This design comes from an exercise in tuning for small area on the open sky130 flow, not from production work. RTL that was checked went through simulation tests only; none was proved equivalent to the original. Not every run is shown, and edits may drop behaviour that the tests do not exercise. No functional check of the RTL was part of run 3. Power and IR drop assume default switching activity.

==> flow/run.sh <==
#!/bin/bash
# synth_recipe.tcl (not shown) runs the flow's synth.tcl, then flattens the netlist and writes it again
# the make line also repeats each setting of config.mk as NAME=value (left out here)
make -C /OpenROAD-flow-scripts/flow DESIGN_CONFIG=/design/flow/config.mk WORK_HOME=/design/flow/orfs CLKGATE_MAP_FILE= SYNTH_SCRIPT=/design/flow/synth_recipe.tcl finish
==> flow/config.mk <==
export PLATFORM = sky130hd
export DESIGN_NAME = testpattern
export DESIGN_NICKNAME = testpattern
export VERILOG_FILES = /design/flow/design.v
export SDC_FILE = /design/flow/constraint.sdc
export NUM_CORES = 4
export LEC_CHECK = 0
export CAP_MARGIN = 20
export CORE_MARGIN = 2
export CORE_UTILIZATION = 40
export SLEW_MARGIN = 20
==> flow/constraint.sdc <==
create_clock -name core_clock -period 10.0 [get_ports {I_pxl_clk}]
set_input_delay 2.0000 -clock core_clock [delete_from_list [all_inputs] [get_ports {I_pxl_clk}]]
set_output_delay 2.0000 -clock core_clock [all_outputs]
set_load 0.01 [all_outputs]
==> flow/design.v <==
module testpattern
(
    input              I_pxl_clk   , 
    input              I_rst_n     , 
    input      [2:0]   I_mode      , 
    input      [15:0]  I_sqr_width ,
    input      [7:0]   I_single_r  ,
    input      [7:0]   I_single_g  ,
    input      [7:0]   I_single_b  ,
    input      [15:0]  I_h_total   , 
    input      [15:0]  I_h_sync    , 
    input      [15:0]  I_h_bporch  , 
    input      [15:0]  I_h_res     , 
    input      [15:0]  I_v_total   , 
    input      [15:0]  I_v_sync    , 
    input      [15:0]  I_v_bporch  , 
    input      [15:0]  I_v_res     , 
    input              I_hs_pol    , 
    input              I_vs_pol    , 
    output reg         O_de        ,
    output reg         O_hs        ,
    output reg         O_vs        ,
    output     [7:0]   O_data_r    ,
    output     [7:0]   O_data_g    ,
    output     [7:0]   O_data_b
);
reg           pre;       
reg           hs_a;      
reg           hbp;       
reg           hact;      
reg           vs_a;      
reg           vbp;       
reg           vact;      
reg  [15:0]   H_cnt;     
reg  [15:0]   V_cnt;     
reg  [15:0]   A_cnt;     
reg  [15:0]   C_cnt;     
reg  [15:0]   B_cnt;     
reg  [15:0]   Cv_cnt;    
reg  [12:0]   U_cnt;     
reg  [3:0]    K_cnt;     
reg           Sqr_h;
reg           Sqr_v;
reg  [23:0]   Data_tmp;
wire [15:0] H_inc    = H_cnt + 1'b1;
wire        start    = pre & (H_cnt[1:0] == 2'd3);
wire        line_end = ~pre & (H_inc == I_h_total);
wire        hs_end   = hs_a & (H_inc == I_h_sync);
wire        bp_zero  = (I_h_bporch == 16'd0);
wire [15:0] C_inc    = C_cnt + 1'b1;
wire        hbp_end  = hbp & (C_inc == I_h_bporch);
wire        act_start= (hs_end & bp_zero) | hbp_end;
wire        de       = hact & vact;
wire [15:0] A_inc    = A_cnt + de;
wire        act_last = hact & (A_inc == I_h_res);
wire        hact_n   = act_start | (hact & ~act_last & ~line_end);
wire [15:0] V_inc    = V_cnt + line_end;
wire        frame_end= line_end & (V_inc == I_v_total);
wire        vs_end   = line_end & vs_a & (V_inc == I_v_sync);
wire        vbp_zero = (I_v_bporch == 16'd0);
wire        B_last   = (B_cnt == I_v_res);
wire        vbp_end  = line_end & vbp & (B_cnt == I_v_bporch);
wire        vact_start = (vs_end & vbp_zero) | vbp_end;
wire        vact_end = line_end & vact & B_last;
wire        vact_n   = vact_start | (vact & ~vact_end);
wire        de_n     = hact_n & vact_n;
wire        de_start = act_start & vact;
wire        de_fall  = de & ~de_n;
always @(posedge I_pxl_clk or negedge I_rst_n)
begin
    if (!I_rst_n) begin
        pre  <= 1'b1;
        hs_a <= 1'b0;
        hbp  <= 1'b0;
        hact <= 1'b0;
        vs_a <= 1'b0;
        vbp  <= 1'b0;
        vact <= 1'b0;
        H_cnt[1:0] <= 2'd0;
    end else begin
        pre  <= pre & ~start;
        hs_a <= start | line_end | (hs_a & ~hs_end);
        hbp  <= (hs_end & ~bp_zero) | (hbp & ~hbp_end);
        hact <= hact_n;
        vs_a <= start | frame_end | (vs_a & ~vs_end);
        vbp  <= (vs_end & ~vbp_zero) | (vbp & ~vbp_end);
        vact <= vact_n;
        H_cnt[1:0] <= (start | line_end) ? 2'd0 : H_cnt[1:0] + 1'b1;
    end
end
always @(posedge I_pxl_clk)
begin
    H_cnt[15:2] <= (start | line_end) ? 14'd0 : H_inc[15:2];
    V_cnt  <= (start | frame_end) ? 16'd0 : V_inc;
    B_cnt  <= (vs_end | vact_start) ? 16'd1 : B_cnt + line_end;
end
always @(posedge I_pxl_clk or negedge I_rst_n)
begin
    if (!I_rst_n)
        A_cnt <= 16'd0;
    else if (de_start)
        A_cnt <= 16'd0;
    else
        A_cnt <= A_inc;
end
wire        sqr_h_hit = de & (C_inc == I_sqr_width);
wire [15:0] Cv_inc    = Cv_cnt + de_fall;
wire        sqr_v_hit = de_fall & (Cv_inc == I_sqr_width);
always @(posedge I_pxl_clk)
begin
    C_cnt  <= (hs_end | act_start | sqr_h_hit) ? 16'd0 : C_inc;
    Sqr_h  <= act_start ? 1'b0 : (Sqr_h ^ sqr_h_hit);
    Cv_cnt <= (vs_end | sqr_v_hit) ? 16'd0 : Cv_inc;
    Sqr_v  <= vs_end ? 1'b0 : (Sqr_v ^ sqr_v_hit);
end
wire [12:0] bar_w  = I_h_res[15:3];
wire [12:0] U_inc  = U_cnt + 1'b1;
wire        U_wrap = (U_inc == bar_w);
wire        w_one  = (bar_w == 13'd1);
wire [2:0]  res_r  = I_h_res[2:0];
reg         w_div;
always @(*) begin
    w_div = 1'b0;
    if (I_h_res[15:7] == 9'd0)
        case (I_h_res[6:3])
            4'd2: w_div = res_r[0];
            4'd3: w_div = (res_r == 3'd2) | (res_r == 3'd5);
            4'd4: w_div = (res_r[1:0] == 2'd3);
            4'd5: w_div = (res_r == 3'd4);
            4'd6: w_div = (res_r == 3'd5);
            4'd7: w_div = (res_r == 3'd6);
            4'd8: w_div = (res_r == 3'd7);
            default: w_div = 1'b0;
        endcase
end
reg         K_ch;
wire        K_t0   = O_de ? (w_one ? K_ch : w_div) : (w_one & ~A_cnt[3]);
wire        k_inc  = de_start ? K_t0 :
                     de & (w_one ? (K_ch | ~O_de) : (U_wrap & ~K_ch));
always @(posedge I_pxl_clk)
begin
    U_cnt <= (act_start | U_wrap) ? 13'd0 : U_inc;
    K_cnt <= de_n ? (K_cnt + k_inc) : 4'd0;
    K_ch  <= de_start ? K_t0 : (K_ch & ~(de & U_wrap & ~w_one));
end
wire        net  = de & ((A_cnt[4:0] == 5'd0) | act_last | (B_cnt[4:0] == 5'd1) | B_last);
wire        sqr  = de & (Sqr_h == Sqr_v);
wire        cb_r = de & ~K_cnt[3] & ~K_cnt[1];
wire        cb_g = de & ~K_cnt[3] & ~K_cnt[2];
wire        cb_b = de & ~K_cnt[3] & ~K_cnt[0];
wire        m_bar  = (I_mode == 3'b000);
wire        m_net  = (I_mode == 3'b001);
wire        m_gray = (I_mode == 3'b010);
wire        m_sqr  = (I_mode == 3'b011);
wire        m_one  = (I_mode == 3'b111);
wire        m_blue = I_mode[2] & ~m_one;
wire        r_c = (m_bar & cb_r) | (m_net & net) | (m_sqr & sqr);
wire        g_c = (m_bar & cb_g) | (m_sqr & sqr);
wire        b_c = (m_bar & cb_b) | (m_sqr & sqr) | m_blue;
wire [7:0]  gray = A_cnt[7:0];
always @(posedge I_pxl_clk or negedge I_rst_n)
begin
    if (!I_rst_n) begin
        O_de     <= 1'b0;
        O_hs     <= 1'b1;
        O_vs     <= 1'b1;
        Data_tmp <= 24'd0;
    end else begin
        O_de     <= de;
        O_hs     <= I_hs_pol ? hs_a : ~hs_a;
        O_vs     <= I_vs_pol ? vs_a : ~vs_a;
        Data_tmp <= {{8{b_c}} | ({8{m_gray}} & gray) | ({8{m_one}} & I_single_b),
                     {8{g_c}} | ({8{m_gray}} & gray) | ({8{m_one}} & I_single_g),
                     {8{r_c}} | ({8{m_gray}} & gray) | ({8{m_one}} & I_single_r)};
    end
end
assign O_data_r = Data_tmp[ 7: 0];
assign O_data_g = Data_tmp[15: 8];
assign O_data_b = Data_tmp[23:16];
endmodule
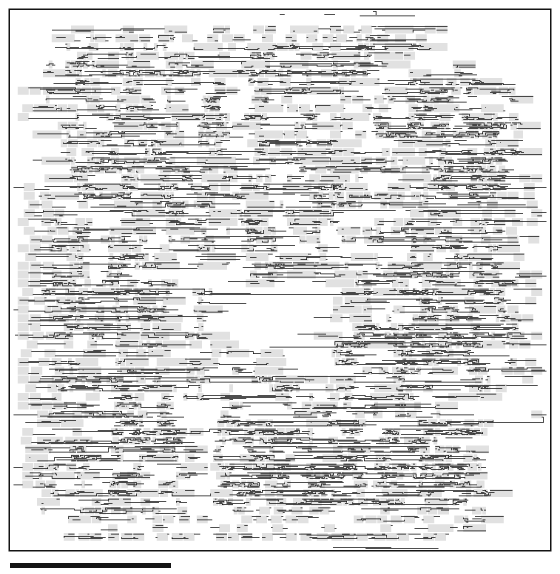
(run_1/met1.png)
Scale bar: 50 um. Cells faint in the background.
The layer holds 46% of the routed length. 1,520 nets have wire on it. The layer carries 15,200 um of wire. The wires run mostly horizontal. The longest straight run is 47.8 um.

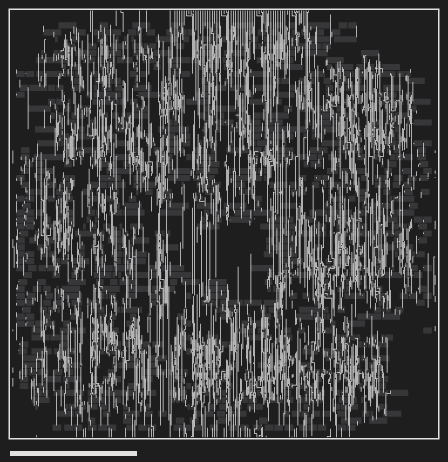
(run_1/met2.png)
Scale bar: 50 um. Cells faint in the background.
1,404 nets have wire on it. The wires run mostly vertical.
met2 Track Usage GR: 0.3857
count of vias placed by the detailed router: 10,077
drt total wl: 32.81 mm

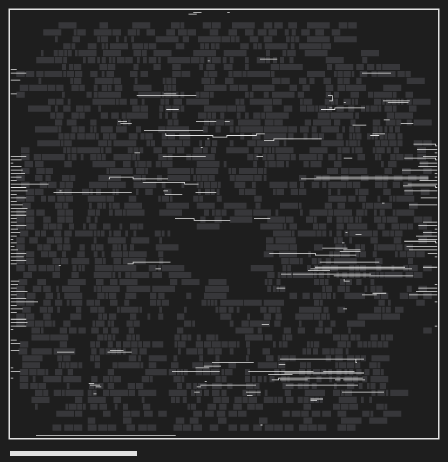
(run_1/met3.png)
Scale bar: 50 um. Cells faint in the background.
The layer carries 1,570 um of wire. 167 nets have wire on it. The layer holds 4.8% of the routed length.

==> flow_summary.json, run 1 <==
{
  "outcome": "finished clean",
  "clock_power_share": 0.345,
  "fraction_of_final_layout_cells_sized_beyond_drive_strength_1": 0.04963,
  "power.share.combinational": 0.247,
  "power_w": 0.001803,
  "cts-buffers-inserted": 17,
  "ctsLongestPathBuffers": 2,
  "xor_xnor_cell_area_share_of_the_yosys_netlist": 0.2411,
  "power.net_switching_w": 0.0005842,
  "finalHoldViolations": 0,
  "clk_transition_reported_paths_ns": 0.07,
  "largest_family_of_logic_cells_by_synthesized_area": "simple AND/OR/NAND/NOR gates",
  "maxPowerGroup": "registers",
  "synth.cell_area_um2": 10740,
  "final.fill_count": 2503,
  "p_comb_w": 0.000446,
  "startpoint_type": "primary input",
  "place.gp.congestion": 0.9305,
  "largest-register": "Data_tmp",
  "vdd_drop_max_mv": 0.1195,
  "crit-reg2reg-capture": "Sqr_v",
  "p_per_area_nw_per_um2": 132.9,
  "wl_met2_mm": 15.57,
  "ys_types": 78,
  "worstMarginPinSlew_ns": 0.9638,
  "largest_cells_by_area_after_synthesis": "sky130_fd_sc_hd__dfxtp_1 18%, sky130_fd_sc_hd__xnor2_1 14%, sky130_fd_sc_hd__dfrtp_1 11%",
  "fin_crit_sh": 0.9412,
  "postSynth.asyncResetShare": 0.3467
}
## run 1: stage by stage
step | hold slack (ns) | setup slack (ns) | cell area, um2 | util
3_3_place_gp | 0.4706 | 0.3327 | 13000 | 0.4960
6_report | 0.4902 | 0.5884 | 13570 | 0.5177
4_1_cts | 0.4960 | 0.4575 | 13550 | 0.5172
3_5_place_dp | 0.4783 | 0.05517 | 13000 | 0.4961
2_1_floorplan | 0.4323 | 1.637 | 10740 | -
5_1_grt | 0.5160 | 0.009872 | 13570 | 0.5177
## run 1: critical path, delay by kind of cell
kind / cells / cell delay [ns]
AND/OR/NAND/NOR: 12 / 3.05
AO/OA/AOI/OAI: 11 / 2.76
adder cells (fa/ha/maj): 4 / 0.90
buffers and inverters: 2 / 0.69
multiplexers: 1 / 0.30
## run 1: layout make-up
cell class / count / share of cell area
clock inverters: 13 / 0.008116
inverters: 32 / 0.008854
well taps: 335 / 0.03090
flip-flops and latches: 150 / 0.2408
repair buffers: 211 / 0.1535
multi-input cells: 1046 / 0.5252
clock buffers: 19 / 0.03265
## run 1: what timing repair did
action / in CTS / in global routing
resized for setup: 0 / 2
hold buffers: 0 / 0
setup endpoints to repair: 0 / 17
==> run_1/cts_layout.png <==
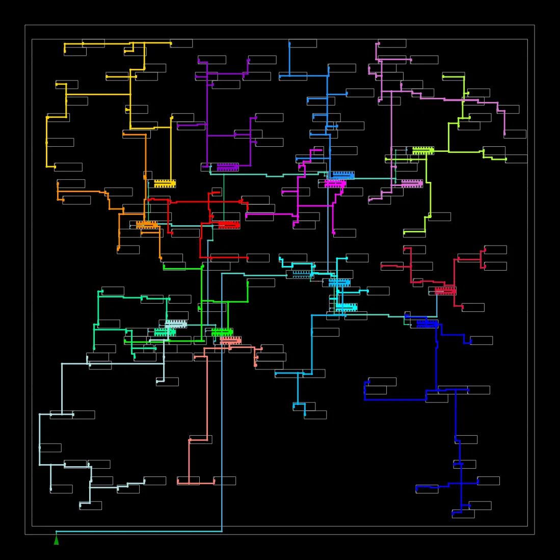

==> run 2, diff against run 1 <==
==> flow/flow/run.sh (new file) <==
#!/bin/bash
# Standard ORFS layout, with the smallest buffer (buf_1) on the ports instead
# of the default port buffer. Make's full output goes to flow_make.log here;
# ORFS also keeps each step's log under orfs/logs/.
set -euo pipefail
bash standard.sh "BUFFER_PORTS_ARGS=-buffer_cell sky130_fd_sc_hd__buf_1" finish > flow_make.log 2>&1
==> flow/standard.sh (new file) <==
#!/bin/bash
# synth_recipe.tcl (not shown) runs the flow's synth.tcl, then flattens the netlist and writes it again
# the make line also repeats each setting of config.mk as NAME=value (left out here)
make -C /OpenROAD-flow-scripts/flow DESIGN_CONFIG=/design/flow/config.mk WORK_HOME=/design/flow/orfs CLKGATE_MAP_FILE= SYNTH_SCRIPT=/design/flow/synth_recipe.tcl "${@:-finish}"
removed: flow/run.sh
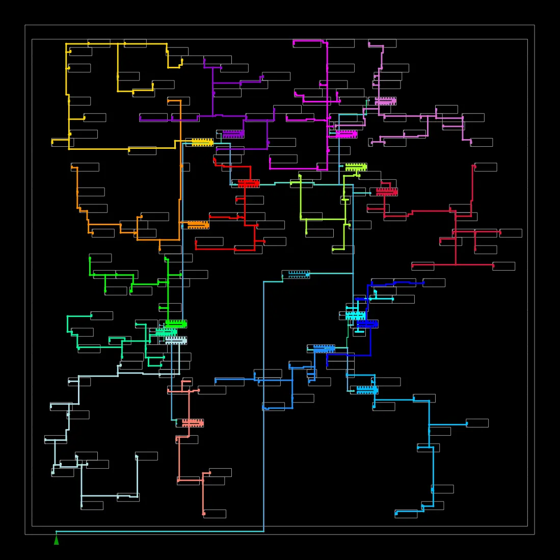
(run_2/cts_layout.png)
total clock buffers created by CTS: 17
H-tree depth reported by CTS: 4
clock tree sinks: 150
Seq cells: 150
root buffer cell: sky130_fd_sc_hd__clkbuf_16

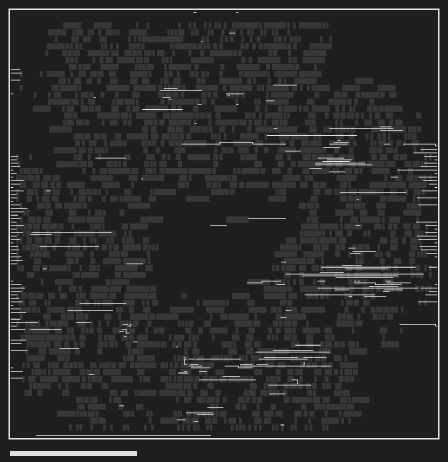
(run_2/met3.png)
Scale bar: 50 um. Cells faint in the background.
The layer carries 1,580 um of wire. 181 nets have wire on it.

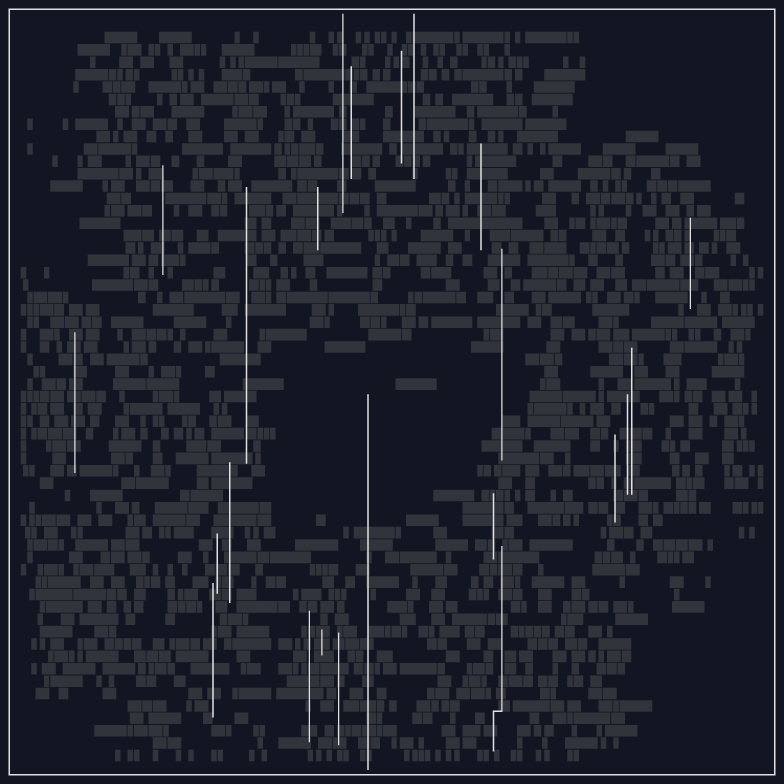
(run_2/met4.png)
Cells faint in the background.
The wires run mostly vertical. The layer holds 2.2% of the routed length. The layer carries 693 um of wire. 18 nets have wire on it. The longest straight run is 82.3 um.

==> run 2 against run 1 <==
  * Hold slack better by 0.0044 ns
  * Combinational power fell by 12%
  * Critical path depth did not move
  * Area after synthesis did not move
  * Still clean on timing, DRC and antenna
  * Sequential share of layout area rose by 2.4 points
  * Routed wire length down 4.7%
  * Register-to-register slack worse by 0.17 ns
  * Critical path type unchanged
  * Die area unchanged
==> flow_summary.json, run 2 <==
{
  "post_dp_cell_area_um2": 11750,
  "clock_power_share": 0.358,
  "logic_depth_of_the_worst_setup_path_including_buffers": 30,
  "maxPowerGroup": "registers",
  "place.gp.congestion": 1.005,
  "power.share.combinational": 0.224,
  "outcome": "finished clean",
  "groute.layer.met2.usage": 0.3582,
  "fraction_of_final_layout_cells_sized_beyond_drive_strength_1": 0.04963,
  "wl_met2_mm": 14.61,
  "vdd_drop_max_mv": 0.09547,
  "ys_types": 78,
  "worstMarginPinSlew_ns": 0.8554,
  "routed_wl_mm": 31.26,
  "p_per_area_nw_per_um2": 142.1,
  "largest-register": "Data_tmp",
  "largest_cells_by_area_after_synthesis": "sky130_fd_sc_hd__dfxtp_1 18%, sky130_fd_sc_hd__xnor2_1 14%, sky130_fd_sc_hd__dfrtp_1 11%",
  "hold_slack_ns": 0.4946,
  "power.net_switching_w": 0.0005677,
  "ctsResizeCount": 0,
  "ys_seq_area_frac": 0.3041,
  "final.fill_count": 2658,
  "postLayoutCellArea_um2": 12340,
  "crit_family": "simple AND/OR/NAND/NOR gates",
  "vias": 10048,
  "crit-reg2reg-capture": "Sqr_v",
  "synth.cell_area_um2": 10740,
  "cts_hold_buffers": 0,
  "routed.top_layer": "met4",
  "fin_crit_sh": 0.9267,
  "postSynth.asyncResetShare": 0.3467
}
## run 2: cell type report
| type | count | share of cell area |
|---|---|---|
| Clock buffer | 22 | 0.03934 |
| Clock inverter | 10 | 0.007097 |
| Inverter | 32 | 0.009732 |
| Multi-Input combinational cell | 1046 | 0.5779 |
| Sequential cell | 150 | 0.2647 |
| Tap cell | 335 | 0.03396 |
| Timing Repair Buffer | 211 | 0.06732 |
## run 2: kinds of logic after synthesis
family | Yosys count | synth area share
AO/OA/AOI/OAI | 196 | 0.1196
adder cells (fa/ha/maj) | 13 | 0.01514
XOR/XNOR | 270 | 0.2411
flip-flops | 150 | 0.3041
AND/OR/NAND/NOR | 560 | 0.2781
multiplexers | 7 | 0.007220
buffers and inverters | 93 | 0.03482
## run 2: through the flow
step	utilization	cells	TNS (ns)	setup WS (ns)	total power, W
floorplan	-	1289	0	1.637	0.001012
global placement	0.4482	1774	0	0.1787	0.001127
detailed placement	0.4484	1774	-0.02233	-0.02233	0.001131
CTS	0.4702	1806	0	0.4177	0.001762
global route	0.4709	1806	-0.001664	-0.001664	0.001845
finish	0.4709	1806	0	0.7327	0.001754
==> run 3, diff against run 2 <==
--- a/flow/design.v
+++ b/flow/design.v
@@ -54,9 +54,8 @@
 wire [15:0] A_inc    = A_cnt + de;
 wire        act_last = hact & (A_inc == I_h_res);
 wire        hact_n   = act_start | (hact & ~act_last & ~line_end);
-wire [15:0] V_inc    = V_cnt + line_end;
-wire        frame_end= line_end & (V_inc == I_v_total);
-wire        vs_end   = line_end & vs_a & (V_inc == I_v_sync);
+wire        frame_end= line_end & (V_cnt == I_v_total);
+wire        vs_end   = line_end & vs_a & (V_cnt == I_v_sync);
 wire        vbp_zero = (I_v_bporch == 16'd0);
 wire        B_last   = (B_cnt == I_v_res);
 wire        vbp_end  = line_end & vbp & (B_cnt == I_v_bporch);
@@ -91,7 +90,7 @@
 always @(posedge I_pxl_clk)
 begin
     H_cnt[15:2] <= (start | line_end) ? 14'd0 : H_inc[15:2];
-    V_cnt  <= (start | frame_end) ? 16'd0 : V_inc;
+    V_cnt  <= (start | frame_end) ? 16'd1 : V_cnt + line_end;
     B_cnt  <= (vs_end | vact_start) ? 16'd1 : B_cnt + line_end;
 end
 always @(posedge I_pxl_clk or negedge I_rst_n)
@@ -104,13 +103,12 @@
         A_cnt <= A_inc;
 end
 wire        sqr_h_hit = de & (C_inc == I_sqr_width);
-wire [15:0] Cv_inc    = Cv_cnt + de_fall;
-wire        sqr_v_hit = de_fall & (Cv_inc == I_sqr_width);
+wire        sqr_v_hit = de_fall & (Cv_cnt == I_sqr_width);
 always @(posedge I_pxl_clk)
 begin
     C_cnt  <= (hs_end | act_start | sqr_h_hit) ? 16'd0 : C_inc;
     Sqr_h  <= act_start ? 1'b0 : (Sqr_h ^ sqr_h_hit);
-    Cv_cnt <= (vs_end | sqr_v_hit) ? 16'd0 : Cv_inc;
+    Cv_cnt <= (vs_end | sqr_v_hit) ? 16'd1 : Cv_cnt + de_fall;
     Sqr_v  <= vs_end ? 1'b0 : (Sqr_v ^ sqr_v_hit);
 end
 wire [12:0] bar_w  = I_h_res[15:3];
==> flow/flow/run.sh (replaced) <==
#!/bin/bash
# Standard ORFS layout (standard.sh) with two changes:
#  - synthesis maps logic with an area-oriented ABC script (flow/synth.tcl);
#  - ports get the smallest buffer (buf_1).
# Make's full output goes to flow_make.log here; ORFS keeps each step's log
# under orfs/logs/.
set -euo pipefail
here=$(pwd)
export MY_ABC_SCRIPT=$here/flow/abc_area.script
bash standard.sh "SYNTH_SCRIPT=$here/flow/synth.tcl" \
  "BUFFER_PORTS_ARGS=-buffer_cell sky130_fd_sc_hd__buf_1" finish > flow_make.log 2>&1
==> flow/flow/abc_area.script (new file) <==
&get -n
&st
&dc2
&dch -f
&nf -R 2000 -a
&put
==> flow/flow/synth.tcl (new file) <==
# The standard synthesis script (synth_recipe.tcl), with one change: Yosys's
# abc mapping step runs an area-oriented ABC script (flow/abc_area.script)
# instead of ORFS's speed script. Everything before it (and so every
# register) is unchanged.
proc synth {args} { yosys synth -nofsm -noshare {*}$args }
proc abc {args} {
  set i [lsearch $args -script]
  set args [lreplace $args [expr {$i+1}] [expr {$i+1}] $::env(MY_ABC_SCRIPT)]
  yosys abc {*}$args
}
source $::env(SCRIPTS_DIR)/synth.tcl
# left out here: clear keep_hierarchy, flatten, clean up, hide names made inside functions, write 1_2_yosys.v
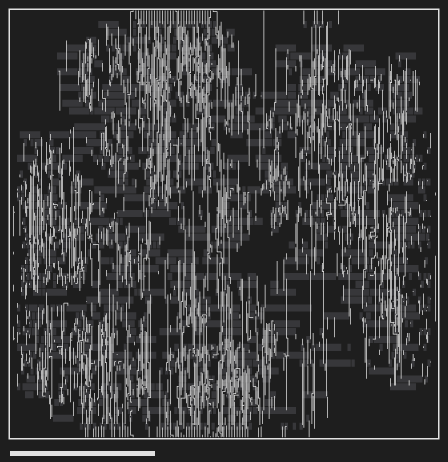
(run_3/met2.png)
Scale bar: 50 um. Cells faint in the background.
The layer holds 47% of the routed length. The wires run mostly vertical. 1,141 nets have wire on it. The longest straight run is 53.0 um. The layer carries 10,600 um of wire.

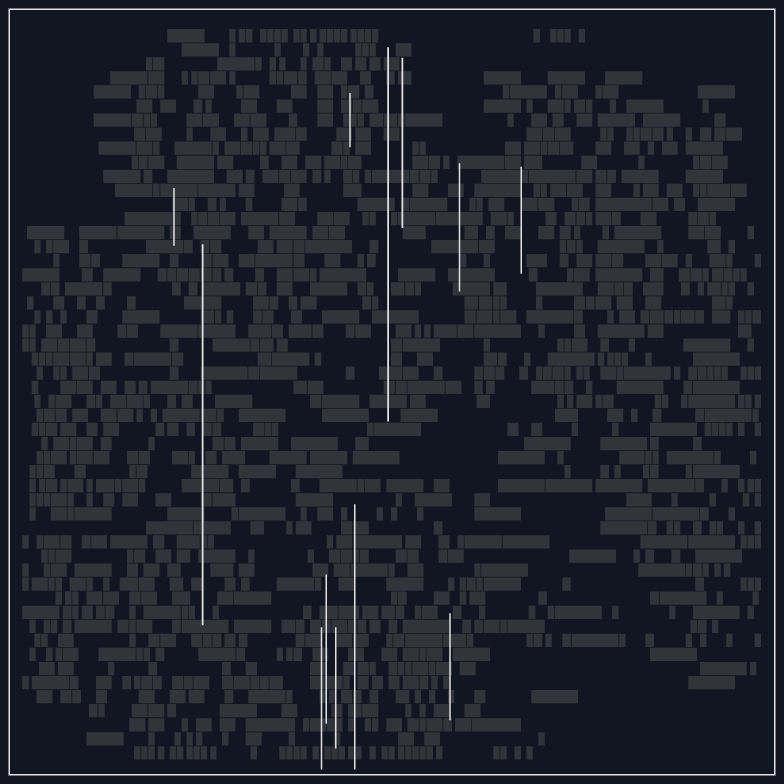
(run_3/met4.png)
Cells faint in the background.
The longest straight run is 73.4 um. The layer holds 1.7% of the routed length. The wires run mostly vertical. 10 nets have wire on it.

==> run 3 against run 2 <==
  * Still clean
  * Synthesized cell count is 26% lower
  * Maximum frequency rose by 60%
  * Power decreased by 12%
  * Routed wire length fell by 28%
  * Via count fell by 24%
  * Die area fell by 23%
  * Critical path type unchanged
==> flow_summary.json, run 3 <==
{
  "outcome": "finished clean",
  "non_clock_inverter_count": 39,
  "final.fill_count": 2033,
  "buffers_excl_clock": 203,
  "wl_met2_mm": 10.65,
  "ys_types": 54,
  "cts_hold_buffers": 0,
  "seq_cell_count": 150,
  "vdd_drop_max_mv": 0.1262,
  "postSynth.asyncResetShare": 0.3467,
  "muxShareOfSynthArea": 0.001210,
  "p_comb_w": 0.000213,
  "ctsResizeCount": 0,
  "clk_transition_reported_paths_ns": 0.06,
  "largest-register": "Data_tmp",
  "power.net_switching_w": 0.0004171,
  "utilization_after_layout": 0.4942,
  "synthesized_area_fraction_occupied_by_adder_cells": 0.01967,
  "final.setup.tns_ns": 0,
  "fin_crit_sh": 0.5780,
  "non_clock_buffer_area_share": 0.07708,
  "power_w": 0.001541,
  "ys_seq_area_frac": 0.3951,
  "hold_slack_ns": 0.4795,
  "clock_sink_count": 150,
  "place.gp.congestion": 0.8862,
  "cts-buffers-inserted": 17,
  "synth-compound-area-share": 0.1141,
  "placed_instances": 1429,
  "clock_power_share": 0.429,
  "power.share.combinational": 0.138,
  "setup_ws_ns": 4.220,
  "largest_family_of_logic_cells_by_synthesized_area": "simple AND/OR/NAND/NOR gates",
  "seq-cell-share": 0.3267,
  "tap-cell-count": 270,
  "groute.layer.met2.usage": 0.3388,
  "crit-reg2reg-capture": "Cv_cnt[15]",
  "layout.clock_buffers": 20,
  "startpoint_type": "primary input",
  "postLayoutCellArea_um2": 10000,
  "finalHoldViolations": 0,
  "cts.htree.levels": 4,
  "largestClassByArea": "multi-input combinational cells",
  "worstMarginPinSlew_ns": 0.9596,
  "multi_input_area_share": 0.4856
}
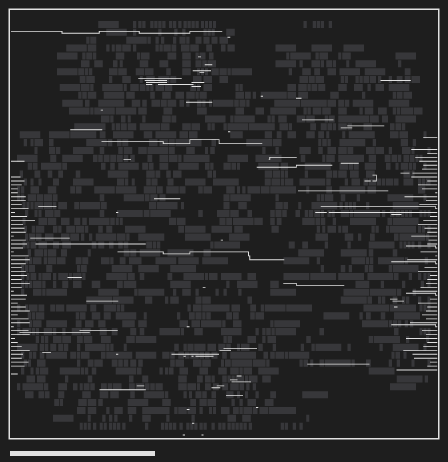
(run_3/met3.png)
Scale bar: 50 um. Cells faint in the background.
The longest straight run is 39.6 um. The layer carries 1,280 um of wire. The layer holds 5.7% of the routed length. 163 nets have wire on it. The wires run mostly horizontal.
drt total wl: 22.63 mm
count of vias placed by the detailed router: 7,685
global routing met3 resource utilization: 0.04074

[run 3: cell count changes after synthesis, sizes merged, moves of 14 or more]
cell | before | now
and3 | 21 | 41
clkinv | 0 | 39
nand2 | 78 | 92
and2 | 26 | 4
xnor2 | 171 | 76
clkbuf | 44 | 0
xor2 | 83 | 114
buf | 17 | 0
nor2 | 138 | 100
inv | 32 | 0
nand4 | 47 | 28
nor4 | 63 | 25
nand2b | 20 | 3
o21ai | 54 | 16
[run 3: worst min-delay path by stage]
stage | end | depth (start not counted) | startpoint | slack (ns)
2_1_floorplan | O_vs | 1 | vs_a | 0.43
3_3_place_gp | Sqr_h | 2 | Sqr_h | 0.47
3_5_place_dp | Sqr_h | 2 | Sqr_h | 0.48
4_1_cts | Sqr_h | 2 | Sqr_h | 0.49
5_1_grt | Sqr_h | 2 | Sqr_h | 0.50
6_report | Sqr_h | 2 | Sqr_h | 0.48
[run 3: critical path, delay by kind of cell]
kind / cells / cell delay, ns
XOR/XNOR: 2 / 0.26
AND/OR/NAND/NOR: 12 / 2.67
AO/OA/AOI/OAI: 3 / 0.81
buffers and inverters: 1 / 0.08
adder cells (fa/ha/maj): 1 / 0.25
==> run 4, diff against run 3 <==
--- a/flow/design.v
+++ b/flow/design.v
@@ -32,35 +32,37 @@
 reg           vbp;       
 reg           vact;      
 reg  [15:0]   H_cnt;     
+reg  [15:0]   C_cnt;     
 reg  [15:0]   V_cnt;     
-reg  [15:0]   A_cnt;     
-reg  [15:0]   C_cnt;     
 reg  [15:0]   B_cnt;     
 reg  [15:0]   Cv_cnt;    
+reg  [15:0]   A_cnt;     
 reg  [12:0]   U_cnt;     
 reg  [3:0]    K_cnt;     
+reg           K_ch;
 reg           Sqr_h;
 reg           Sqr_v;
 reg  [23:0]   Data_tmp;
-wire [15:0] H_inc    = H_cnt + 1'b1;
+wire        H_end    = (H_cnt == 16'hFFFE);
+wire        C_end    = (C_cnt == 16'hFFFE);
 wire        start    = pre & (H_cnt[1:0] == 2'd3);
-wire        line_end = ~pre & (H_inc == I_h_total);
-wire        hs_end   = hs_a & (H_inc == I_h_sync);
+wire        line_end = ~pre & H_end;
+wire        hs_end   = hs_a & C_end;
 wire        bp_zero  = (I_h_bporch == 16'd0);
-wire [15:0] C_inc    = C_cnt + 1'b1;
-wire        hbp_end  = hbp & (C_inc == I_h_bporch);
+wire        hbp_end  = hbp & C_end;
 wire        act_start= (hs_end & bp_zero) | hbp_end;
 wire        de       = hact & vact;
 wire [15:0] A_inc    = A_cnt + de;
 wire        act_last = hact & (A_inc == I_h_res);
 wire        hact_n   = act_start | (hact & ~act_last & ~line_end);
-wire        frame_end= line_end & (V_cnt == I_v_total);
-wire        vs_end   = line_end & vs_a & (V_cnt == I_v_sync);
+wire        V_end    = (V_cnt == 16'hFFFE);
+wire        B_end    = (B_cnt == 16'hFFFE);
+wire        frame_end= line_end & V_end;
+wire        vs_end   = line_end & vs_a & B_end;
 wire        vbp_zero = (I_v_bporch == 16'd0);
-wire        B_last   = (B_cnt == I_v_res);
-wire        vbp_end  = line_end & vbp & (B_cnt == I_v_bporch);
+wire        vbp_end  = line_end & vbp & B_end;
 wire        vact_start = (vs_end & vbp_zero) | vbp_end;
-wire        vact_end = line_end & vact & B_last;
+wire        vact_end = line_end & vact & B_end;
 wire        vact_n   = vact_start | (vact & ~vact_end);
 wire        de_n     = hact_n & vact_n;
 wire        de_start = act_start & vact;
@@ -84,14 +86,30 @@
         vs_a <= start | frame_end | (vs_a & ~vs_end);
         vbp  <= (vs_end & ~vbp_zero) | (vbp & ~vbp_end);
         vact <= vact_n;
-        H_cnt[1:0] <= (start | line_end) ? 2'd0 : H_cnt[1:0] + 1'b1;
+        H_cnt[1:0] <= (start | line_end) ? ~I_h_total[1:0] : H_cnt[1:0] + 1'b1;
     end
 end
+wire [15:0] H_inc = H_cnt + 1'b1;
 always @(posedge I_pxl_clk)
 begin
-    H_cnt[15:2] <= (start | line_end) ? 14'd0 : H_inc[15:2];
-    V_cnt  <= (start | frame_end) ? 16'd1 : V_cnt + line_end;
-    B_cnt  <= (vs_end | vact_start) ? 16'd1 : B_cnt + line_end;
+    H_cnt[15:2] <= (start | line_end) ? ~I_h_total[15:2] : H_inc[15:2];
+    if (start | line_end)
+        C_cnt <= ~I_h_sync;
+    else if (hs_end & ~bp_zero)
+        C_cnt <= ~I_h_bporch;
+    else if (act_start | (hact & C_end))
+        C_cnt <= ~I_sqr_width;
+    else
+        C_cnt <= C_cnt + 1'b1;
+    V_cnt <= (start | frame_end) ? ~I_v_total : V_cnt + line_end;
+    if (start | frame_end)
+        B_cnt <= ~I_v_sync;
+    else if (vs_end & ~vbp_zero)
+        B_cnt <= ~I_v_bporch;
+    else if (vact_start)
+        B_cnt <= ~I_v_res;
+    else
+        B_cnt <= B_cnt + line_end;
 end
 always @(posedge I_pxl_clk or negedge I_rst_n)
 begin
@@ -102,18 +120,16 @@
     else
         A_cnt <= A_inc;
 end
-wire        sqr_h_hit = de & (C_inc == I_sqr_width);
-wire        sqr_v_hit = de_fall & (Cv_cnt == I_sqr_width);
+wire        sqr_h_hit = de & C_end;
+wire        sqr_v_hit = de_fall & (Cv_cnt == 16'hFFFE);
 always @(posedge I_pxl_clk)
 begin
-    C_cnt  <= (hs_end | act_start | sqr_h_hit) ? 16'd0 : C_inc;
     Sqr_h  <= act_start ? 1'b0 : (Sqr_h ^ sqr_h_hit);
-    Cv_cnt <= (vs_end | sqr_v_hit) ? 16'd1 : Cv_cnt + de_fall;
+    Cv_cnt <= (vs_end | sqr_v_hit) ? ~I_sqr_width : Cv_cnt + de_fall;
     Sqr_v  <= vs_end ? 1'b0 : (Sqr_v ^ sqr_v_hit);
 end
 wire [12:0] bar_w  = I_h_res[15:3];
-wire [12:0] U_inc  = U_cnt + 1'b1;
-wire        U_wrap = (U_inc == bar_w);
+wire        U_wrap = (U_cnt == 13'h1FFE);
 wire        w_one  = (bar_w == 13'd1);
 wire [2:0]  res_r  = I_h_res[2:0];
 reg         w_div;
@@ -131,17 +147,16 @@
             default: w_div = 1'b0;
         endcase
 end
-reg         K_ch;
 wire        K_t0   = O_de ? (w_one ? K_ch : w_div) : (w_one & ~A_cnt[3]);
 wire        k_inc  = de_start ? K_t0 :
                      de & (w_one ? (K_ch | ~O_de) : (U_wrap & ~K_ch));
 always @(posedge I_pxl_clk)
 begin
-    U_cnt <= (act_start | U_wrap) ? 13'd0 : U_inc;
+    U_cnt <= (act_start | U_wrap) ? ~bar_w : U_cnt + 1'b1;
     K_cnt <= de_n ? (K_cnt + k_inc) : 4'd0;
     K_ch  <= de_start ? K_t0 : (K_ch & ~(de & U_wrap & ~w_one));
 end
-wire        net  = de & ((A_cnt[4:0] == 5'd0) | act_last | (B_cnt[4:0] == 5'd1) | B_last);
+wire        net  = de & ((A_cnt[4:0] == 5'd0) | act_last | (B_cnt[4:0] == ~I_v_res[4:0]) | B_end);
 wire        sqr  = de & (Sqr_h == Sqr_v);
 wire        cb_r = de & ~K_cnt[3] & ~K_cnt[1];
 wire        cb_g = de & ~K_cnt[3] & ~K_cnt[2];
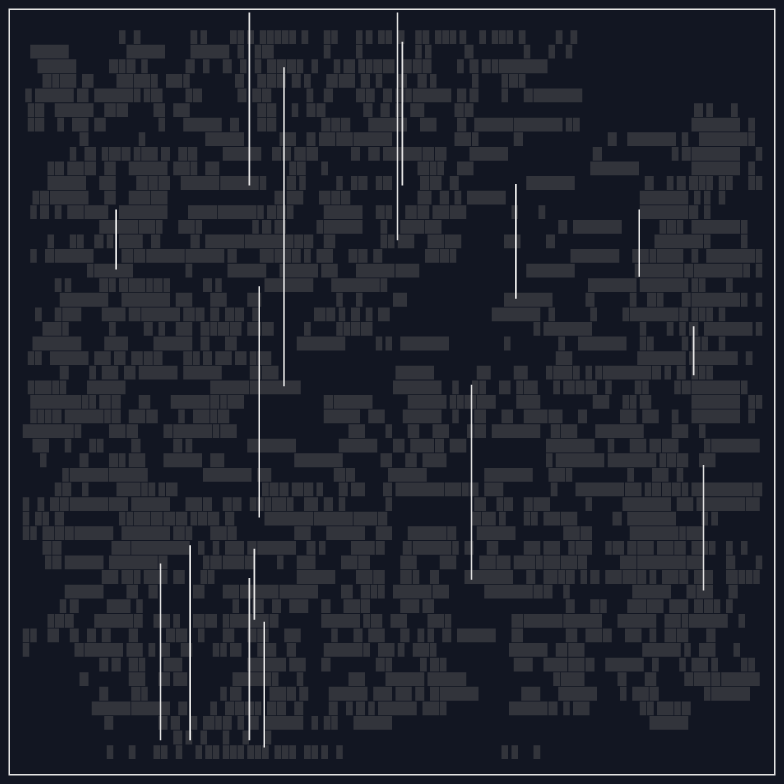
(run_4/met4.png)
Cells faint in the background.
The layer holds 2.1% of the routed length. The wires run mostly vertical. The longest straight run is 59.2 um. 12 nets have wire on it.

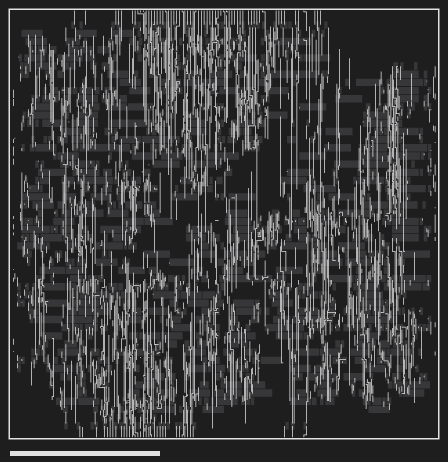
(run_4/met2.png)
Scale bar: 50 um. Cells faint in the background.
The wires run mostly vertical. The layer carries 9,980 um of wire. The longest straight run is 57.1 um. The layer holds 46% of the routed length.
count of vias placed by the detailed router: 7,452
met2 Track Usage GR: 0.3509

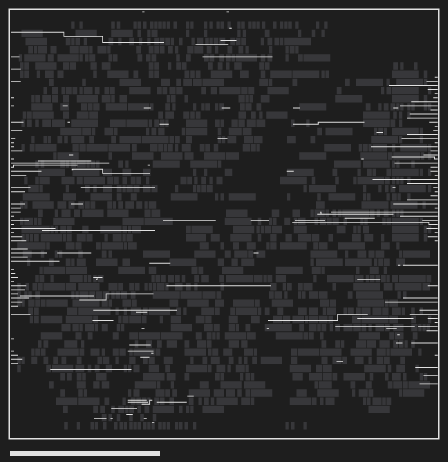
(run_4/met3.png)
Scale bar: 50 um. Cells faint in the background.
The longest straight run is 45.3 um. The layer holds 6.0% of the routed length. 145 nets have wire on it.

==> run 4 against run 3 <==
  * Still clean
  * Die area is 7.1% lower
  * Clock-buffer cell count is 2 higher
  * Non-clock buffer count is 6 higher
  * Maximum frequency is 11% higher
  * Core utilization is 0.63 points higher
  * Hold slack better by 0.011 ns
  * Synthesized cell count down 4.7%
  * Via count shrank 3.0%
  * Register-to-register slack better by 0.38 ns
  * First-iteration DRC count down 15%
  * Combinational power fell by 2%
  * Critical endpoint is now Cv_cnt[15]
  * Largest cell class unchanged
  * Highest routed layer unchanged
==> flow_summary.json, run 4 <==
{
  "buffers_excl_clock": 209,
  "worstHoldPathCells": 2,
  "cts_root_buffer": "sky130_fd_sc_hd__clkbuf_16",
  "cts-buffers-inserted": 17,
  "largestClassByArea": "multi-input combinational cells",
  "xor_xnor_cell_area_share_of_the_yosys_netlist": 0.1132,
  "final.setup.tns_ns": 0,
  "startpoint_type": "flip-flop",
  "ys_types": 45,
  "layout.clock.cell_area_share": 0.06274,
  "outcome": "finished clean",
  "largest-register": "Data_tmp",
  "non_clock_inverter_count": 14,
  "fin_crit_sh": 0.5191,
  "layout.clock_buffers": 22,
  "ctsLongestPathBuffers": 2,
  "power_w": 0.001550,
  "routed.top_layer": "met4",
  "crit-reg2reg-capture": "Cv_cnt[15]",
  "postSynth.asyncResetShare": 0.3467,
  "pre_cts_slack_ns": 4.388,
  "ys_seq_area_frac": 0.4264,
  "tap-cell-count": 234,
  "finalHoldViolations": 0,
  "hold_slack_ns": 0.4902,
  "clock_sink_count": 150,
  "multi_input_area_share": 0.4648,
  "logic_depth_of_the_worst_setup_path_including_buffers": 24,
  "wl_met2_mm": 9.977,
  "non_clock_buffer_area_share": 0.08765,
  "largest_family_of_logic_cells_by_synthesized_area": "simple AND/OR/NAND/NOR gates",
  "seq_cell_count": 150,
  "clk_transition_reported_paths_ns": 0.06,
  "seq-cell-share": 0.3478
}
run 4: cell count changes in the layout (fill, tap and decap cells not counted), moves of 34 or more:
cell / change
sky130_fd_sc_hd__nor3_1: -34
sky130_fd_sc_hd__nand2_1: +44
sky130_fd_sc_hd__a21oi_1: +37
sky130_fd_sc_hd__nor2_1: -36
sky130_fd_sc_hd__xor2_1: -71
sky130_fd_sc_hd__o21ai_0: +93
run 4: metrics by stage:
stage,cell area [um2],utilization
after floorplan,7662,-
after global placement,8773,0.4675
after detailed placement,8793,0.4685
after CTS,9383,0.4999
after global routing,9390,0.5003
final,9393,0.5005
run 4: worst min path at each step:
stage               startpoint  end  slack [ns]
floorplan                  vbp  vbp        0.45
global placement           vbp  vbp        0.47
detailed placement         vbp  vbp        0.47
CTS                        vbp  vbp        0.49
global route               pre  pre        0.52
finish                     vbp  vbp        0.49
run 4: report_power, final:
part	switching, W	internal, W	total [W]	leakage [nW]
clock network	0.000257	0.000379	0.000636	0.291
logic	0.000117	0.0000913	0.000208	2.21
registers	0.0000507	0.000655	0.000705	1.44
total	0.000425	0.00112	0.00155	3.93
==> run 5, diff against run 4 <==
==> flow/flow/run.sh (replaced) <==
#!/bin/bash
# Standard ORFS layout (standard.sh) with three changes:
#  - synthesis maps logic with an area-oriented ABC script (flow/synth.tcl);
#  - ports get the smallest buffer (buf_1);
#  - clock tree: clkbuf_16 root, clkbuf_8 elsewhere, no dummy loads.
# Make's full output goes to flow_make.log here; ORFS keeps each step's log
# under orfs/logs/.
set -euo pipefail
here=$(pwd)
export MY_ABC_SCRIPT=$here/flow/abc_area.script
bash standard.sh "SYNTH_SCRIPT=$here/flow/synth.tcl" \
  "BUFFER_PORTS_ARGS=-buffer_cell sky130_fd_sc_hd__buf_1" \
  "CTS_ARGS=-sink_clustering_enable -repair_clock_nets -dont_use_dummy_load -root_buf sky130_fd_sc_hd__clkbuf_16 -buf_list sky130_fd_sc_hd__clkbuf_8" \
  finish > flow_make.log 2>&1
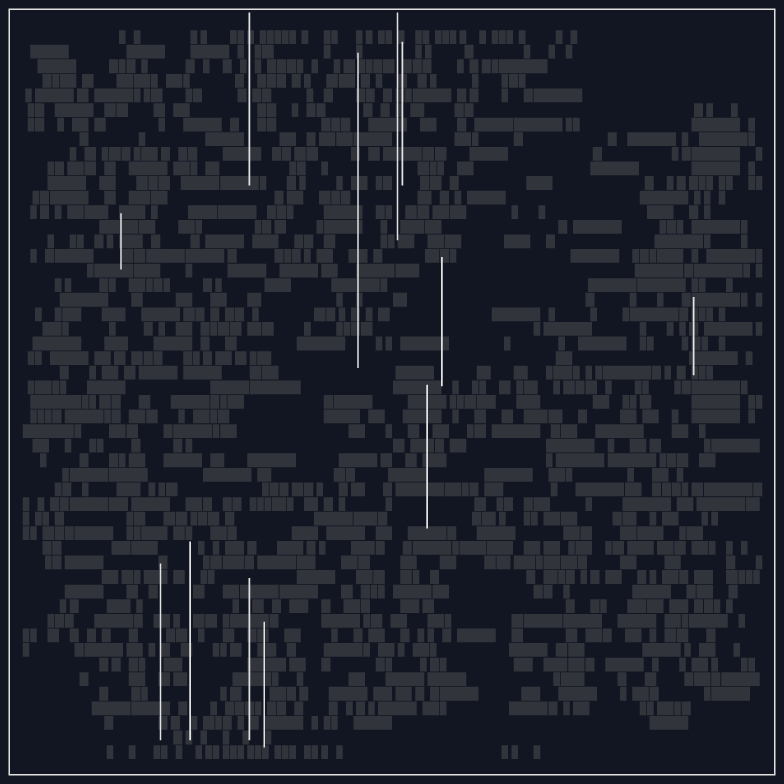
(run_5/met4.png)
Cells faint in the background.
10 nets have wire on it. The longest straight run is 58.5 um.
count of vias placed by the detailed router: 7,392
drt total wl: 21.30 mm

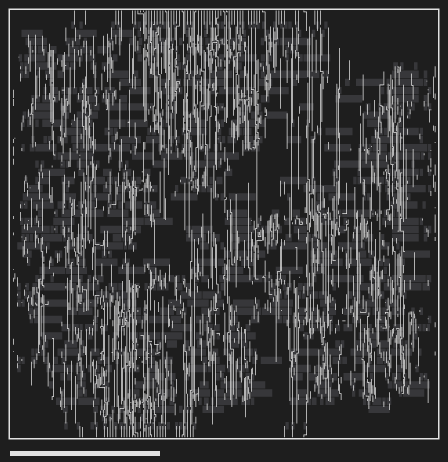
(run_5/met2.png)
Scale bar: 50 um. Cells faint in the background.
The longest straight run is 53.9 um. The wires run mostly vertical.

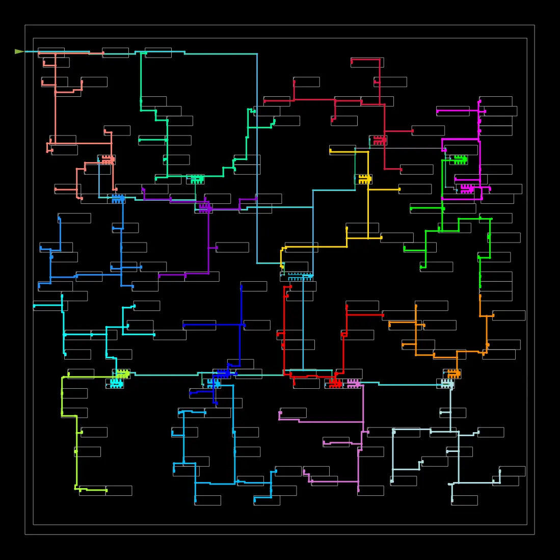
(run_5/cts_layout.png)

==> run 5 against run 4 <==
  * Still clean on timing, DRC and antenna
  * Critical path type is now in -> reg
  * Largest power group unchanged
  * Cell count shrank 1.1%
  * Flip-flop and latch count is the same
  * Sequential power is essentially flat
  * Synthesized cell count is the same
  * Die area is the same
  * Via count shrank 0.81%
==> flow_summary.json, run 5 <==
{
  "outcome": "finished clean",
  "p_clk_w": 0.000357,
  "startpoint_type": "primary input",
  "power.net_switching_w": 0.0003634,
  "global_router_s_overall_resource_usage": 0.2121,
  "power.share.combinational": 0.164,
  "power.share.sequential": 0.555,
  "setup_ws_ns": 4.759,
  "power.sequential.total_w": 0.000705,
  "power_w": 0.001269,
  "cts-buffers-inserted": 17,
  "ctsResizeCount": 0,
  "worstMarginPinSlew_ns": 1.053,
  "placed_instances": 1354,
  "cts_hold_buffers": 0,
  "synthesized_area_fraction_occupied_by_adder_cells": 0.02613,
  "maxPowerGroup": "registers",
  "utilization_after_layout": 0.4821,
  "swShare": 0.2862,
  "ctsLongestPathBuffers": 2,
  "detailedPlacementHpwl_mm": 16.21,
  "post_dp_cell_area_um2": 8793,
  "vdd_drop_max_mv": 0.09131,
  "p_int_w": 0.0009061,
  "postSynth.asyncResetShare": 0.3467,
  "largest_family_of_logic_cells_by_synthesized_area": "simple AND/OR/NAND/NOR gates",
  "clock_sink_count": 150,
  "muxShareOfSynthArea": 0.01715,
  "largest_cells_by_area_after_synthesis": "sky130_fd_sc_hd__dfxtp_1 26%, sky130_fd_sc_hd__dfrtp_1 16%, sky130_fd_sc_hd__o21ai_0 7.1%",
  "cts.htree.levels": 4,
  "place.gp.congestion": 0.8592,
  "postLayoutCellArea_um2": 9049,
  "cts_root_buffer": "sky130_fd_sc_hd__clkbuf_16",
  "mostFrequentLayoutCell": "sky130_fd_sc_hd__buf_1",
  "cp_num_buf_inv": 2,
  "crit_family": "simple AND/OR/NAND/NOR gates",
  "power_leakage_nw": 3.771,
  "share_of_synthesized_cell_area_in_and_or_nand_and_nor_gates": 0.2441,
  "xor_xnor_cell_area_share_of_the_yosys_netlist": 0.1132,
  "finalHoldViolations": 0,
  "fraction_of_final_layout_cells_sized_beyond_drive_strength_1": 0.02902,
  "p_comb_w": 0.000208,
  "synth-compound-area-share": 0.1662,
  "instances_no_fill": 1372,
  "final.setup.tns_ns": 0,
  "ys_seq_area_frac": 0.4264,
  "clk_transition_reported_paths_ns": 0.07,
  "fin_crit_sh": 0.5241,
  "synth.cell_area_um2": 7662,
  "ys_types": 45,
  "largest-register": "Data_tmp"
}
-- run 5: cell count changes in the layout (fill, tap and decap cells not counted), moves of 2 or more --
cell                        delta
sky130_fd_sc_hd__clkbuf_16    -18
sky130_fd_sc_hd__clkinv_2      -4
sky130_fd_sc_hd__clkbuf_1      -2
sky130_fd_sc_hd__clkbuf_8     +15
sky130_fd_sc_hd__clkinv_4      -3
-- run 5: final cells by class --
class                   instances  area [um2]
multi-input cells             747        4365
fillers                      1966        9719
clock buffers                  17       245.2
flip-flops and latches        150        3267
diodes                          1       2.502
repair buffers                209       823.3
inverters                      14       52.55
well taps                     234       292.8
-- run 5: final timing paths --
check,startpoint,end,slack [ns],depth (start not counted)
max,I_h_res[5],Cv_cnt[15],4.76,20
min reg2reg,vbp,vbp,0.48,2
max in group asynchronous,I_rst_n,A_cnt[2],7.77,2
min,vbp,vbp,0.48,2
max reg2reg,vact,Cv_cnt[15],4.78,24
min in group asynchronous,I_rst_n,A_cnt[7],1.77,2
-- run 5: metal layers --
metal | share of wire | track usage | wire length, um
met5 | 0 | 0 | 0
met4 | 0.017 | 0.06097 | 356
met3 | 0.058 | 0.05148 | 1232
met2 | 0.46 | 0.3501 | 9828
met1 | 0.46 | 0.2771 | 9884
==> run 6, diff against run 5 <==
==> flow/flow/run.sh (replaced) <==
#!/bin/bash
# Standard ORFS layout (standard.sh) with three changes:
#  - synthesis maps logic with an area-oriented ABC script (flow/synth.tcl);
#  - ports get the smallest buffer (buf_1);
#  - clock tree: clkbuf_16 root, clkbuf_8 elsewhere.
# Make's full output goes to flow_make.log here; ORFS keeps each step's log
# under orfs/logs/.
set -euo pipefail
here=$(pwd)
export MY_ABC_SCRIPT=$here/flow/abc_area.script
bash standard.sh "SYNTH_SCRIPT=$here/flow/synth.tcl" \
  "BUFFER_PORTS_ARGS=-buffer_cell sky130_fd_sc_hd__buf_1" \
  "CTS_ARGS=-sink_clustering_enable -repair_clock_nets -root_buf sky130_fd_sc_hd__clkbuf_16 -buf_list sky130_fd_sc_hd__clkbuf_8" \
  finish > flow_make.log 2>&1
==> run 6 against run 5 <==
  * Register-to-register slack improved by 0.04 ns
  * Hold slack better by 0.0094 ns
  * Clock-buffer cell count increased by 1
  * Cell count up 1.1%
  * Cell area grew 1.9%
  * Non-clock buffer count unchanged
  * Synthesized cell count stayed put
  * Power up 11%
  * Clock skew fell by 0.015 ns
==> flow_summary.json, run 6 <==
{
  "outcome": "finished clean",
  "muxShareOfSynthArea": 0.01715,
  "worst-r2r-cell-count": 24,
  "power_leakage_nw": 3.864,
  "clock_power_share": 0.353,
  "setup_ws_ns": 4.824,
  "cts_hold_buffers": 0,
  "swShare": 0.2855,
  "detailedPlacementHpwl_mm": 16.21,
  "placed_instances": 1354,
  "xor_xnor_cell_area_share_of_the_yosys_netlist": 0.1132,
  "synth-compound-area-share": 0.1662,
  "p_clk_w": 0.000497,
  "maxPowerGroup": "registers",
  "place.gp.congestion": 0.8592,
  "worstMarginPinSlew_ns": 1.065,
  "p_int_w": 0.001007,
  "synthesized_area_fraction_occupied_by_adder_cells": 0.02613,
  "post_dp_cell_area_um2": 8793,
  "global_router_s_overall_resource_usage": 0.2139,
  "startpoint_type": "flip-flop",
  "postLayoutCellArea_um2": 9223,
  "p_per_area_nw_per_um2": 152.9,
  "final.setup.tns_ns": 0,
  "cts.htree.levels": 4,
  "fraction_of_final_layout_cells_sized_beyond_drive_strength_1": 0.03993,
  "cp_num_buf_inv": 1,
  "pre_cts_slack_ns": 4.388
}
[run 6: cell counts after synthesis]
No cell type changed its count.
[run 6: tightest hold or removal path: stages (launching register included)]
cell	delay (ns)
sky130_fd_sc_hd__dfrtp_1	0.35
sky130_fd_sc_hd__nand2_1	0.05
sky130_fd_sc_hd__nand2_1	0.06
[run 6: layout make-up]
cell class	instances	area, um2
Inverter	14	52.55
Tap cell	234	292.8
Multi-Input combinational cell	747	4365
Clock buffer	18	259.0
Fill cell	1948	9545
Clock inverter	14	160.2
Timing Repair Buffer	209	823.3
Sequential cell	150	3267
Antenna cell	1	2.502
[run 6: path summary, 6_finish.rpt]
path	start	endpoint	slack, ns
hold reg to reg	vbp	vbp	0.49
max in group asynchronous	I_rst_n	hbp	7.78
setup / recovery	vact	Cv_cnt[15]	4.82
setup reg to reg	vact	Cv_cnt[15]	4.82
hold / removal	vbp	vbp	0.49
min in group asynchronous	I_rst_n	A_cnt[12]	1.75
[run 6: per-layer routing]
metal	vias to the layer above	routed length, um
met5	-	0
met4	0	340
met1	3416	9974
li1	3762	-
met2	205	9826
met3	24	1291
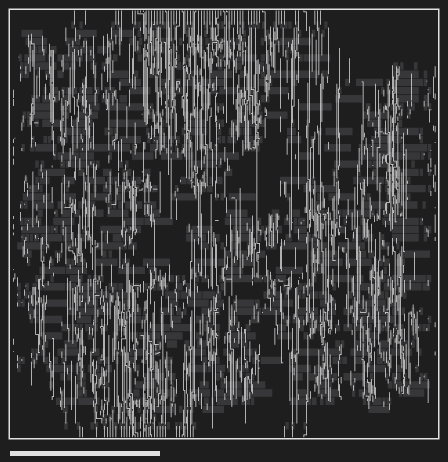
(run_6/met2.png)
Scale bar: 50 um. Cells faint in the background.
The wires run mostly vertical. The layer holds 46% of the routed length.

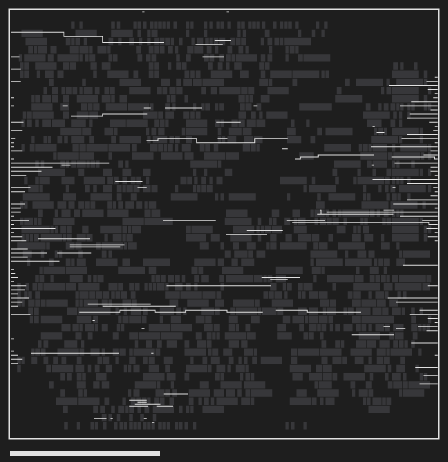
(run_6/met3.png)
Scale bar: 50 um. Cells faint in the background.
140 nets have wire on it. The layer carries 1,290 um of wire. The longest straight run is 45.3 um. The wires run mostly horizontal.
drt total wl: 21.43 mm
count of vias placed by the detailed router: 7,407
global routing met3 resource utilization: 0.05451

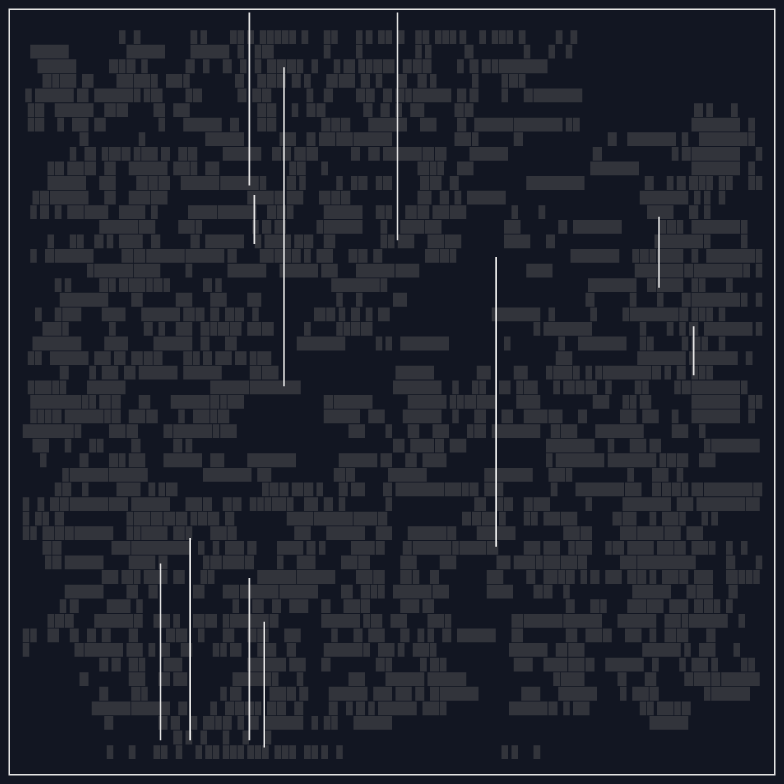
(run_6/met4.png)
Cells faint in the background.
The wires run mostly vertical. The layer carries 341 um of wire.

==> run 7, diff against run 6 <==
--- a/flow/design.v
+++ b/flow/design.v
@@ -52,7 +52,8 @@
 wire        hbp_end  = hbp & C_end;
 wire        act_start= (hs_end & bp_zero) | hbp_end;
 wire        de       = hact & vact;
-wire [15:0] A_inc    = A_cnt + de;
+wire [8:0]  A_lo_inc = A_cnt[7:0] + de;
+wire [15:0] A_inc    = {A_cnt[15:8] + A_lo_inc[8], A_lo_inc[7:0]};
 wire        act_last = hact & (A_inc == I_h_res);
 wire        hact_n   = act_start | (hact & ~act_last & ~line_end);
 wire        V_end    = (V_cnt == 16'hFFFE);
@@ -114,11 +115,18 @@
 always @(posedge I_pxl_clk or negedge I_rst_n)
 begin
     if (!I_rst_n)
-        A_cnt <= 16'd0;
+        A_cnt[7:0] <= 8'd0;
     else if (de_start)
-        A_cnt <= 16'd0;
-    else
-        A_cnt <= A_inc;
+        A_cnt[7:0] <= 8'd0;
+    else
+        A_cnt[7:0] <= A_inc[7:0];
+end
+always @(posedge I_pxl_clk)
+begin
+    if (de_start)
+        A_cnt[15:8] <= 8'd0;
+    else
+        A_cnt[15:8] <= A_inc[15:8];
 end
 wire        sqr_h_hit = de & C_end;
 wire        sqr_v_hit = de_fall & (Cv_cnt == 16'hFFFE);
==> flow/flow/run.sh (replaced) <==
#!/bin/bash
# Standard ORFS layout (standard.sh) with three changes:
#  - synthesis maps logic with an area-oriented ABC script (flow/synth.tcl);
#  - ports get the smallest buffer (buf_1);
#  - clock tree: clkbuf_16 root, clkbuf_8 elsewhere, no dummy loads.
# Make's full output goes to flow_make.log here; ORFS keeps each step's log
# under orfs/logs/.
set -euo pipefail
here=$(pwd)
export MY_ABC_SCRIPT=$here/flow/abc_area.script
bash standard.sh "SYNTH_SCRIPT=$here/flow/synth.tcl" \
  "BUFFER_PORTS_ARGS=-buffer_cell sky130_fd_sc_hd__buf_1" \
  "CTS_ARGS=-sink_clustering_enable -repair_clock_nets -dont_use_dummy_load -root_buf sky130_fd_sc_hd__clkbuf_16 -buf_list sky130_fd_sc_hd__clkbuf_8" \
  finish > flow_make.log 2>&1
--- a/flow/config.mk
+++ b/flow/config.mk
@@ -7,5 +7,5 @@
 export LEC_CHECK = 0
 export CAP_MARGIN = 20
 export CORE_MARGIN = 2
-export CORE_UTILIZATION = 40
+export CORE_UTILIZATION = 65
 export SLEW_MARGIN = 20
==> run 7 against run 6 <==
  * Still clean
  * Core utilization increased by 29 points
  * Sequential power increased by 6.7%
  * Critical path depth increased by 2
  * Via count increased by 2.0%
  * Register-to-register slack got worse by 0.44 ns
  * Cell area decreased by 3.4%
  * Non-clock buffer count unchanged
  * Clock skew increased by 0.012 ns
  * First-iteration DRC count increased by 93%
  * Flip-flop and latch count unchanged
  * Largest power group unchanged
==> flow_summary.json, run 7 <==
{
  "p_per_area_nw_per_um2": 151.3,
  "multiInputGateArea_um2": 4382,
  "groute.layer.met2.usage": 0.5486,
  "cts_hold_buffers": 0,
  "swShare": 0.2927,
  "worst-r2r-cell-count": 26,
  "vdd_drop_max_mv": 0.1244,
  "hold_path_end": "K_ch",
  "final.fill_count": 887,
  "power.share.combinational": 0.188,
  "power.share.sequential": 0.557,
  "routed.top_layer": "met4",
  "p_int_w": 0.0009535,
  "clk_transition_reported_paths_ns": 0.06,
  "crit_family": "simple AND/OR/NAND/NOR gates",
  "place.gp.congestion": 0.8609,
  "power_leakage_nw": 3.774,
  "maxPowerGroup": "registers",
  "wl_met2_mm": 9.798,
  "startpoint_type": "flip-flop",
  "finalHoldViolations": 0,
  "drt-met1-wl_mm": 8.030,
  "cp_num_buf_inv": 1,
  "regToRegStartpoint": "hact",
  "cts.htree.levels": 4,
  "critPathLaunch": "hact",
  "setup.reg_to_reg.worst_slack_ns": 4.38,
  "wl_met3_mm": 1.197,
  "grtUsageMet3": 0.06102,
  "fraction_of_final_layout_cells_sized_beyond_drive_strength_1": 0.02880,
  "global_router_s_overall_resource_usage": 0.3094,
  "fin_crit_sh": 0.5617,
  "hold_path.startpoint": "K_ch",
  "worstMarginPinSlew_ns": 0.8512,
  "utilization_after_layout": 0.7805,
  "m1_gr_usage": 0.3760,
  "outcome": "finished clean",
  "worstHoldPathCells": 2,
  "power.sequential.total_w": 0.000751,
  "clock_power_share": 0.255
}
[run 7: layout make-up]
cell class	instances	area share
Multi-Input combinational cell	755	0.4916
Inverter	15	0.006318
Tap cell	143	0.02008
Sequential cell	150	0.3621
Clock buffer	17	0.02752
Timing Repair Buffer	209	0.09238
[run 7: through the flow]
| step | cell area [um2] | hold WS (ns) | cells | setup slack, ns | power (W) |
|---|---|---|---|---|---|
| 6_report | 8912 | 0.4920 | 1289 | 4.383 | 0.001348 |
| 5_1_grt | 8912 | 0.5255 | 1289 | 3.828 | 0.001425 |
| 4_1_cts | 8890 | 0.4953 | 1288 | 4.435 | 0.001350 |
| 3_5_place_dp | 8645 | 0.4899 | 1271 | 4.055 | 0.001012 |
| 3_3_place_gp | 8645 | 0.4739 | 1271 | 4.242 | 0.001005 |
| 2_1_floorplan | 7632 | 0.4562 | 920 | 4.892 | 0.0009168 |
[run 7: logic make-up after synthesis]
logic type,Yosys count,share of synthesized area
simple gates,392,0.2438
compound gates,228,0.1602
flops,150,0.4228
xor+xnor,104,0.1193
fa+ha+maj,18,0.02951
buf+inv,15,0.007377
mux,13,0.01705
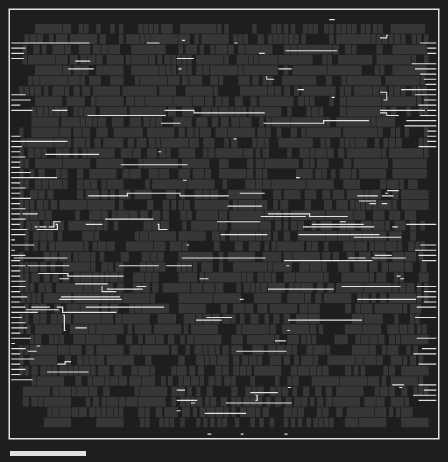
(run_7/met3.png)
Scale bar: 20 um. Cells faint in the background.
170 nets have wire on it. The layer carries 1,200 um of wire. The longest straight run is 23.0 um. The wires run mostly horizontal.
drt total wl: 19.62 mm
count of vias placed by the detailed router: 7,552

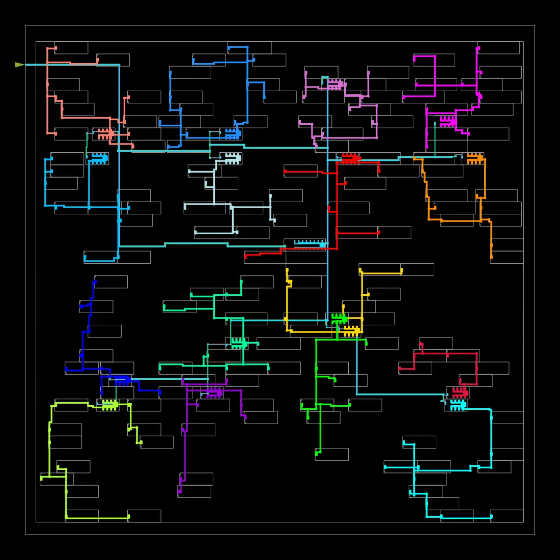
(run_7/cts_layout.png)

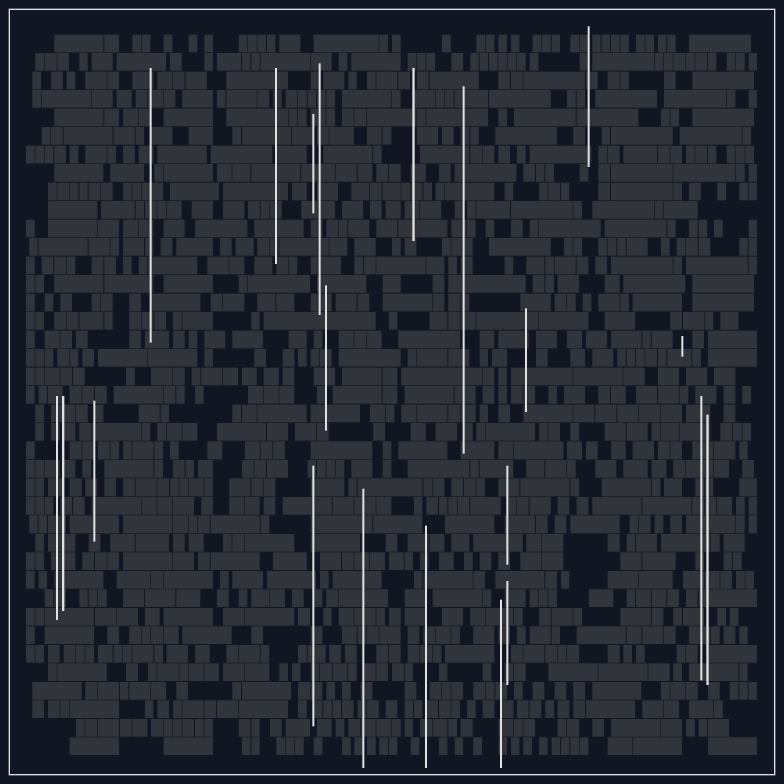
(run_7/met4.png)
Cells faint in the background.
The layer holds 3.0% of the routed length. The wires run mostly vertical.

==> run 8, diff against run 7 <==
--- a/flow/config.mk
+++ b/flow/config.mk
@@ -7,5 +7,5 @@
 export LEC_CHECK = 0
 export CAP_MARGIN = 20
 export CORE_MARGIN = 2
-export CORE_UTILIZATION = 65
+export CORE_UTILIZATION = 40
 export SLEW_MARGIN = 20
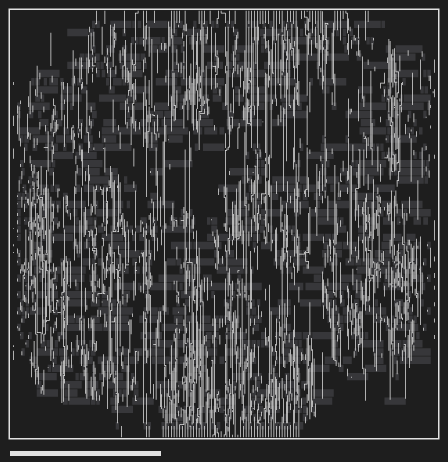
(run_8/met2.png)
Scale bar: 50 um. Cells faint in the background.
The layer carries 10,400 um of wire. The wires run mostly vertical. The longest straight run is 82.5 um. The layer holds 49% of the routed length.
count of vias placed by the detailed router: 7,349
met2 Track Usage GR: 0.3763
drt total wl: 21.46 mm

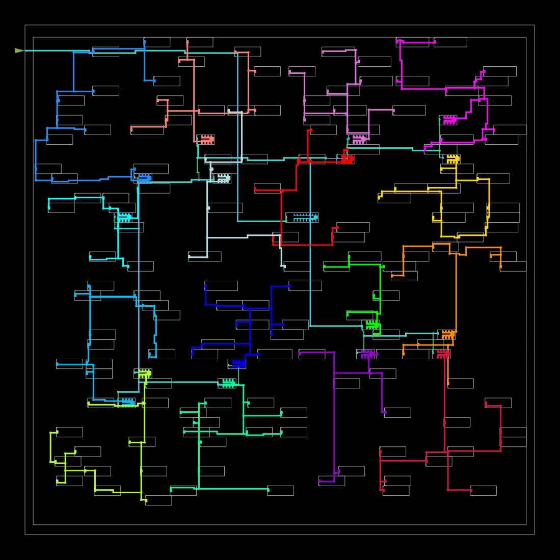
(run_8/cts_layout.png)

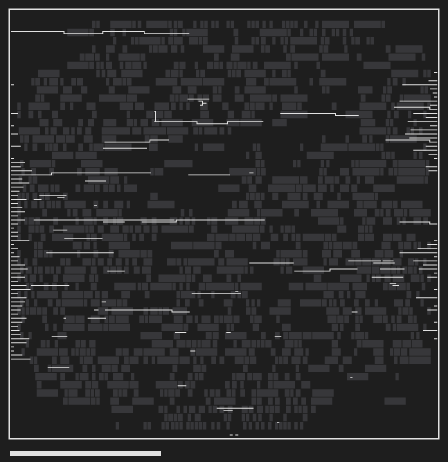
(run_8/met3.png)
Scale bar: 50 um. Cells faint in the background.
The wires run mostly horizontal. The layer holds 4.5% of the routed length.
global routing met3 resource utilization: 0.03903

==> run 8 against run 7 <==
  * Flip-flop and latch count stayed put
  * Cell count grew 7.1%
  * Die area up 60%
  * Maximum frequency increased by 3.5%
  * Clock power rose by 5.8%
  * Setup slack better by 0.19 ns
  * Clock-buffer cell count is the same
  * Clock skew is 0.0041 ns higher
  * Area after synthesis stayed put
  * Critical path depth stayed put
  * Largest cell class unchanged
  * Largest power group unchanged
  * Highest routed layer unchanged
==> flow_summary.json, run 8 <==
{
  "final.setup.tns_ns": 0,
  "ys_seq_area_frac": 0.4228,
  "synthesized_area_fraction_occupied_by_adder_cells": 0.02951,
  "ctsResizeCount": 0,
  "crit_family": "simple AND/OR/NAND/NOR gates",
  "setup.reg_to_reg.worst_slack_ns": 4.57,
  "cp_num_buf_inv": 1,
  "postSynth.asyncResetShare": 0.2933,
  "m1_gr_usage": 0.2712,
  "drt-met1-wl_mm": 9.668,
  "largest-register": "Data_tmp",
  "power_w": 0.001375,
  "largest_cells_by_area_after_synthesis": "sky130_fd_sc_hd__dfxtp_1 28%, sky130_fd_sc_hd__dfrtp_1 13%, sky130_fd_sc_hd__nand2_1 7.4%",
  "global_router_s_overall_resource_usage": 0.2154,
  "cts_root_buffer": "sky130_fd_sc_hd__clkbuf_16",
  "wl_met2_mm": 10.41,
  "largest_family_of_logic_cells_by_synthesized_area": "simple AND/OR/NAND/NOR gates",
  "share_of_synthesized_cell_area_in_and_or_nand_and_nor_gates": 0.2438,
  "cts_hold_buffers": 0,
  "cts.htree.levels": 4,
  "p_per_area_nw_per_um2": 152.4,
  "wl_met3_um": 962,
  "synth.cell_area_um2": 7632,
  "finalHoldViolations": 0,
  "regToRegStartpoint": "hact",
  "mostFrequentLayoutCell": "sky130_fd_sc_hd__buf_1",
  "synth-compound-area-share": 0.1602,
  "fraction_of_final_layout_cells_sized_beyond_drive_strength_1": 0.02964,
  "outcome": "finished clean",
  "place.gp.congestion": 0.8394,
  "ys_types": 43,
  "vdd_drop_max_mv": 0.07960,
  "clk_transition_reported_paths_ns": 0.08,
  "detailedPlacementHpwl_mm": 16.24
}
[run 8: layout make-up]
cell class | count | area [um2]
clock buffer | 17 | 245.2
fill | 1930 | 9687
inverter | 15 | 56.30
multi-input combinational | 755 | 4374
sequential | 150 | 3227
tap | 234 | 292.8
timing repair buffer | 210 | 823.3
[run 8: report_power, final]
group | total [W] | internal [W] | switching [W]
registers | 0.000753 | 0.000676 | 0.0000762
clock network | 0.000364 | 0.000161 | 0.000204
logic | 0.000258 | 0.000117 | 0.000141
[run 8: final timing paths]
path,depth (start not counted),end
worst max-delay path,26,Cv_cnt[15]
worst min-delay path,2,K_ch
worst max register to register,26,Cv_cnt[15]
worst min register to register,2,K_ch
max in group asynchronous,2,A_cnt[3]
min in group asynchronous,2,Data_tmp[23]
[run 8: through the flow]
stage / cells / setup WS (ns) / util / area [um2] / hold slack, ns
final: 1381 / 4.573 / 0.4821 / 9019 / 0.4875
after global routing: 1381 / 4.012 / 0.4821 / 9019 / 0.5159
after CTS: 1381 / 4.573 / 0.4821 / 9019 / 0.4883
after detailed placement: 1364 / 4.294 / 0.4690 / 8773 / 0.4815
after global placement: 1364 / 4.429 / 0.4690 / 8773 / 0.4736
after floorplan: 920 / 4.892 / - / 7632 / 0.4562
==> run 9, diff against run 8 <==
==> flow/flow/run.sh (replaced) <==
#!/bin/bash
# Standard ORFS layout (standard.sh) with these changes:
#  - synthesis: no hard half/full-adder cells (ADDER_MAP_FILE empty), and
#    logic mapped with an area-oriented ABC script (flow/synth.tcl,
#    flow/abc_area.script); registers are the standard synthesis's;
#  - ports get the smallest buffer (buf_1);
#  - clock tree: clkbuf_16 root, clkbuf_8 elsewhere, no dummy loads.
# Make's full output goes to flow_make.log here; ORFS keeps each step's log
# under orfs/logs/.
set -euo pipefail
here=$(pwd)
export MY_ABC_SCRIPT=$here/flow/abc_area.script
bash standard.sh "SYNTH_SCRIPT=$here/flow/synth.tcl" "ADDER_MAP_FILE=" \
  "BUFFER_PORTS_ARGS=-buffer_cell sky130_fd_sc_hd__buf_1" \
  "CTS_ARGS=-sink_clustering_enable -repair_clock_nets -dont_use_dummy_load -root_buf sky130_fd_sc_hd__clkbuf_16 -buf_list sky130_fd_sc_hd__clkbuf_8" \
  finish > flow_make.log 2>&1
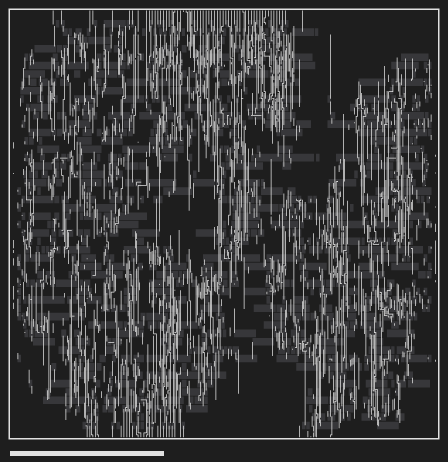
(run_9/met2.png)
Scale bar: 50 um. Cells faint in the background.
The layer holds 45% of the routed length. 1,023 nets have wire on it. The layer carries 8,960 um of wire. The wires run mostly vertical. The longest straight run is 42.8 um.

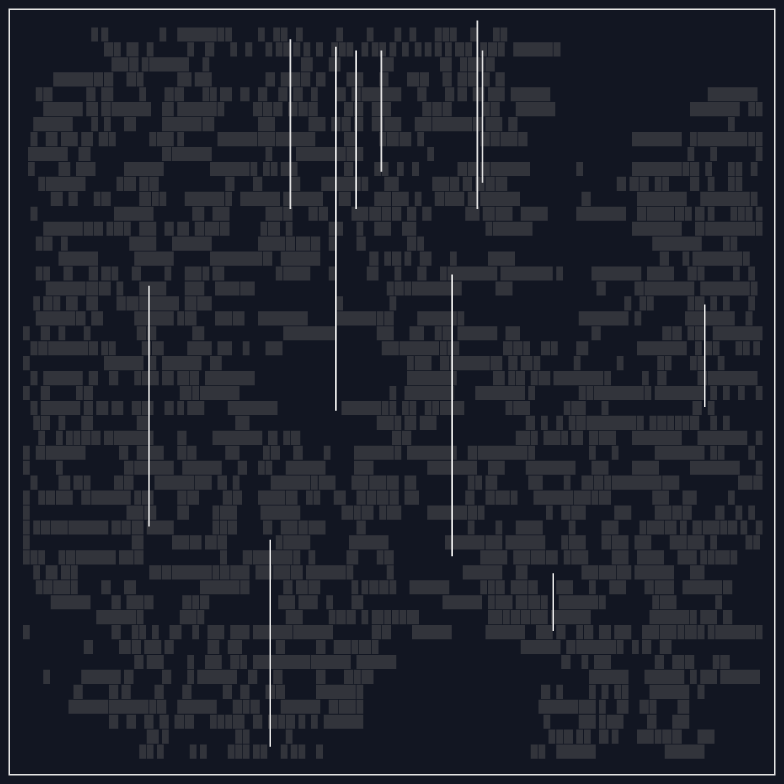
(run_9/met4.png)
Cells faint in the background.
The layer holds 1.8% of the routed length. 10 nets have wire on it. The longest straight run is 66.0 um.

==> run 9 against run 8 <==
  * Cell count down 2.4%
  * Still clean
  * Clock skew up 0.0039 ns
  * Synthesized cell count down 2.9%
==> flow_summary.json, run 9 <==
{
  "seq-cell-share": 0.3726,
  "cp_num_buf_inv": 0,
  "post_dp_cell_area_um2": 8416,
  "gr-max-usage-layer": "met2",
  "vdd_drop_max_mv": 0.09689,
  "antenna_cells_inserted": 0,
  "seq_cell_count": 150,
  "critPathLaunch": "hact",
  "fraction_of_final_layout_cells_sized_beyond_drive_strength_1": 0.02770,
  "layout.area.seq_um2": 3227,
  "layout.comb_gates.multi_input": 721,
  "postSynth.asyncResetShare": 0.2933,
  "hold_path.startpoint": "H_cnt[7]",
  "instances_no_fill": 1348,
  "cts.htree.levels": 4,
  "buffers_excl_clock": 209,
  "outcome": "finished clean",
  "global_router_s_overall_resource_usage": 0.2038,
  "detailedPlacementHpwl_mm": 15.15,
  "pre_cts_slack_ns": 4.008,
  "non_clock_inverter_count": 22,
  "ctsLongestPathBuffers": 2,
  "clk_transition_reported_paths_ns": 0.08,
  "hold_slack_ns": 0.5070,
  "cts_root_buffer": "sky130_fd_sc_hd__clkbuf_16",
  "final.fill_count": 1857,
  "crit-reg2reg-capture": "Cv_cnt[15]",
  "placed_instances": 1331,
  "ctsResizeCount": 0,
  "tap-cell-count": 229,
  "utilization_after_layout": 0.4821,
  "place.gp.congestion": 0.8895,
  "power_leakage_nw": 3.337,
  "layout.clock.cell_area_share": 0.02832,
  "ys_types": 46,
  "grtUsageMet3": 0.04385,
  "worstHoldPathCells": 2,
  "largest-register": "Data_tmp",
  "largest_cells_by_area_after_synthesis": "sky130_fd_sc_hd__dfxtp_1 29%, sky130_fd_sc_hd__dfrtp_1 14%, sky130_fd_sc_hd__o21ai_0 7.5%",
  "regToRegStartpoint": "hact",
  "crit_family": "simple AND/OR/NAND/NOR gates",
  "worst-r2r-cell-count": 25,
  "ys_seq_area_frac": 0.4420,
  "groute.layer.met2.usage": 0.3142,
  "non_clock_buffer_area_share": 0.09419,
  "power_w": 0.001263,
  "multi_input_area_share": 0.4623,
  "mostFrequentLayoutCell": "sky130_fd_sc_hd__buf_1"
}
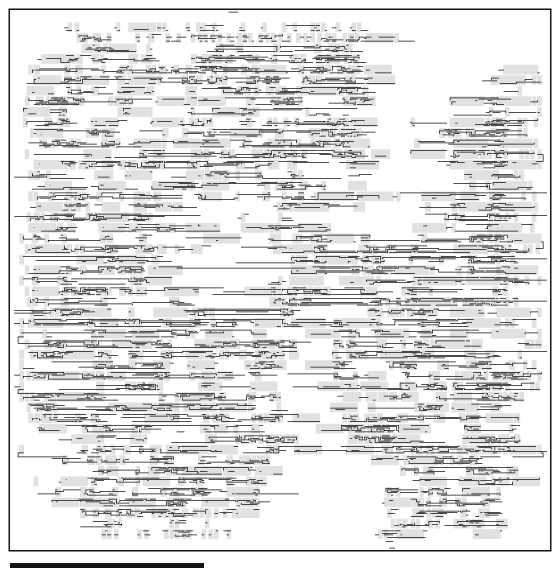
(run_9/met1.png)
Scale bar: 50 um. Cells faint in the background.
The longest straight run is 37.7 um. The layer carries 9,580 um of wire. The wires run mostly horizontal.
M1 GR Usage: 0.2827
count of vias placed by the detailed router: 7,187
drt total wl: 20.06 mm

[run 9: cell count changes after synthesis, sizes merged, moves of 7 or more]
cell    change
nor2        +7
nand2      -26
clkinv      +7
nand3      -16
mux2i       -8
a21oi      +17
and3        -7
ha         -18
nand4       -7
xor2       -28
[run 9: per-layer routing]
metal | routed length [um] | up-vias
met4 | 365 | 0
met5 | 0 | -
li1 | - | 3694
met2 | 8961 | 218
met1 | 9580 | 3251
met3 | 1150 | 24
[run 9: cell families (layout without fill, tap and decap cells)]
family,after synthesis,in the layout,share of synthesized area
compound gates,275,275,0.2091
xor+xnor,75,75,0.08997
buf+inv,22,248,0.01131
flops,150,150,0.4420
mux,5,5,0.006855
simple gates,366,366,0.2408
[run 9: tightest hold or removal path, stage by stage (launching register included)]
cell and delay [ns]:
sky130_fd_sc_hd__dfxtp_1 0.33, sky130_fd_sc_hd__o21ai_0 0.09, sky130_fd_sc_hd__o21ai_0 0.06
[run 9: power by group]
part | internal (W) | switching, W | total [W] | leakage, nW
Clock | 0.000161 | 0.000195 | 0.000356 | 0.127
Combinational | 0.0000938 | 0.000104 | 0.000198 | 1.81
Sequential | 0.000658 | 0.0000514 | 0.000709 | 1.40
==> run_9/cts_layout.png <==
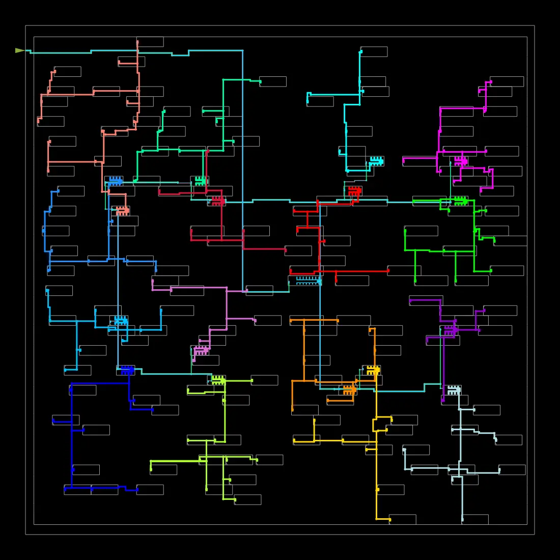

==> run 10, diff against run 9 <==
==> flow/flow/abc_area.script (replaced) <==
&get -n
&st
&dc2
&dch -f
&nf -R 2000 -a
&st
&dc2
&dch -f
&nf -R 2000 -a
&put
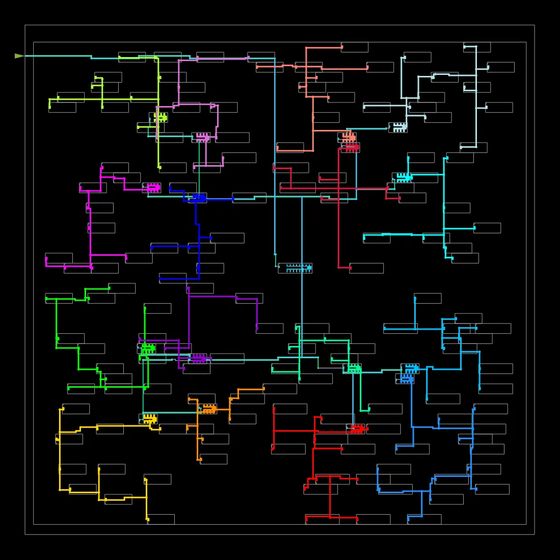
(run_10/cts_layout.png)

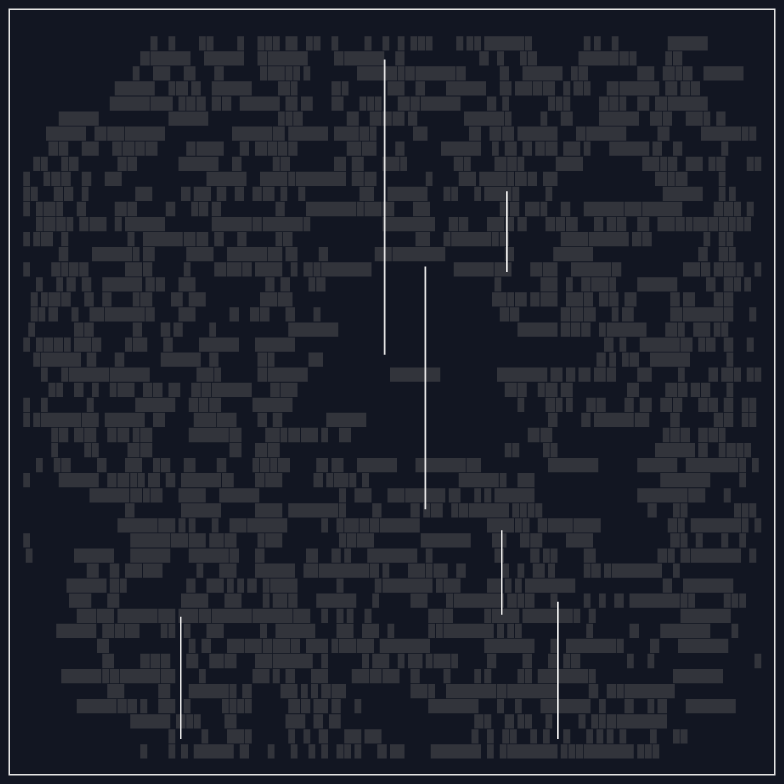
(run_10/met4.png)
Cells faint in the background.
4 nets have wire on it. The longest straight run is 53.0 um.

==> run 10 against run 9 <==
  * Still clean
  * Sequential power down 2%
  * Critical path depth down 6
  * Cell count fell by 2.1%
  * Critical endpoint is now Cv_cnt[14]
  * Highest routed layer unchanged
==> flow_summary.json, run 10 <==
{
  "logic_depth_of_the_worst_setup_path_including_buffers": 19,
  "ys_seq_area_frac": 0.4498,
  "hold_path.startpoint": "vbp",
  "cts-buffers-inserted": 17,
  "setup.reg_to_reg.worst_slack_ns": 4.80,
  "synth-edff-count": 0,
  "cp_num_buf_inv": 2,
  "ctsLongestPathBuffers": 2,
  "power.share.combinational": 0.135,
  "instances_no_fill": 1320,
  "cts_root_buffer": "sky130_fd_sc_hd__clkbuf_16",
  "power_leakage_nw": 3.373,
  "clock_sink_count": 150,
  "endpoint": "Cv_cnt[14]",
  "post_dp_cell_area_um2": 8282,
  "crit-reg2reg-capture": "Cv_cnt[14]",
  "maxPowerGroup": "registers",
  "p_per_area_nw_per_um2": 142.3,
  "global_router_s_overall_resource_usage": 0.2101,
  "outcome": "finished clean",
  "cts.htree.levels": 4,
  "ctsResizeCount": 0,
  "power.share.sequential": 0.570,
  "hold_slack_ns": 0.4944,
  "p_comb_w": 0.000164,
  "hold_path_end": "vbp",
  "swShare": 0.2648,
  "antenna_cells_inserted": 0,
  "rsz0062_at_grt": "no",
  "power.net_switching_w": 0.0003215,
  "postLayoutCellArea_um2": 8534,
  "synth.cell_area_um2": 7174,
  "fin_crit_sh": 0.5719,
  "power_w": 0.001214,
  "largest-register": "Data_tmp",
  "largest_cells_by_area_after_synthesis": "sky130_fd_sc_hd__dfxtp_1 30%, sky130_fd_sc_hd__dfrtp_1 14%, sky130_fd_sc_hd__o21ai_0 7.7%",
  "worstMarginPinSlew_ns": 1.043,
  "startpoint_type": "primary input",
  "vias": 7054,
  "mostFrequentLayoutCell": "sky130_fd_sc_hd__buf_1",
  "routed_wl_mm": 20.06,
  "regToRegStartpoint": "hact",
  "placed_instances": 1303,
  "io_buffer_count": 201,
  "setup_ws_ns": 4.281,
  "critPathLaunch": "I_h_res[2]",
  "utilization_after_layout": 0.4900,
  "clk_transition_reported_paths_ns": 0.08,
  "clock_power_share": 0.295,
  "power.sequential.total_w": 0.000692,
  "vdd_drop_max_mv": 0.08524,
  "crit_family": "simple AND/OR/NAND/NOR gates",
  "detailedPlacementHpwl_mm": 14.98,
  "route.detailed.wl_per_inst_um": 15.20,
  "final.setup.tns_ns": 0,
  "finalHoldViolations": 0,
  "postSynth.asyncResetShare": 0.2933,
  "fraction_of_final_layout_cells_sized_beyond_drive_strength_1": 0.03014
}
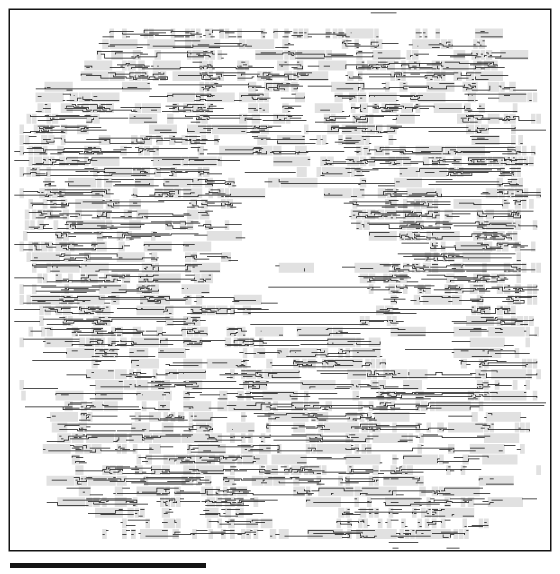
(run_10/met1.png)
Scale bar: 50 um. Cells faint in the background.
1,125 nets have wire on it. The longest straight run is 42.3 um. The wires run mostly horizontal.

run 10: changes by cell type in the layout (fill, tap and decap cells not counted), sizes merged, moves of 5 or more:
cell | before | now
nand2 | 124 | 98
o22ai | 14 | 8
xor2 | 20 | 25
o211ai | 6 | 0
clkinv | 22 | 17
nor3 | 19 | 10
xnor2 | 55 | 40
a211oi | 0 | 7
and3 | 15 | 26
nor2 | 66 | 78
a21oi | 105 | 110
run 10: layout make-up:
cell class,count,area (um2)
repair buffers,209,815.8
clock buffers,17,245.2
inverters,17,63.81
fillers,1780,8882
well taps,225,281.5
flip-flops and latches,150,3227
multi-input cells,702,3901
run 10: cell families after synthesis:
family / Yosys count / share of synthesized area
and+or+nand+nor: 358 / 0.2443
AOI/OAI and AO/OA: 272 / 0.2075
DFF: 150 / 0.4498
xor gates and xnor gates: 65 / 0.07935
buffers and inverters: 17 / 0.008894
muxes: 7 / 0.01012
run 10: per-layer routing:
layer / share of wire / track usage / wire [um]
met1: 0.48 / 0.2912 / 9555
met2: 0.45 / 0.3355 / 9038
met3: 0.065 / 0.04569 / 1297
met4: 0.0086 / 0.04875 / 172
met5: 0 / 0 / 0
==> run 11, diff against run 10 <==
==> flow/flow/run.sh (replaced) <==
#!/bin/bash
# Standard ORFS layout (standard.sh) with these changes:
#  - synthesis: no hard half/full-adder cells (ADDER_MAP_FILE empty), and
#    logic mapped with an area-oriented ABC script (flow/synth.tcl,
#    flow/abc_area.script); registers are the standard synthesis's;
#  - ports get the smallest buffer (buf_1);
#  - clock tree: clkbuf_8 throughout, no dummy loads.
# Make's full output goes to flow_make.log here; ORFS keeps each step's log
# under orfs/logs/.
set -euo pipefail
here=$(pwd)
export MY_ABC_SCRIPT=$here/flow/abc_area.script
bash standard.sh "SYNTH_SCRIPT=$here/flow/synth.tcl" "ADDER_MAP_FILE=" \
  "BUFFER_PORTS_ARGS=-buffer_cell sky130_fd_sc_hd__buf_1" \
  "CTS_ARGS=-sink_clustering_enable -repair_clock_nets -dont_use_dummy_load -root_buf sky130_fd_sc_hd__clkbuf_8 -buf_list sky130_fd_sc_hd__clkbuf_8" \
  finish > flow_make.log 2>&1
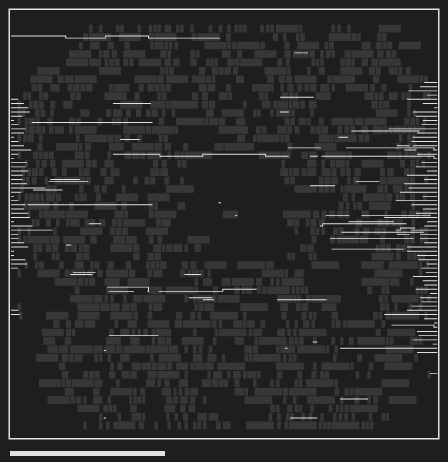
(run_11/met3.png)
Scale bar: 50 um. Cells faint in the background.
The layer carries 1,300 um of wire. The longest straight run is 40.0 um. The layer holds 6.5% of the routed length.
drt total wl: 20.07 mm
count of vias placed by the detailed router: 7,060
global routing met3 resource utilization: 0.04569

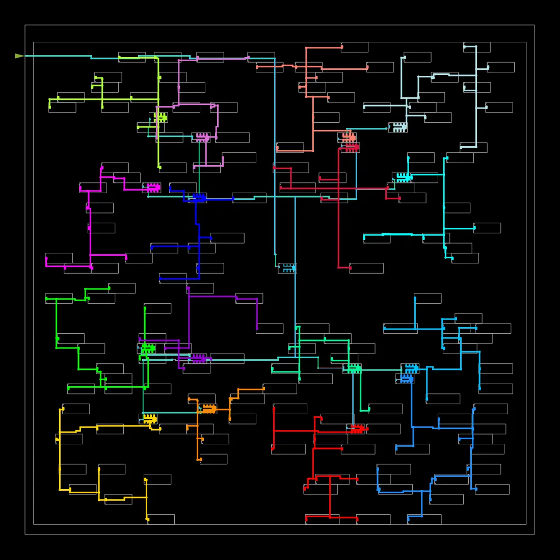
(run_11/cts_layout.png)
root buffer cell: sky130_fd_sc_hd__clkbuf_8

==> run 11 against run 10 <==
  * Via count about the same
  * Cell area decreased by 0.13%
  * Maximum frequency increased by 1.3%
  * Sequential share of layout area about the same
  * Clock power shrank 3%
  * Largest power group unchanged
==> flow_summary.json, run 11 <==
{
  "crit-reg2reg-capture": "Cv_cnt[14]",
  "io_buffer_count": 201,
  "worstMarginPinSlew_ns": 1.049,
  "worst-r2r-cell-count": 23,
  "critPathLaunch": "I_h_res[2]",
  "layout.clock_buffers": 17,
  "crit_family": "simple AND/OR/NAND/NOR gates",
  "synth-edff-count": 0,
  "multiInputGateArea_um2": 3901,
  "fraction_of_final_layout_cells_sized_beyond_drive_strength_1": 0.03014,
  "mostFrequentLayoutCell": "sky130_fd_sc_hd__buf_1",
  "cts_hold_buffers": 0,
  "power_w": 0.001203,
  "startpoint_type": "primary input",
  "tap-cell-count": 225,
  "utilization_after_layout": 0.4894,
  "setup.reg_to_reg.worst_slack_ns": 4.80,
  "clock_sink_count": 150,
  "largest-register": "Data_tmp",
  "vdd_drop_max_mv": 0.07928,
  "outcome": "finished clean",
  "non_clock_inverter_count": 17,
  "hold_slack_ns": 0.4947,
  "cts-buffers-inserted": 17,
  "hold_path.startpoint": "vbp",
  "postLayoutCellArea_um2": 8523,
  "post_dp_cell_area_um2": 8282,
  "largest_cells_by_area_after_synthesis": "sky130_fd_sc_hd__dfxtp_1 30%, sky130_fd_sc_hd__dfrtp_1 14%, sky130_fd_sc_hd__o21ai_0 7.7%",
  "largestClassByArea": "multi-input combinational cells",
  "power_leakage_nw": 3.368,
  "finalHoldViolations": 0,
  "setup_ws_ns": 4.353,
  "cts.htree.levels": 4,
  "rsz0062_at_grt": "no",
  "instances_no_fill": 1320,
  "route.detailed.wl_per_inst_um": 15.21,
  "layout.clock.cell_area_share": 0.02745,
  "final.fill_count": 1782,
  "seq_cell_count": 150,
  "cp_num_buf_inv": 2,
  "endpoint": "Cv_cnt[14]",
  "regToRegStartpoint": "hact",
  "multi_input_area_share": 0.4577
}
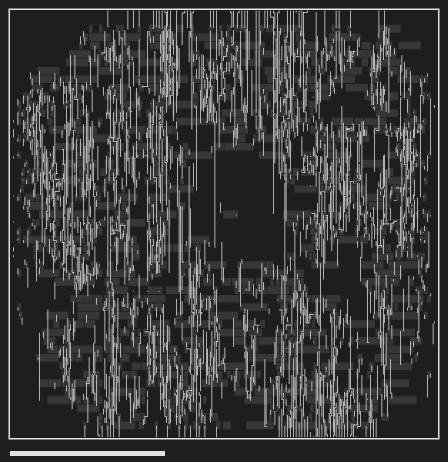
(run_11/met2.png)
Scale bar: 50 um. Cells faint in the background.
The layer carries 9,040 um of wire. The longest straight run is 42.8 um. The layer holds 45% of the routed length.

-- run 11: cell counts after synthesis --
No cell type changed its count.
-- run 11: per-layer routing --
metal  vias to the layer above  wire length [um]  GRT usage  part of all wire
li1                       3600                 -          -                 -
met4                         0               172    0.04875            0.0086
met3                        14              1300    0.04569             0.065
met5                         -                 0          0                 0
met1                      3248              9559     0.2912              0.48
met2                       198              9041     0.3355              0.45
-- run 11: cell families (layout without fill, tap and decap cells) --
group                  Yosys count  count (layout)  synth area share
AO/OA/AOI/OAI                  272             272            0.2075
buffers and inverters           17             243          0.008894
multiplexers                     7               7           0.01012
AND/OR/NAND/NOR                358             358            0.2443
flip-flops                     150             150            0.4498
XOR/XNOR                        65              65           0.07935
-- run 11: where the power goes --
| group | switching (W) | internal [W] | leakage (nW) |
|---|---|---|---|
| Combinational | 0.0000844 | 0.0000796 | 1.86 |
| Clock | 0.000197 | 0.000150 | 0.122 |
| Sequential | 0.0000399 | 0.000652 | 1.39 |
| Total | 0.000322 | 0.000882 | 3.37 |
==> run 12, diff against run 11 <==
==> flow/flow/run.sh (replaced) <==
#!/bin/bash
# Standard ORFS layout (standard.sh) with these changes:
#  - synthesis: no hard half/full-adder cells (ADDER_MAP_FILE empty), and
#    logic mapped with an area-oriented ABC script (flow/synth.tcl,
#    flow/abc_area.script); registers are the standard synthesis's;
#  - ports get the smallest buffer (buf_1);
#  - clock tree: clkbuf_16 H-tree without sink clustering, no dummy loads.
# Make's full output goes to flow_make.log here; ORFS keeps each step's log
# under orfs/logs/.
set -euo pipefail
here=$(pwd)
export MY_ABC_SCRIPT=$here/flow/abc_area.script
bash standard.sh "SYNTH_SCRIPT=$here/flow/synth.tcl" "ADDER_MAP_FILE=" \
  "BUFFER_PORTS_ARGS=-buffer_cell sky130_fd_sc_hd__buf_1" \
  "CTS_ARGS=-repair_clock_nets -dont_use_dummy_load -root_buf sky130_fd_sc_hd__clkbuf_16 -buf_list sky130_fd_sc_hd__clkbuf_16" \
  finish > flow_make.log 2>&1
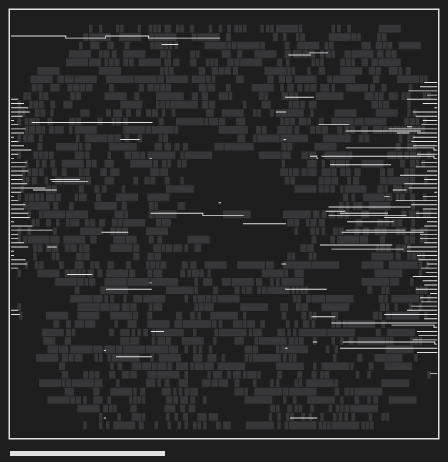
(run_12/met3.png)
Scale bar: 50 um. Cells faint in the background.
The layer carries 1,270 um of wire. The layer holds 6.3% of the routed length. 139 nets have wire on it. The longest straight run is 38.6 um.
count of vias placed by the detailed router: 7,025
global routing met3 resource utilization: 0.03874
drt total wl: 20.11 mm

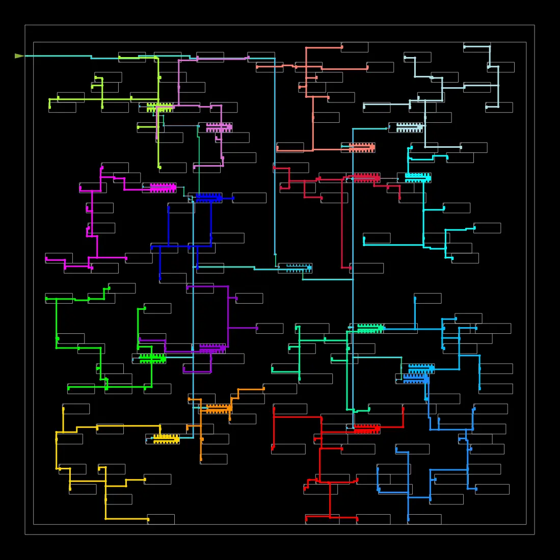
(run_12/cts_layout.png)
root buffer cell: sky130_fd_sc_hd__clkbuf_16

==> run 12 against run 11 <==
  * Clock skew fell by 0.0073 ns
  * Non-clock buffer count unchanged
  * Critical path depth did not move
  * Area after synthesis stayed put
  * Hold slack got worse by 0.0042 ns
  * Sequential power about the same
  * Sequential share of layout area decreased by 0.83 points
  * Clock-buffer cell count is the same
  * Via count is 0.50% lower
  * Global-route usage rose by 0.095 points
  * Critical endpoint unchanged
==> flow_summary.json, run 12 <==
{
  "outcome": "finished clean",
  "cp_num_buf_inv": 2,
  "synth-compound-area-share": 0.2075,
  "cts.htree.levels": 4,
  "p_per_area_nw_per_um2": 157.3,
  "power.share.combinational": 0.119,
  "crit_family": "simple AND/OR/NAND/NOR gates",
  "vdd_drop_max_mv": 0.1136,
  "power.net_switching_w": 0.0003432,
  "fin_crit_sh": 0.5630,
  "clock_sink_count": 150,
  "power_leakage_nw": 3.455,
  "placed_instances": 1303,
  "power.sequential.total_w": 0.000693,
  "critPathLaunch": "I_h_res[2]",
  "clk_transition_reported_paths_ns": 0.06,
  "ys_types": 45,
  "final.setup.tns_ns": 0,
  "power.share.sequential": 0.506,
  "postSynth.asyncResetShare": 0.2933,
  "synth-edff-count": 0,
  "postLayoutCellArea_um2": 8715,
  "p_int_w": 0.001027,
  "mostFrequentLayoutCell": "sky130_fd_sc_hd__buf_1",
  "crit-reg2reg-capture": "Cv_cnt[14]",
  "endpoint": "Cv_cnt[14]",
  "largest_cells_by_area_after_synthesis": "sky130_fd_sc_hd__dfxtp_1 30%, sky130_fd_sc_hd__dfrtp_1 14%, sky130_fd_sc_hd__o21ai_0 7.7%",
  "detailedPlacementHpwl_mm": 14.98,
  "p_comb_w": 0.000164,
  "xor_xnor_cell_area_share_of_the_yosys_netlist": 0.07935
}
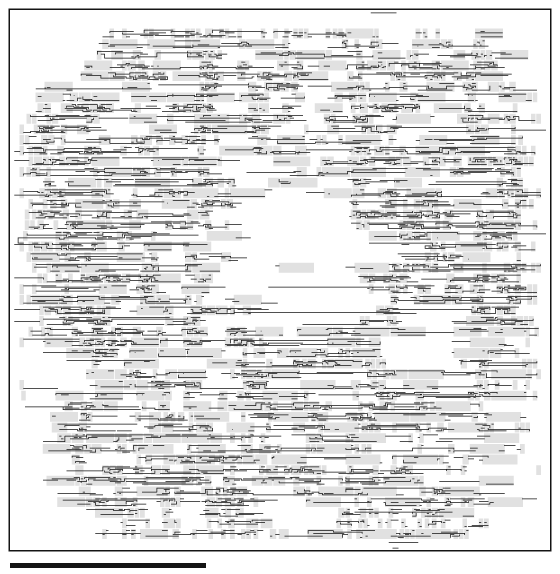
(run_12/met1.png)
Scale bar: 50 um. Cells faint in the background.
The wires run mostly horizontal. The layer carries 9,590 um of wire. The layer holds 48% of the routed length.

-- run 12: cell counts after synthesis --
No cell type changed its count.
-- run 12: layout make-up --
class | count | area [um2] | area share
Inverter | 17 | 63.81 | 0.007322
Multi-Input combinational cell | 702 | 3901 | 0.4477
Sequential cell | 150 | 3227 | 0.3703
Tap cell | 225 | 281.5 | 0.03230
Clock buffer | 17 | 425.4 | 0.04882
Timing Repair Buffer | 209 | 815.8 | 0.09361
-- run 12: routing by layer --
layer / up-vias / part of all wire / global-route usage
met5: - / 0 / 0
met4: 0 / 0.012 / 0.06066
met3: 19 / 0.063 / 0.03874
met2: 188 / 0.45 / 0.3331
met1: 3208 / 0.48 / 0.2955
li1: 3610 / - / -
-- run 12: metrics by stage --
step	utilization	total power, W	setup WS [ns]
6_report	0.5004	0.001370	4.370
5_1_grt	0.5004	0.001437	3.914
4_1_cts	0.4999	0.001385	4.412
3_5_place_dp	0.4755	0.0008684	3.983
3_3_place_gp	0.4755	0.0008673	4.156
2_1_floorplan	-	0.0007994	4.794
==> run 13, diff against run 12 <==
==> flow/flow/run.sh (replaced) <==
#!/bin/bash
# Standard ORFS layout (standard.sh) with these changes:
#  - synthesis: no hard half/full-adder cells (ADDER_MAP_FILE empty), and
#    logic mapped with an area-oriented ABC script (flow/synth.tcl,
#    flow/abc_area.script); registers are the standard synthesis's;
#  - ports get the smallest buffer (buf_1);
#  - clock tree: clkbuf_8 root, clkbuf_4 or clkbuf_8 elsewhere, no dummy loads.
# Make's full output goes to flow_make.log here; ORFS keeps each step's log
# under orfs/logs/.
set -euo pipefail
here=$(pwd)
export MY_ABC_SCRIPT=$here/flow/abc_area.script
bash standard.sh "SYNTH_SCRIPT=$here/flow/synth.tcl" "ADDER_MAP_FILE=" \
  "BUFFER_PORTS_ARGS=-buffer_cell sky130_fd_sc_hd__buf_1" \
  "CTS_ARGS=-sink_clustering_enable -repair_clock_nets -dont_use_dummy_load -root_buf sky130_fd_sc_hd__clkbuf_8 -buf_list sky130_fd_sc_hd__clkbuf_4 sky130_fd_sc_hd__clkbuf_8" \
  finish > flow_make.log 2>&1
--- a/flow/config.mk
+++ b/flow/config.mk
@@ -7,5 +7,5 @@
 export LEC_CHECK = 0
 export CAP_MARGIN = 20
 export CORE_MARGIN = 2
-export CORE_UTILIZATION = 40
+export CORE_UTILIZATION = 55
 export SLEW_MARGIN = 20
==> run 13 against run 12 <==
  * The run now fails in clock tree synthesis (4_1_cts)
  * Area after synthesis stayed put
  * Synthesized cell count stayed put
==> flow_summary.json, run 13 <==
{
  "place.gp.congestion": 0.9096,
  "ys_top_cells_by_count": "111 x sky130_fd_sc_hd__o21ai_0, 110 x sky130_fd_sc_hd__a21oi_1, 106 x sky130_fd_sc_hd__dfxtp_1",
  "placement_rows": 41,
  "synthesis.instances": 869,
  "io_buffer_count": 201,
  "floorplan.die.width_um": 118.2,
  "outcome": "aborted with a tool error",
  "synth.ff_latch_count": 150,
  "postSynthAreaPerCell_um2": 8.256,
  "yosysTopAreaCell": "sky130_fd_sc_hd__dfxtp_1",
  "synthMostInstantiatedCell": "sky130_fd_sc_hd__o21ai_0",
  "synth_fp_nets": 1044,
  "synth_top_cell_area_share": 0.2958,
  "detailedPlacementHpwl_mm": 14.14,
  "largest_cells_by_area_after_synthesis": "sky130_fd_sc_hd__dfxtp_1 30%, sky130_fd_sc_hd__dfrtp_1 14%, sky130_fd_sc_hd__o21ai_0 7.7%",
  "floorplan.initialDensity": 0.5662,
  "stage_reached": "clock tree synthesis (4_1_cts)",
  "post_dp_cell_area_um2": 8215,
  "pin_count": 202,
  "synth.cell_area_um2": 7174,
  "die_h_um": 118.2,
  "yosys_warnings": 1,
  "synthFlopType": "sky130_fd_sc_hd__dfxtp_1",
  "ys_types": 45,
  "placed_instances": 1250,
  "ys_seq_area_frac": 0.4498,
  "postSynth.asyncResetShare": 0.2933,
  "synth-edff-count": 0,
  "first-error": "[ERROR STA-0564] clock_tree_synthesis positional arguments not supported."
}
run 13: worst max path at each step:
stage / from / end / slack (ns) / cells after the start
2_1_floorplan: I_h_res[2] / Cv_cnt[14] / 4.79 / 15
3_3_place_gp: I_h_res[2] / Cv_cnt[14] / 4.22 / 19
3_5_place_dp: I_h_res[2] / Cv_cnt[14] / 4.08 / 19
run 13: power groups by stage:
stage	Clock (W)	Sequential (W)	Combinational, W
2_1_floorplan	0	0.000700	0.0000994
3_3_place_gp	0	0.000704	0.000162
3_5_place_dp	0	0.000706	0.000162
run 13: per-stage QoR:
step                      power (W)    util  setup WS [ns]
after detailed placement  0.0008677  0.6484          4.080
after global placement    0.0008664  0.6484          4.217
after floorplan           0.0007994       -          4.794
run 13: kinds of logic after synthesis:
group	share of synthesized area
flip-flops	0.4498
AO/OA/AOI/OAI	0.2075
buffers and inverters	0.008894
multiplexers	0.01012
XOR/XNOR	0.07935
AND/OR/NAND/NOR	0.2443
==> run 14, diff against run 13 <==
==> flow/flow/run.sh (replaced) <==
#!/bin/bash
# Standard ORFS layout (standard.sh) with these changes:
#  - synthesis: no hard half/full-adder cells (ADDER_MAP_FILE empty), and
#    logic mapped with an area-oriented ABC script (flow/synth.tcl,
#    flow/abc_area.script); registers are the standard synthesis's;
#  - ports get the smallest buffer (buf_1);
#  - clock tree: clkbuf_8 root, clkbuf_4 elsewhere, no dummy loads.
# Make's full output goes to flow_make.log here; ORFS keeps each step's log
# under orfs/logs/.
set -euo pipefail
here=$(pwd)
export MY_ABC_SCRIPT=$here/flow/abc_area.script
bash standard.sh "SYNTH_SCRIPT=$here/flow/synth.tcl" "ADDER_MAP_FILE=" \
  "BUFFER_PORTS_ARGS=-buffer_cell sky130_fd_sc_hd__buf_1" \
  "CTS_ARGS=-sink_clustering_enable -repair_clock_nets -dont_use_dummy_load -root_buf sky130_fd_sc_hd__clkbuf_8 -buf_list sky130_fd_sc_hd__clkbuf_4" \
  finish > flow_make.log 2>&1
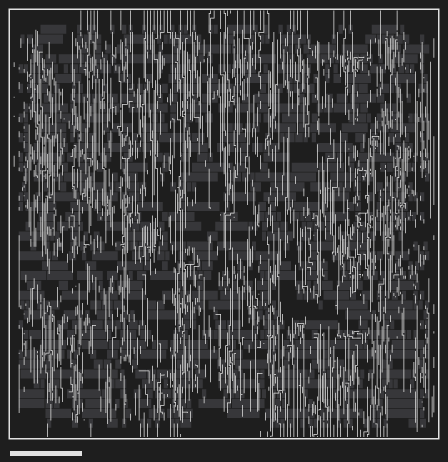
(run_14/met2.png)
Scale bar: 20 um. Cells faint in the background.
The layer carries 8,510 um of wire. The longest straight run is 45.4 um. The layer holds 45% of the routed length. 1,036 nets have wire on it. The wires run mostly vertical.

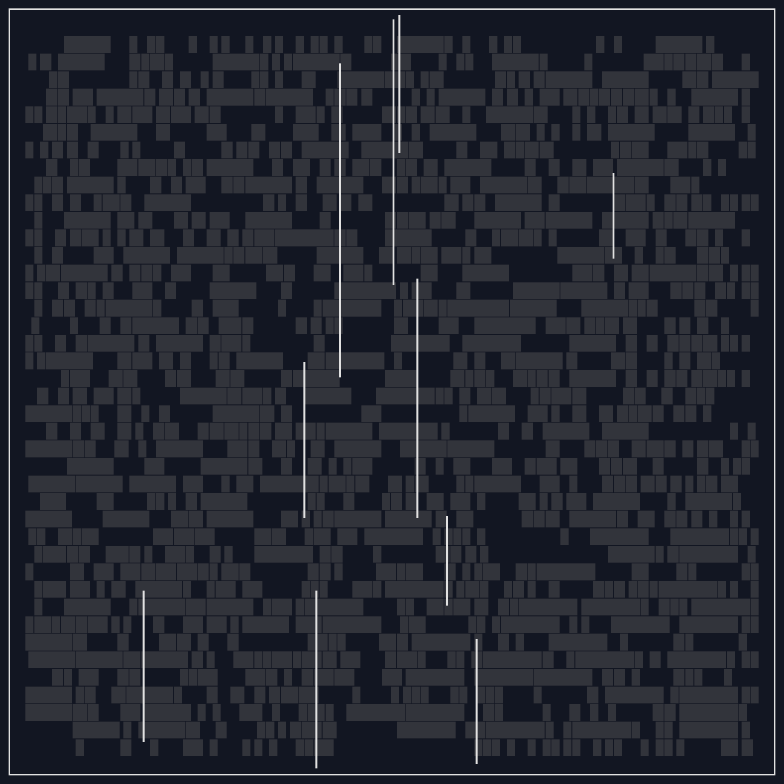
(run_14/met4.png)
Cells faint in the background.
The layer carries 267 um of wire. 8 nets have wire on it. The wires run mostly vertical. The layer holds 1.4% of the routed length. The longest straight run is 48.3 um.

==> run 14 against run 13 <==
  * Area after synthesis unchanged
  * The run now finishes clean
  * Synthesized cell count did not move
==> flow_summary.json, run 14 <==
{
  "outcome": "finished clean",
  "power_w": 0.001118,
  "postLayoutCellArea_um2": 8352,
  "setup.reg_to_reg.worst_slack_ns": 4.77,
  "endpoint": "Cv_cnt[14]",
  "placement_rows": 41,
  "worst-r2r-cell-count": 24,
  "utilization_after_layout": 0.6591,
  "fin_crit_sh": 0.5510,
  "power.share.sequential": 0.619,
  "worstMarginPinSlew_ns": 1.034,
  "fraction_of_final_layout_cells_sized_beyond_drive_strength_1": 0.02922,
  "postSynthAreaPerCell_um2": 8.256,
  "instances_no_fill": 1267,
  "p_clk_w": 0.000263,
  "cts-buffers-inserted": 17,
  "swShare": 0.2711,
  "post_dp_cell_area_um2": 8215,
  "hold_path.startpoint": "vbp",
  "final.setup.tns_ns": 0,
  "clock_power_share": 0.235,
  "ys_types": 45,
  "postSynth.asyncResetShare": 0.2933,
  "rsz0062_at_grt": "no",
  "ys_top_cells_by_count": "111 x sky130_fd_sc_hd__o21ai_0, 110 x sky130_fd_sc_hd__a21oi_1, 106 x sky130_fd_sc_hd__dfxtp_1",
  "synthMostInstantiatedCell": "sky130_fd_sc_hd__o21ai_0",
  "hold_path_end": "vbp"
}
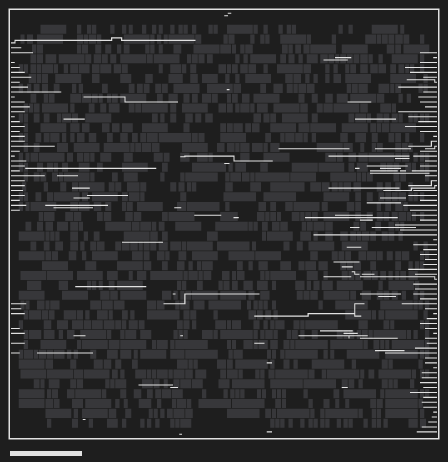
(run_14/met3.png)
Scale bar: 20 um. Cells faint in the background.
The longest straight run is 35.9 um. The wires run mostly horizontal. The layer holds 6.6% of the routed length. 168 nets have wire on it.

## run 14: cell counts after synthesis
No cell type changed its count.
## run 14: routing by layer
metal  routed length (um)  GRT usage
met1                 8721     0.3729
met2                 8508     0.4241
met3                 1242    0.06660
met4                  266    0.07003
met5                    0          0
## run 14: cells by family (layout without fill, tap and decap cells)
family,after synthesis,count (layout),share of synthesized area
muxes,7,7,0.01012
buffers and inverters,17,243,0.008894
and+or+nand+nor,358,358,0.2443
DFF,150,150,0.4498
xor gates and xnor gates,65,65,0.07935
AOI/OAI and AO/OA,272,272,0.2075
## run 14: worst min-delay path, cell delays in order, from the launching register on
cell	delay, ns
sky130_fd_sc_hd__dfrtp_1	0.35
sky130_fd_sc_hd__nand2_1	0.05
sky130_fd_sc_hd__nand2_1	0.06
## run 14: final cells by class
class | count | area [um2]
clock buffers | 17 | 133.9
fillers | 1183 | 4319
inverters | 17 | 63.81
multi-input cells | 702 | 3896
flip-flops and latches | 150 | 3227
well taps | 172 | 215.2
repair buffers | 209 | 815.8
==> run 15, diff against run 14 <==
--- a/flow/config.mk
+++ b/flow/config.mk
@@ -7,5 +7,7 @@
 export LEC_CHECK = 0
 export CAP_MARGIN = 20
 export CORE_MARGIN = 2
-export CORE_UTILIZATION = 55
+export CORE_UTILIZATION = 65
+export GPL_TIMING_DRIVEN = 0
+export PLACE_DENSITY = 0.75
 export SLEW_MARGIN = 20
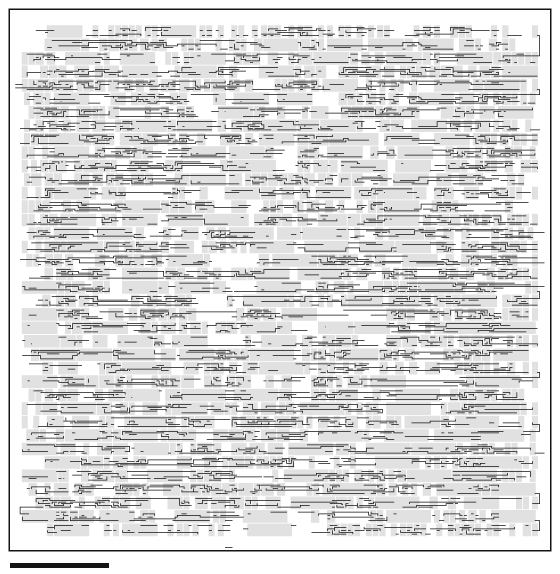
(run_15/met1.png)
Scale bar: 20 um. Cells faint in the background.
The layer holds 42% of the routed length. The wires run mostly horizontal. The layer carries 7,840 um of wire.

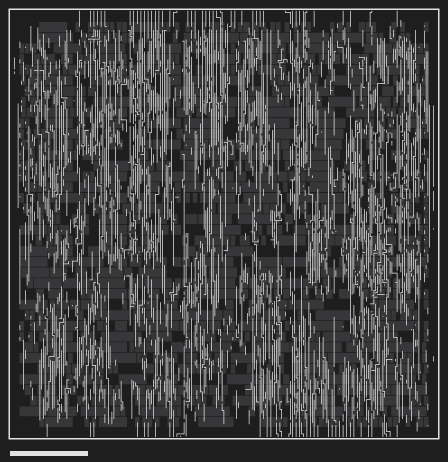
(run_15/met2.png)
Scale bar: 20 um. Cells faint in the background.
The wires run mostly vertical. The layer carries 8,810 um of wire. The longest straight run is 39.6 um. The layer holds 48% of the routed length. 1,064 nets have wire on it.
drt total wl: 18.48 mm
met2 Track Usage GR: 0.5124
count of vias placed by the detailed router: 7,236

==> run 15 against run 14 <==
  * First-iteration DRC count increased by 33%
  * Clock power decreased by 3%
  * Via count increased by 1.4%
  * Cell area decreased by 0.25%
  * Core utilization increased by 11 points
  * Still clean
  * Global-route usage increased by 3.8 points
==> flow_summary.json, run 15 <==
{
  "ctsLongestPathBuffers": 2,
  "finalHoldViolations": 0,
  "muxShareOfSynthArea": 0.01012,
  "layout.area.seq_um2": 3227,
  "ys_types": 45,
  "worst-r2r-cell-count": 24,
  "die_h_um": 109.1,
  "largest-register": "Data_tmp",
  "worstMarginPinSlew_ns": 1.044,
  "largest_family_of_logic_cells_by_synthesized_area": "simple AND/OR/NAND/NOR gates",
  "clk_transition_reported_paths_ns": 0.11,
  "pin_count": 202,
  "startpoint_type": "primary input",
  "final.setup.tns_ns": 0,
  "cp_num_buf_inv": 2,
  "ctsResizeCount": 0,
  "postSynthAreaPerCell_um2": 8.256,
  "synth-edff-count": 0,
  "cts.htree.levels": 4,
  "setup_ws_ns": 4.273,
  "cts_hold_buffers": 0,
  "synth-compound-area-share": 0.2075,
  "setup.reg_to_reg.worst_slack_ns": 4.65,
  "final.fill_count": 879,
  "cts_root_buffer": "sky130_fd_sc_hd__clkbuf_8",
  "xor_xnor_cell_area_share_of_the_yosys_netlist": 0.07935,
  "logic_depth_of_the_worst_setup_path_including_buffers": 19,
  "largest_cells_by_area_after_synthesis": "sky130_fd_sc_hd__dfxtp_1 30%, sky130_fd_sc_hd__dfrtp_1 14%, sky130_fd_sc_hd__o21ai_0 7.7%",
  "multiInputGateArea_um2": 3920,
  "outcome": "finished clean",
  "synth.cell_area_um2": 7174,
  "yosys_warnings": 1,
  "post_dp_cell_area_um2": 8187,
  "hold_path_end": "vbp",
  "floorplan.die.width_um": 109.1,
  "postSynth.asyncResetShare": 0.2933,
  "cts-buffers-inserted": 17,
  "endpoint": "Cv_cnt[14]",
  "fin_crit_sh": 0.5727,
  "place.gp.congestion": 0.8929,
  "worstHoldPathCells": 2,
  "power_leakage_nw": 3.323,
  "placed_instances": 1213
}
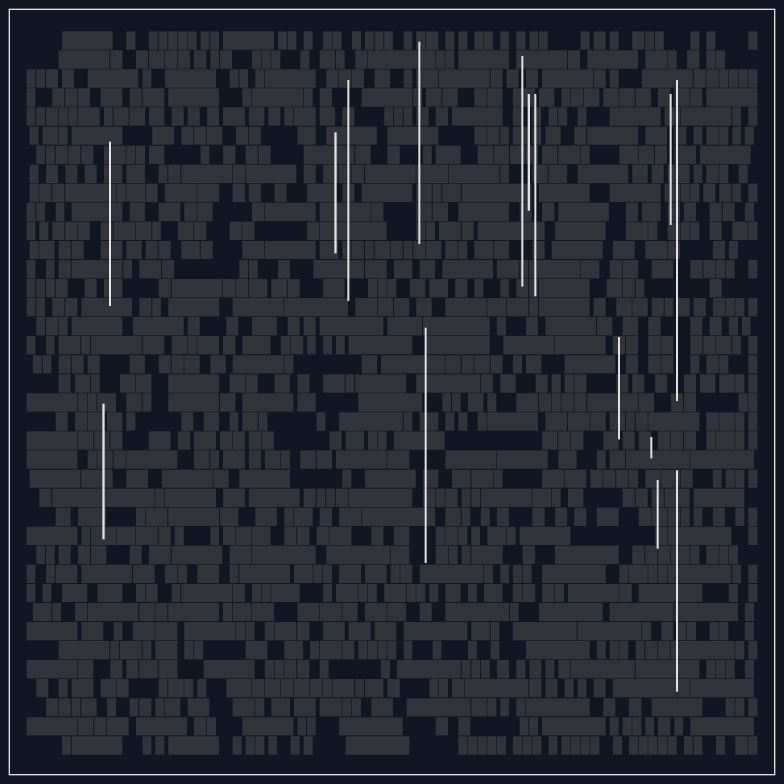
(run_15/met4.png)
Cells faint in the background.
The wires run mostly vertical. 13 nets have wire on it. The layer carries 352 um of wire. The layer holds 1.9% of the routed length. The longest straight run is 45.6 um.

[run 15: layer usage]
| metal | vias to the layer above | track usage | routed length [um] |
|---|---|---|---|
| li1 | 3596 | - | - |
| met1 | 3296 | 0.3957 | 7835 |
| met4 | 0 | 0.1071 | 351 |
| met5 | - | 0 | 0 |
| met2 | 312 | 0.5124 | 8814 |
| met3 | 32 | 0.06635 | 1480 |
[run 15: per-stage QoR]
step	power (W)	utilization
floorplan	0.0007994	-
global placement	0.0008609	0.7509
detailed placement	0.0008680	0.7585
CTS	0.001118	0.7709
global route	0.001176	0.7719
finish	0.001114	0.7719
[run 15: layout make-up]
type	count	area share
multi-input combinational	702	0.4706
sequential	150	0.3874
timing repair buffer	204	0.09733
tap	140	0.02103
clock buffer	17	0.01607
inverter	17	0.007660
[run 15: tightest hold or removal path, cell delays in order (launching register included)]
cell	delay, ns
sky130_fd_sc_hd__dfrtp_1	0.36
sky130_fd_sc_hd__nand2_1	0.05
sky130_fd_sc_hd__nand2_1	0.06
[run 15: where the power goes]
| part | internal [W] | switching (W) |
|---|---|---|
| Sequential | 0.000652 | 0.0000410 |
| Clock | 0.0000835 | 0.000173 |
| Combinational | 0.0000800 | 0.0000841 |
| Total | 0.000816 | 0.000298 |

==> gallery <==
CTS result over the die.
(a)
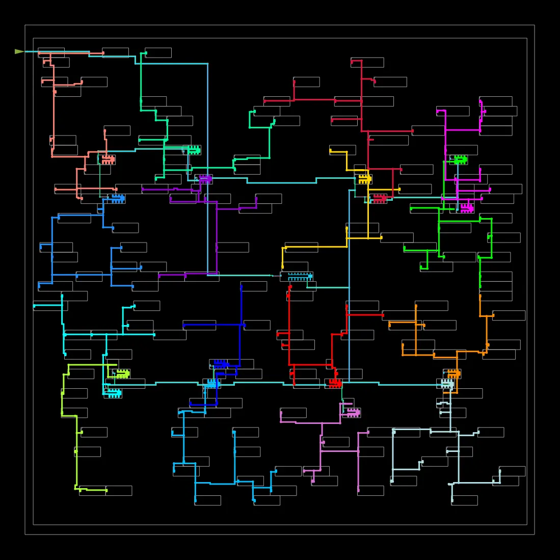
(b)
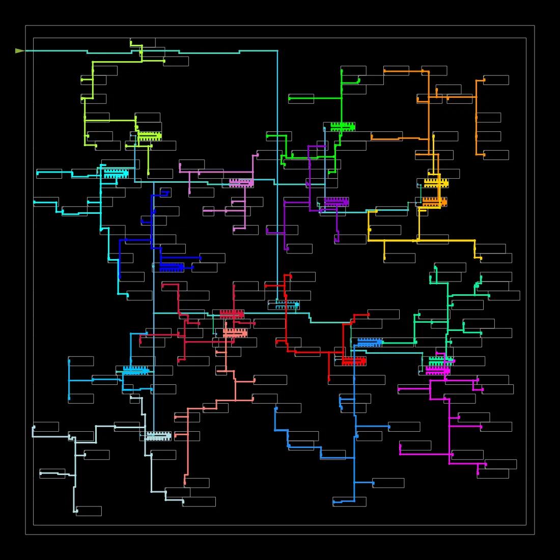
(c)
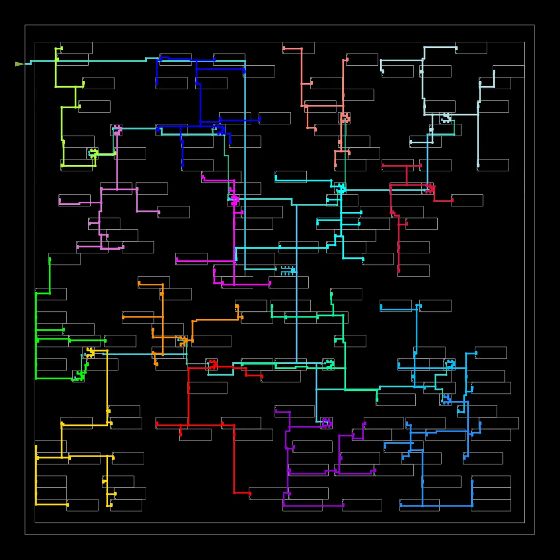
run 6: (a)
run 14: (c)
run 3: (b)


==> screenshots <==
Signal wires on met4.
Cells faint in the background.
picture 1
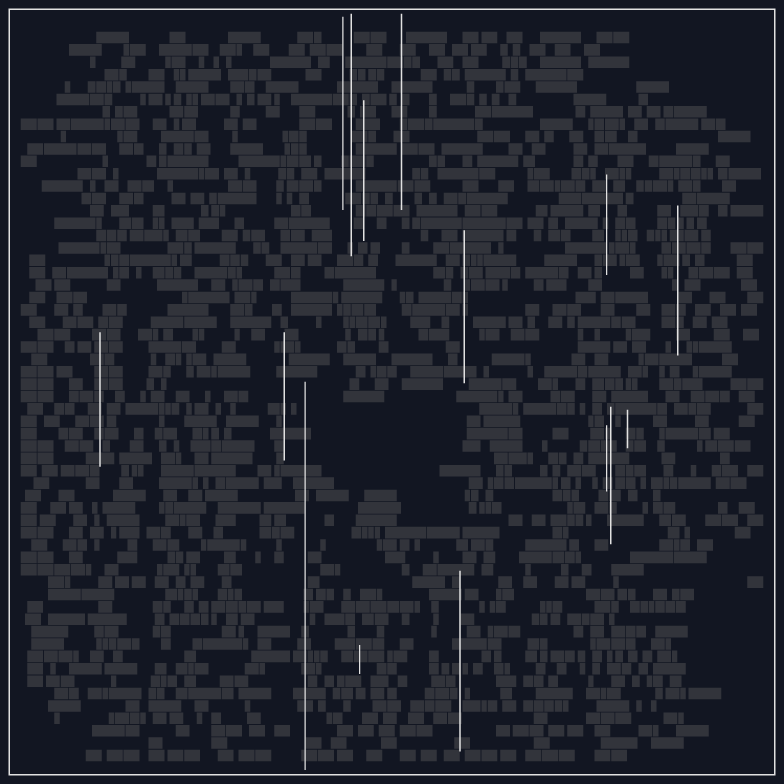
picture 2
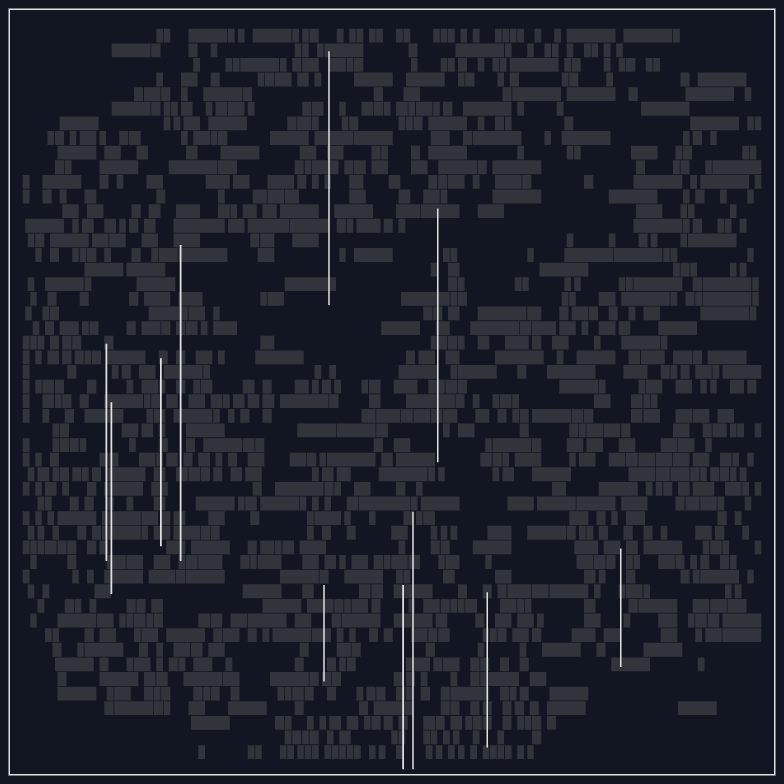
picture 3
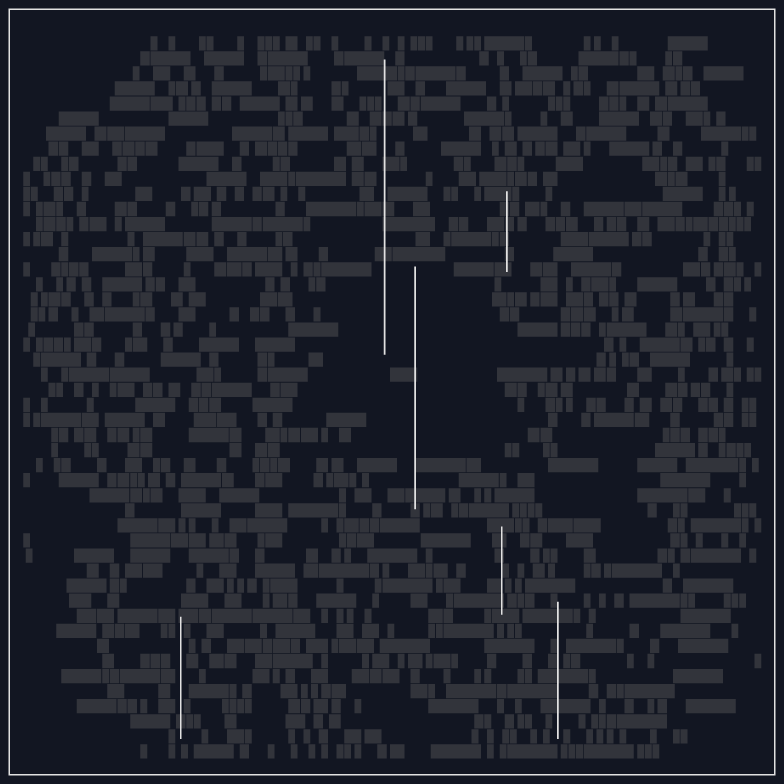
Picture 1 is run 1.
Picture 2 is run 8.
Picture 3 is run 11.

## what the ideal ports hide
Ports are ideal in the flow. The routed layouts listed here were re-timed in OpenROAD.
Step 1 sets driving cells, clkbuf_16 on the clock port and buf_2 on the other inputs (assumed; they add their load-dependent delay and slew).
Step 2 times the ports against the registers' clock, not the clock port: input delays grow and output delays shrink by t, the midpoint of the rising clock arrivals with the driver on.
Three values: no drivers, after step 1, after step 2; two values: the first two.
run	t (ns)	setup WS [ns]	worst hold slack (ns)	worst setup path after step 2	pins driven straight from the clock port
run 1	0.472	0.588 / 0.610 / 0.138	0.490 / 0.490 / 0.490	input to register	1
run 2	0.468	0.733 / 0.757 / 0.289	0.495 / 0.495 / 0.495	input to register	1
run 3	0.466	4.220 / 4.247 / 3.781	0.480 / 0.480 / 0.480	input to register	1
run 4	0.468	4.809 / 4.809 / 4.376	0.490 / 0.490 / 0.490	input to register	1
run 5	0.406	4.759 / 4.784 / 4.377	0.485 / 0.485 / 0.485	input to register	1
run 6	0.421	4.824 / 4.824 / 4.439	0.494 / 0.494 / 0.494	input to register	1
run 7	0.395	4.383 / 4.383 / 4.137	0.492 / 0.492 / 0.492	input to register	1
run 8	0.404	4.573 / 4.573 / 4.303	0.487 / 0.487 / 0.487	input to register	1
run 9	0.410	3.948 / 3.948 / 3.948	0.507 / 0.507 / 0.507	register to register	1
run 10	0.406	4.281 / 4.303 / 3.897	0.494 / 0.494 / 0.494	input to register	1
run 11	0.473	4.353 / 4.370 / 3.897	0.495 / 0.495 / 0.495	input to register	1
run 12	0.454	4.370 / 4.392 / 3.938	0.491 / 0.491 / 0.491	input to register	1
run 14	0.450	4.490 / 4.505 / 4.055	0.487 / 0.487 / 0.487	input to register	1
run 15	0.442	4.273 / 4.283 / 3.841	0.489 / 0.489 / 0.489	input to register	1
After both steps setup and hold are still met in every run listed. For run 11, which loses most, drivers alone change the setup slack by +0.017 ns; drivers and shift together by -0.456 ns.
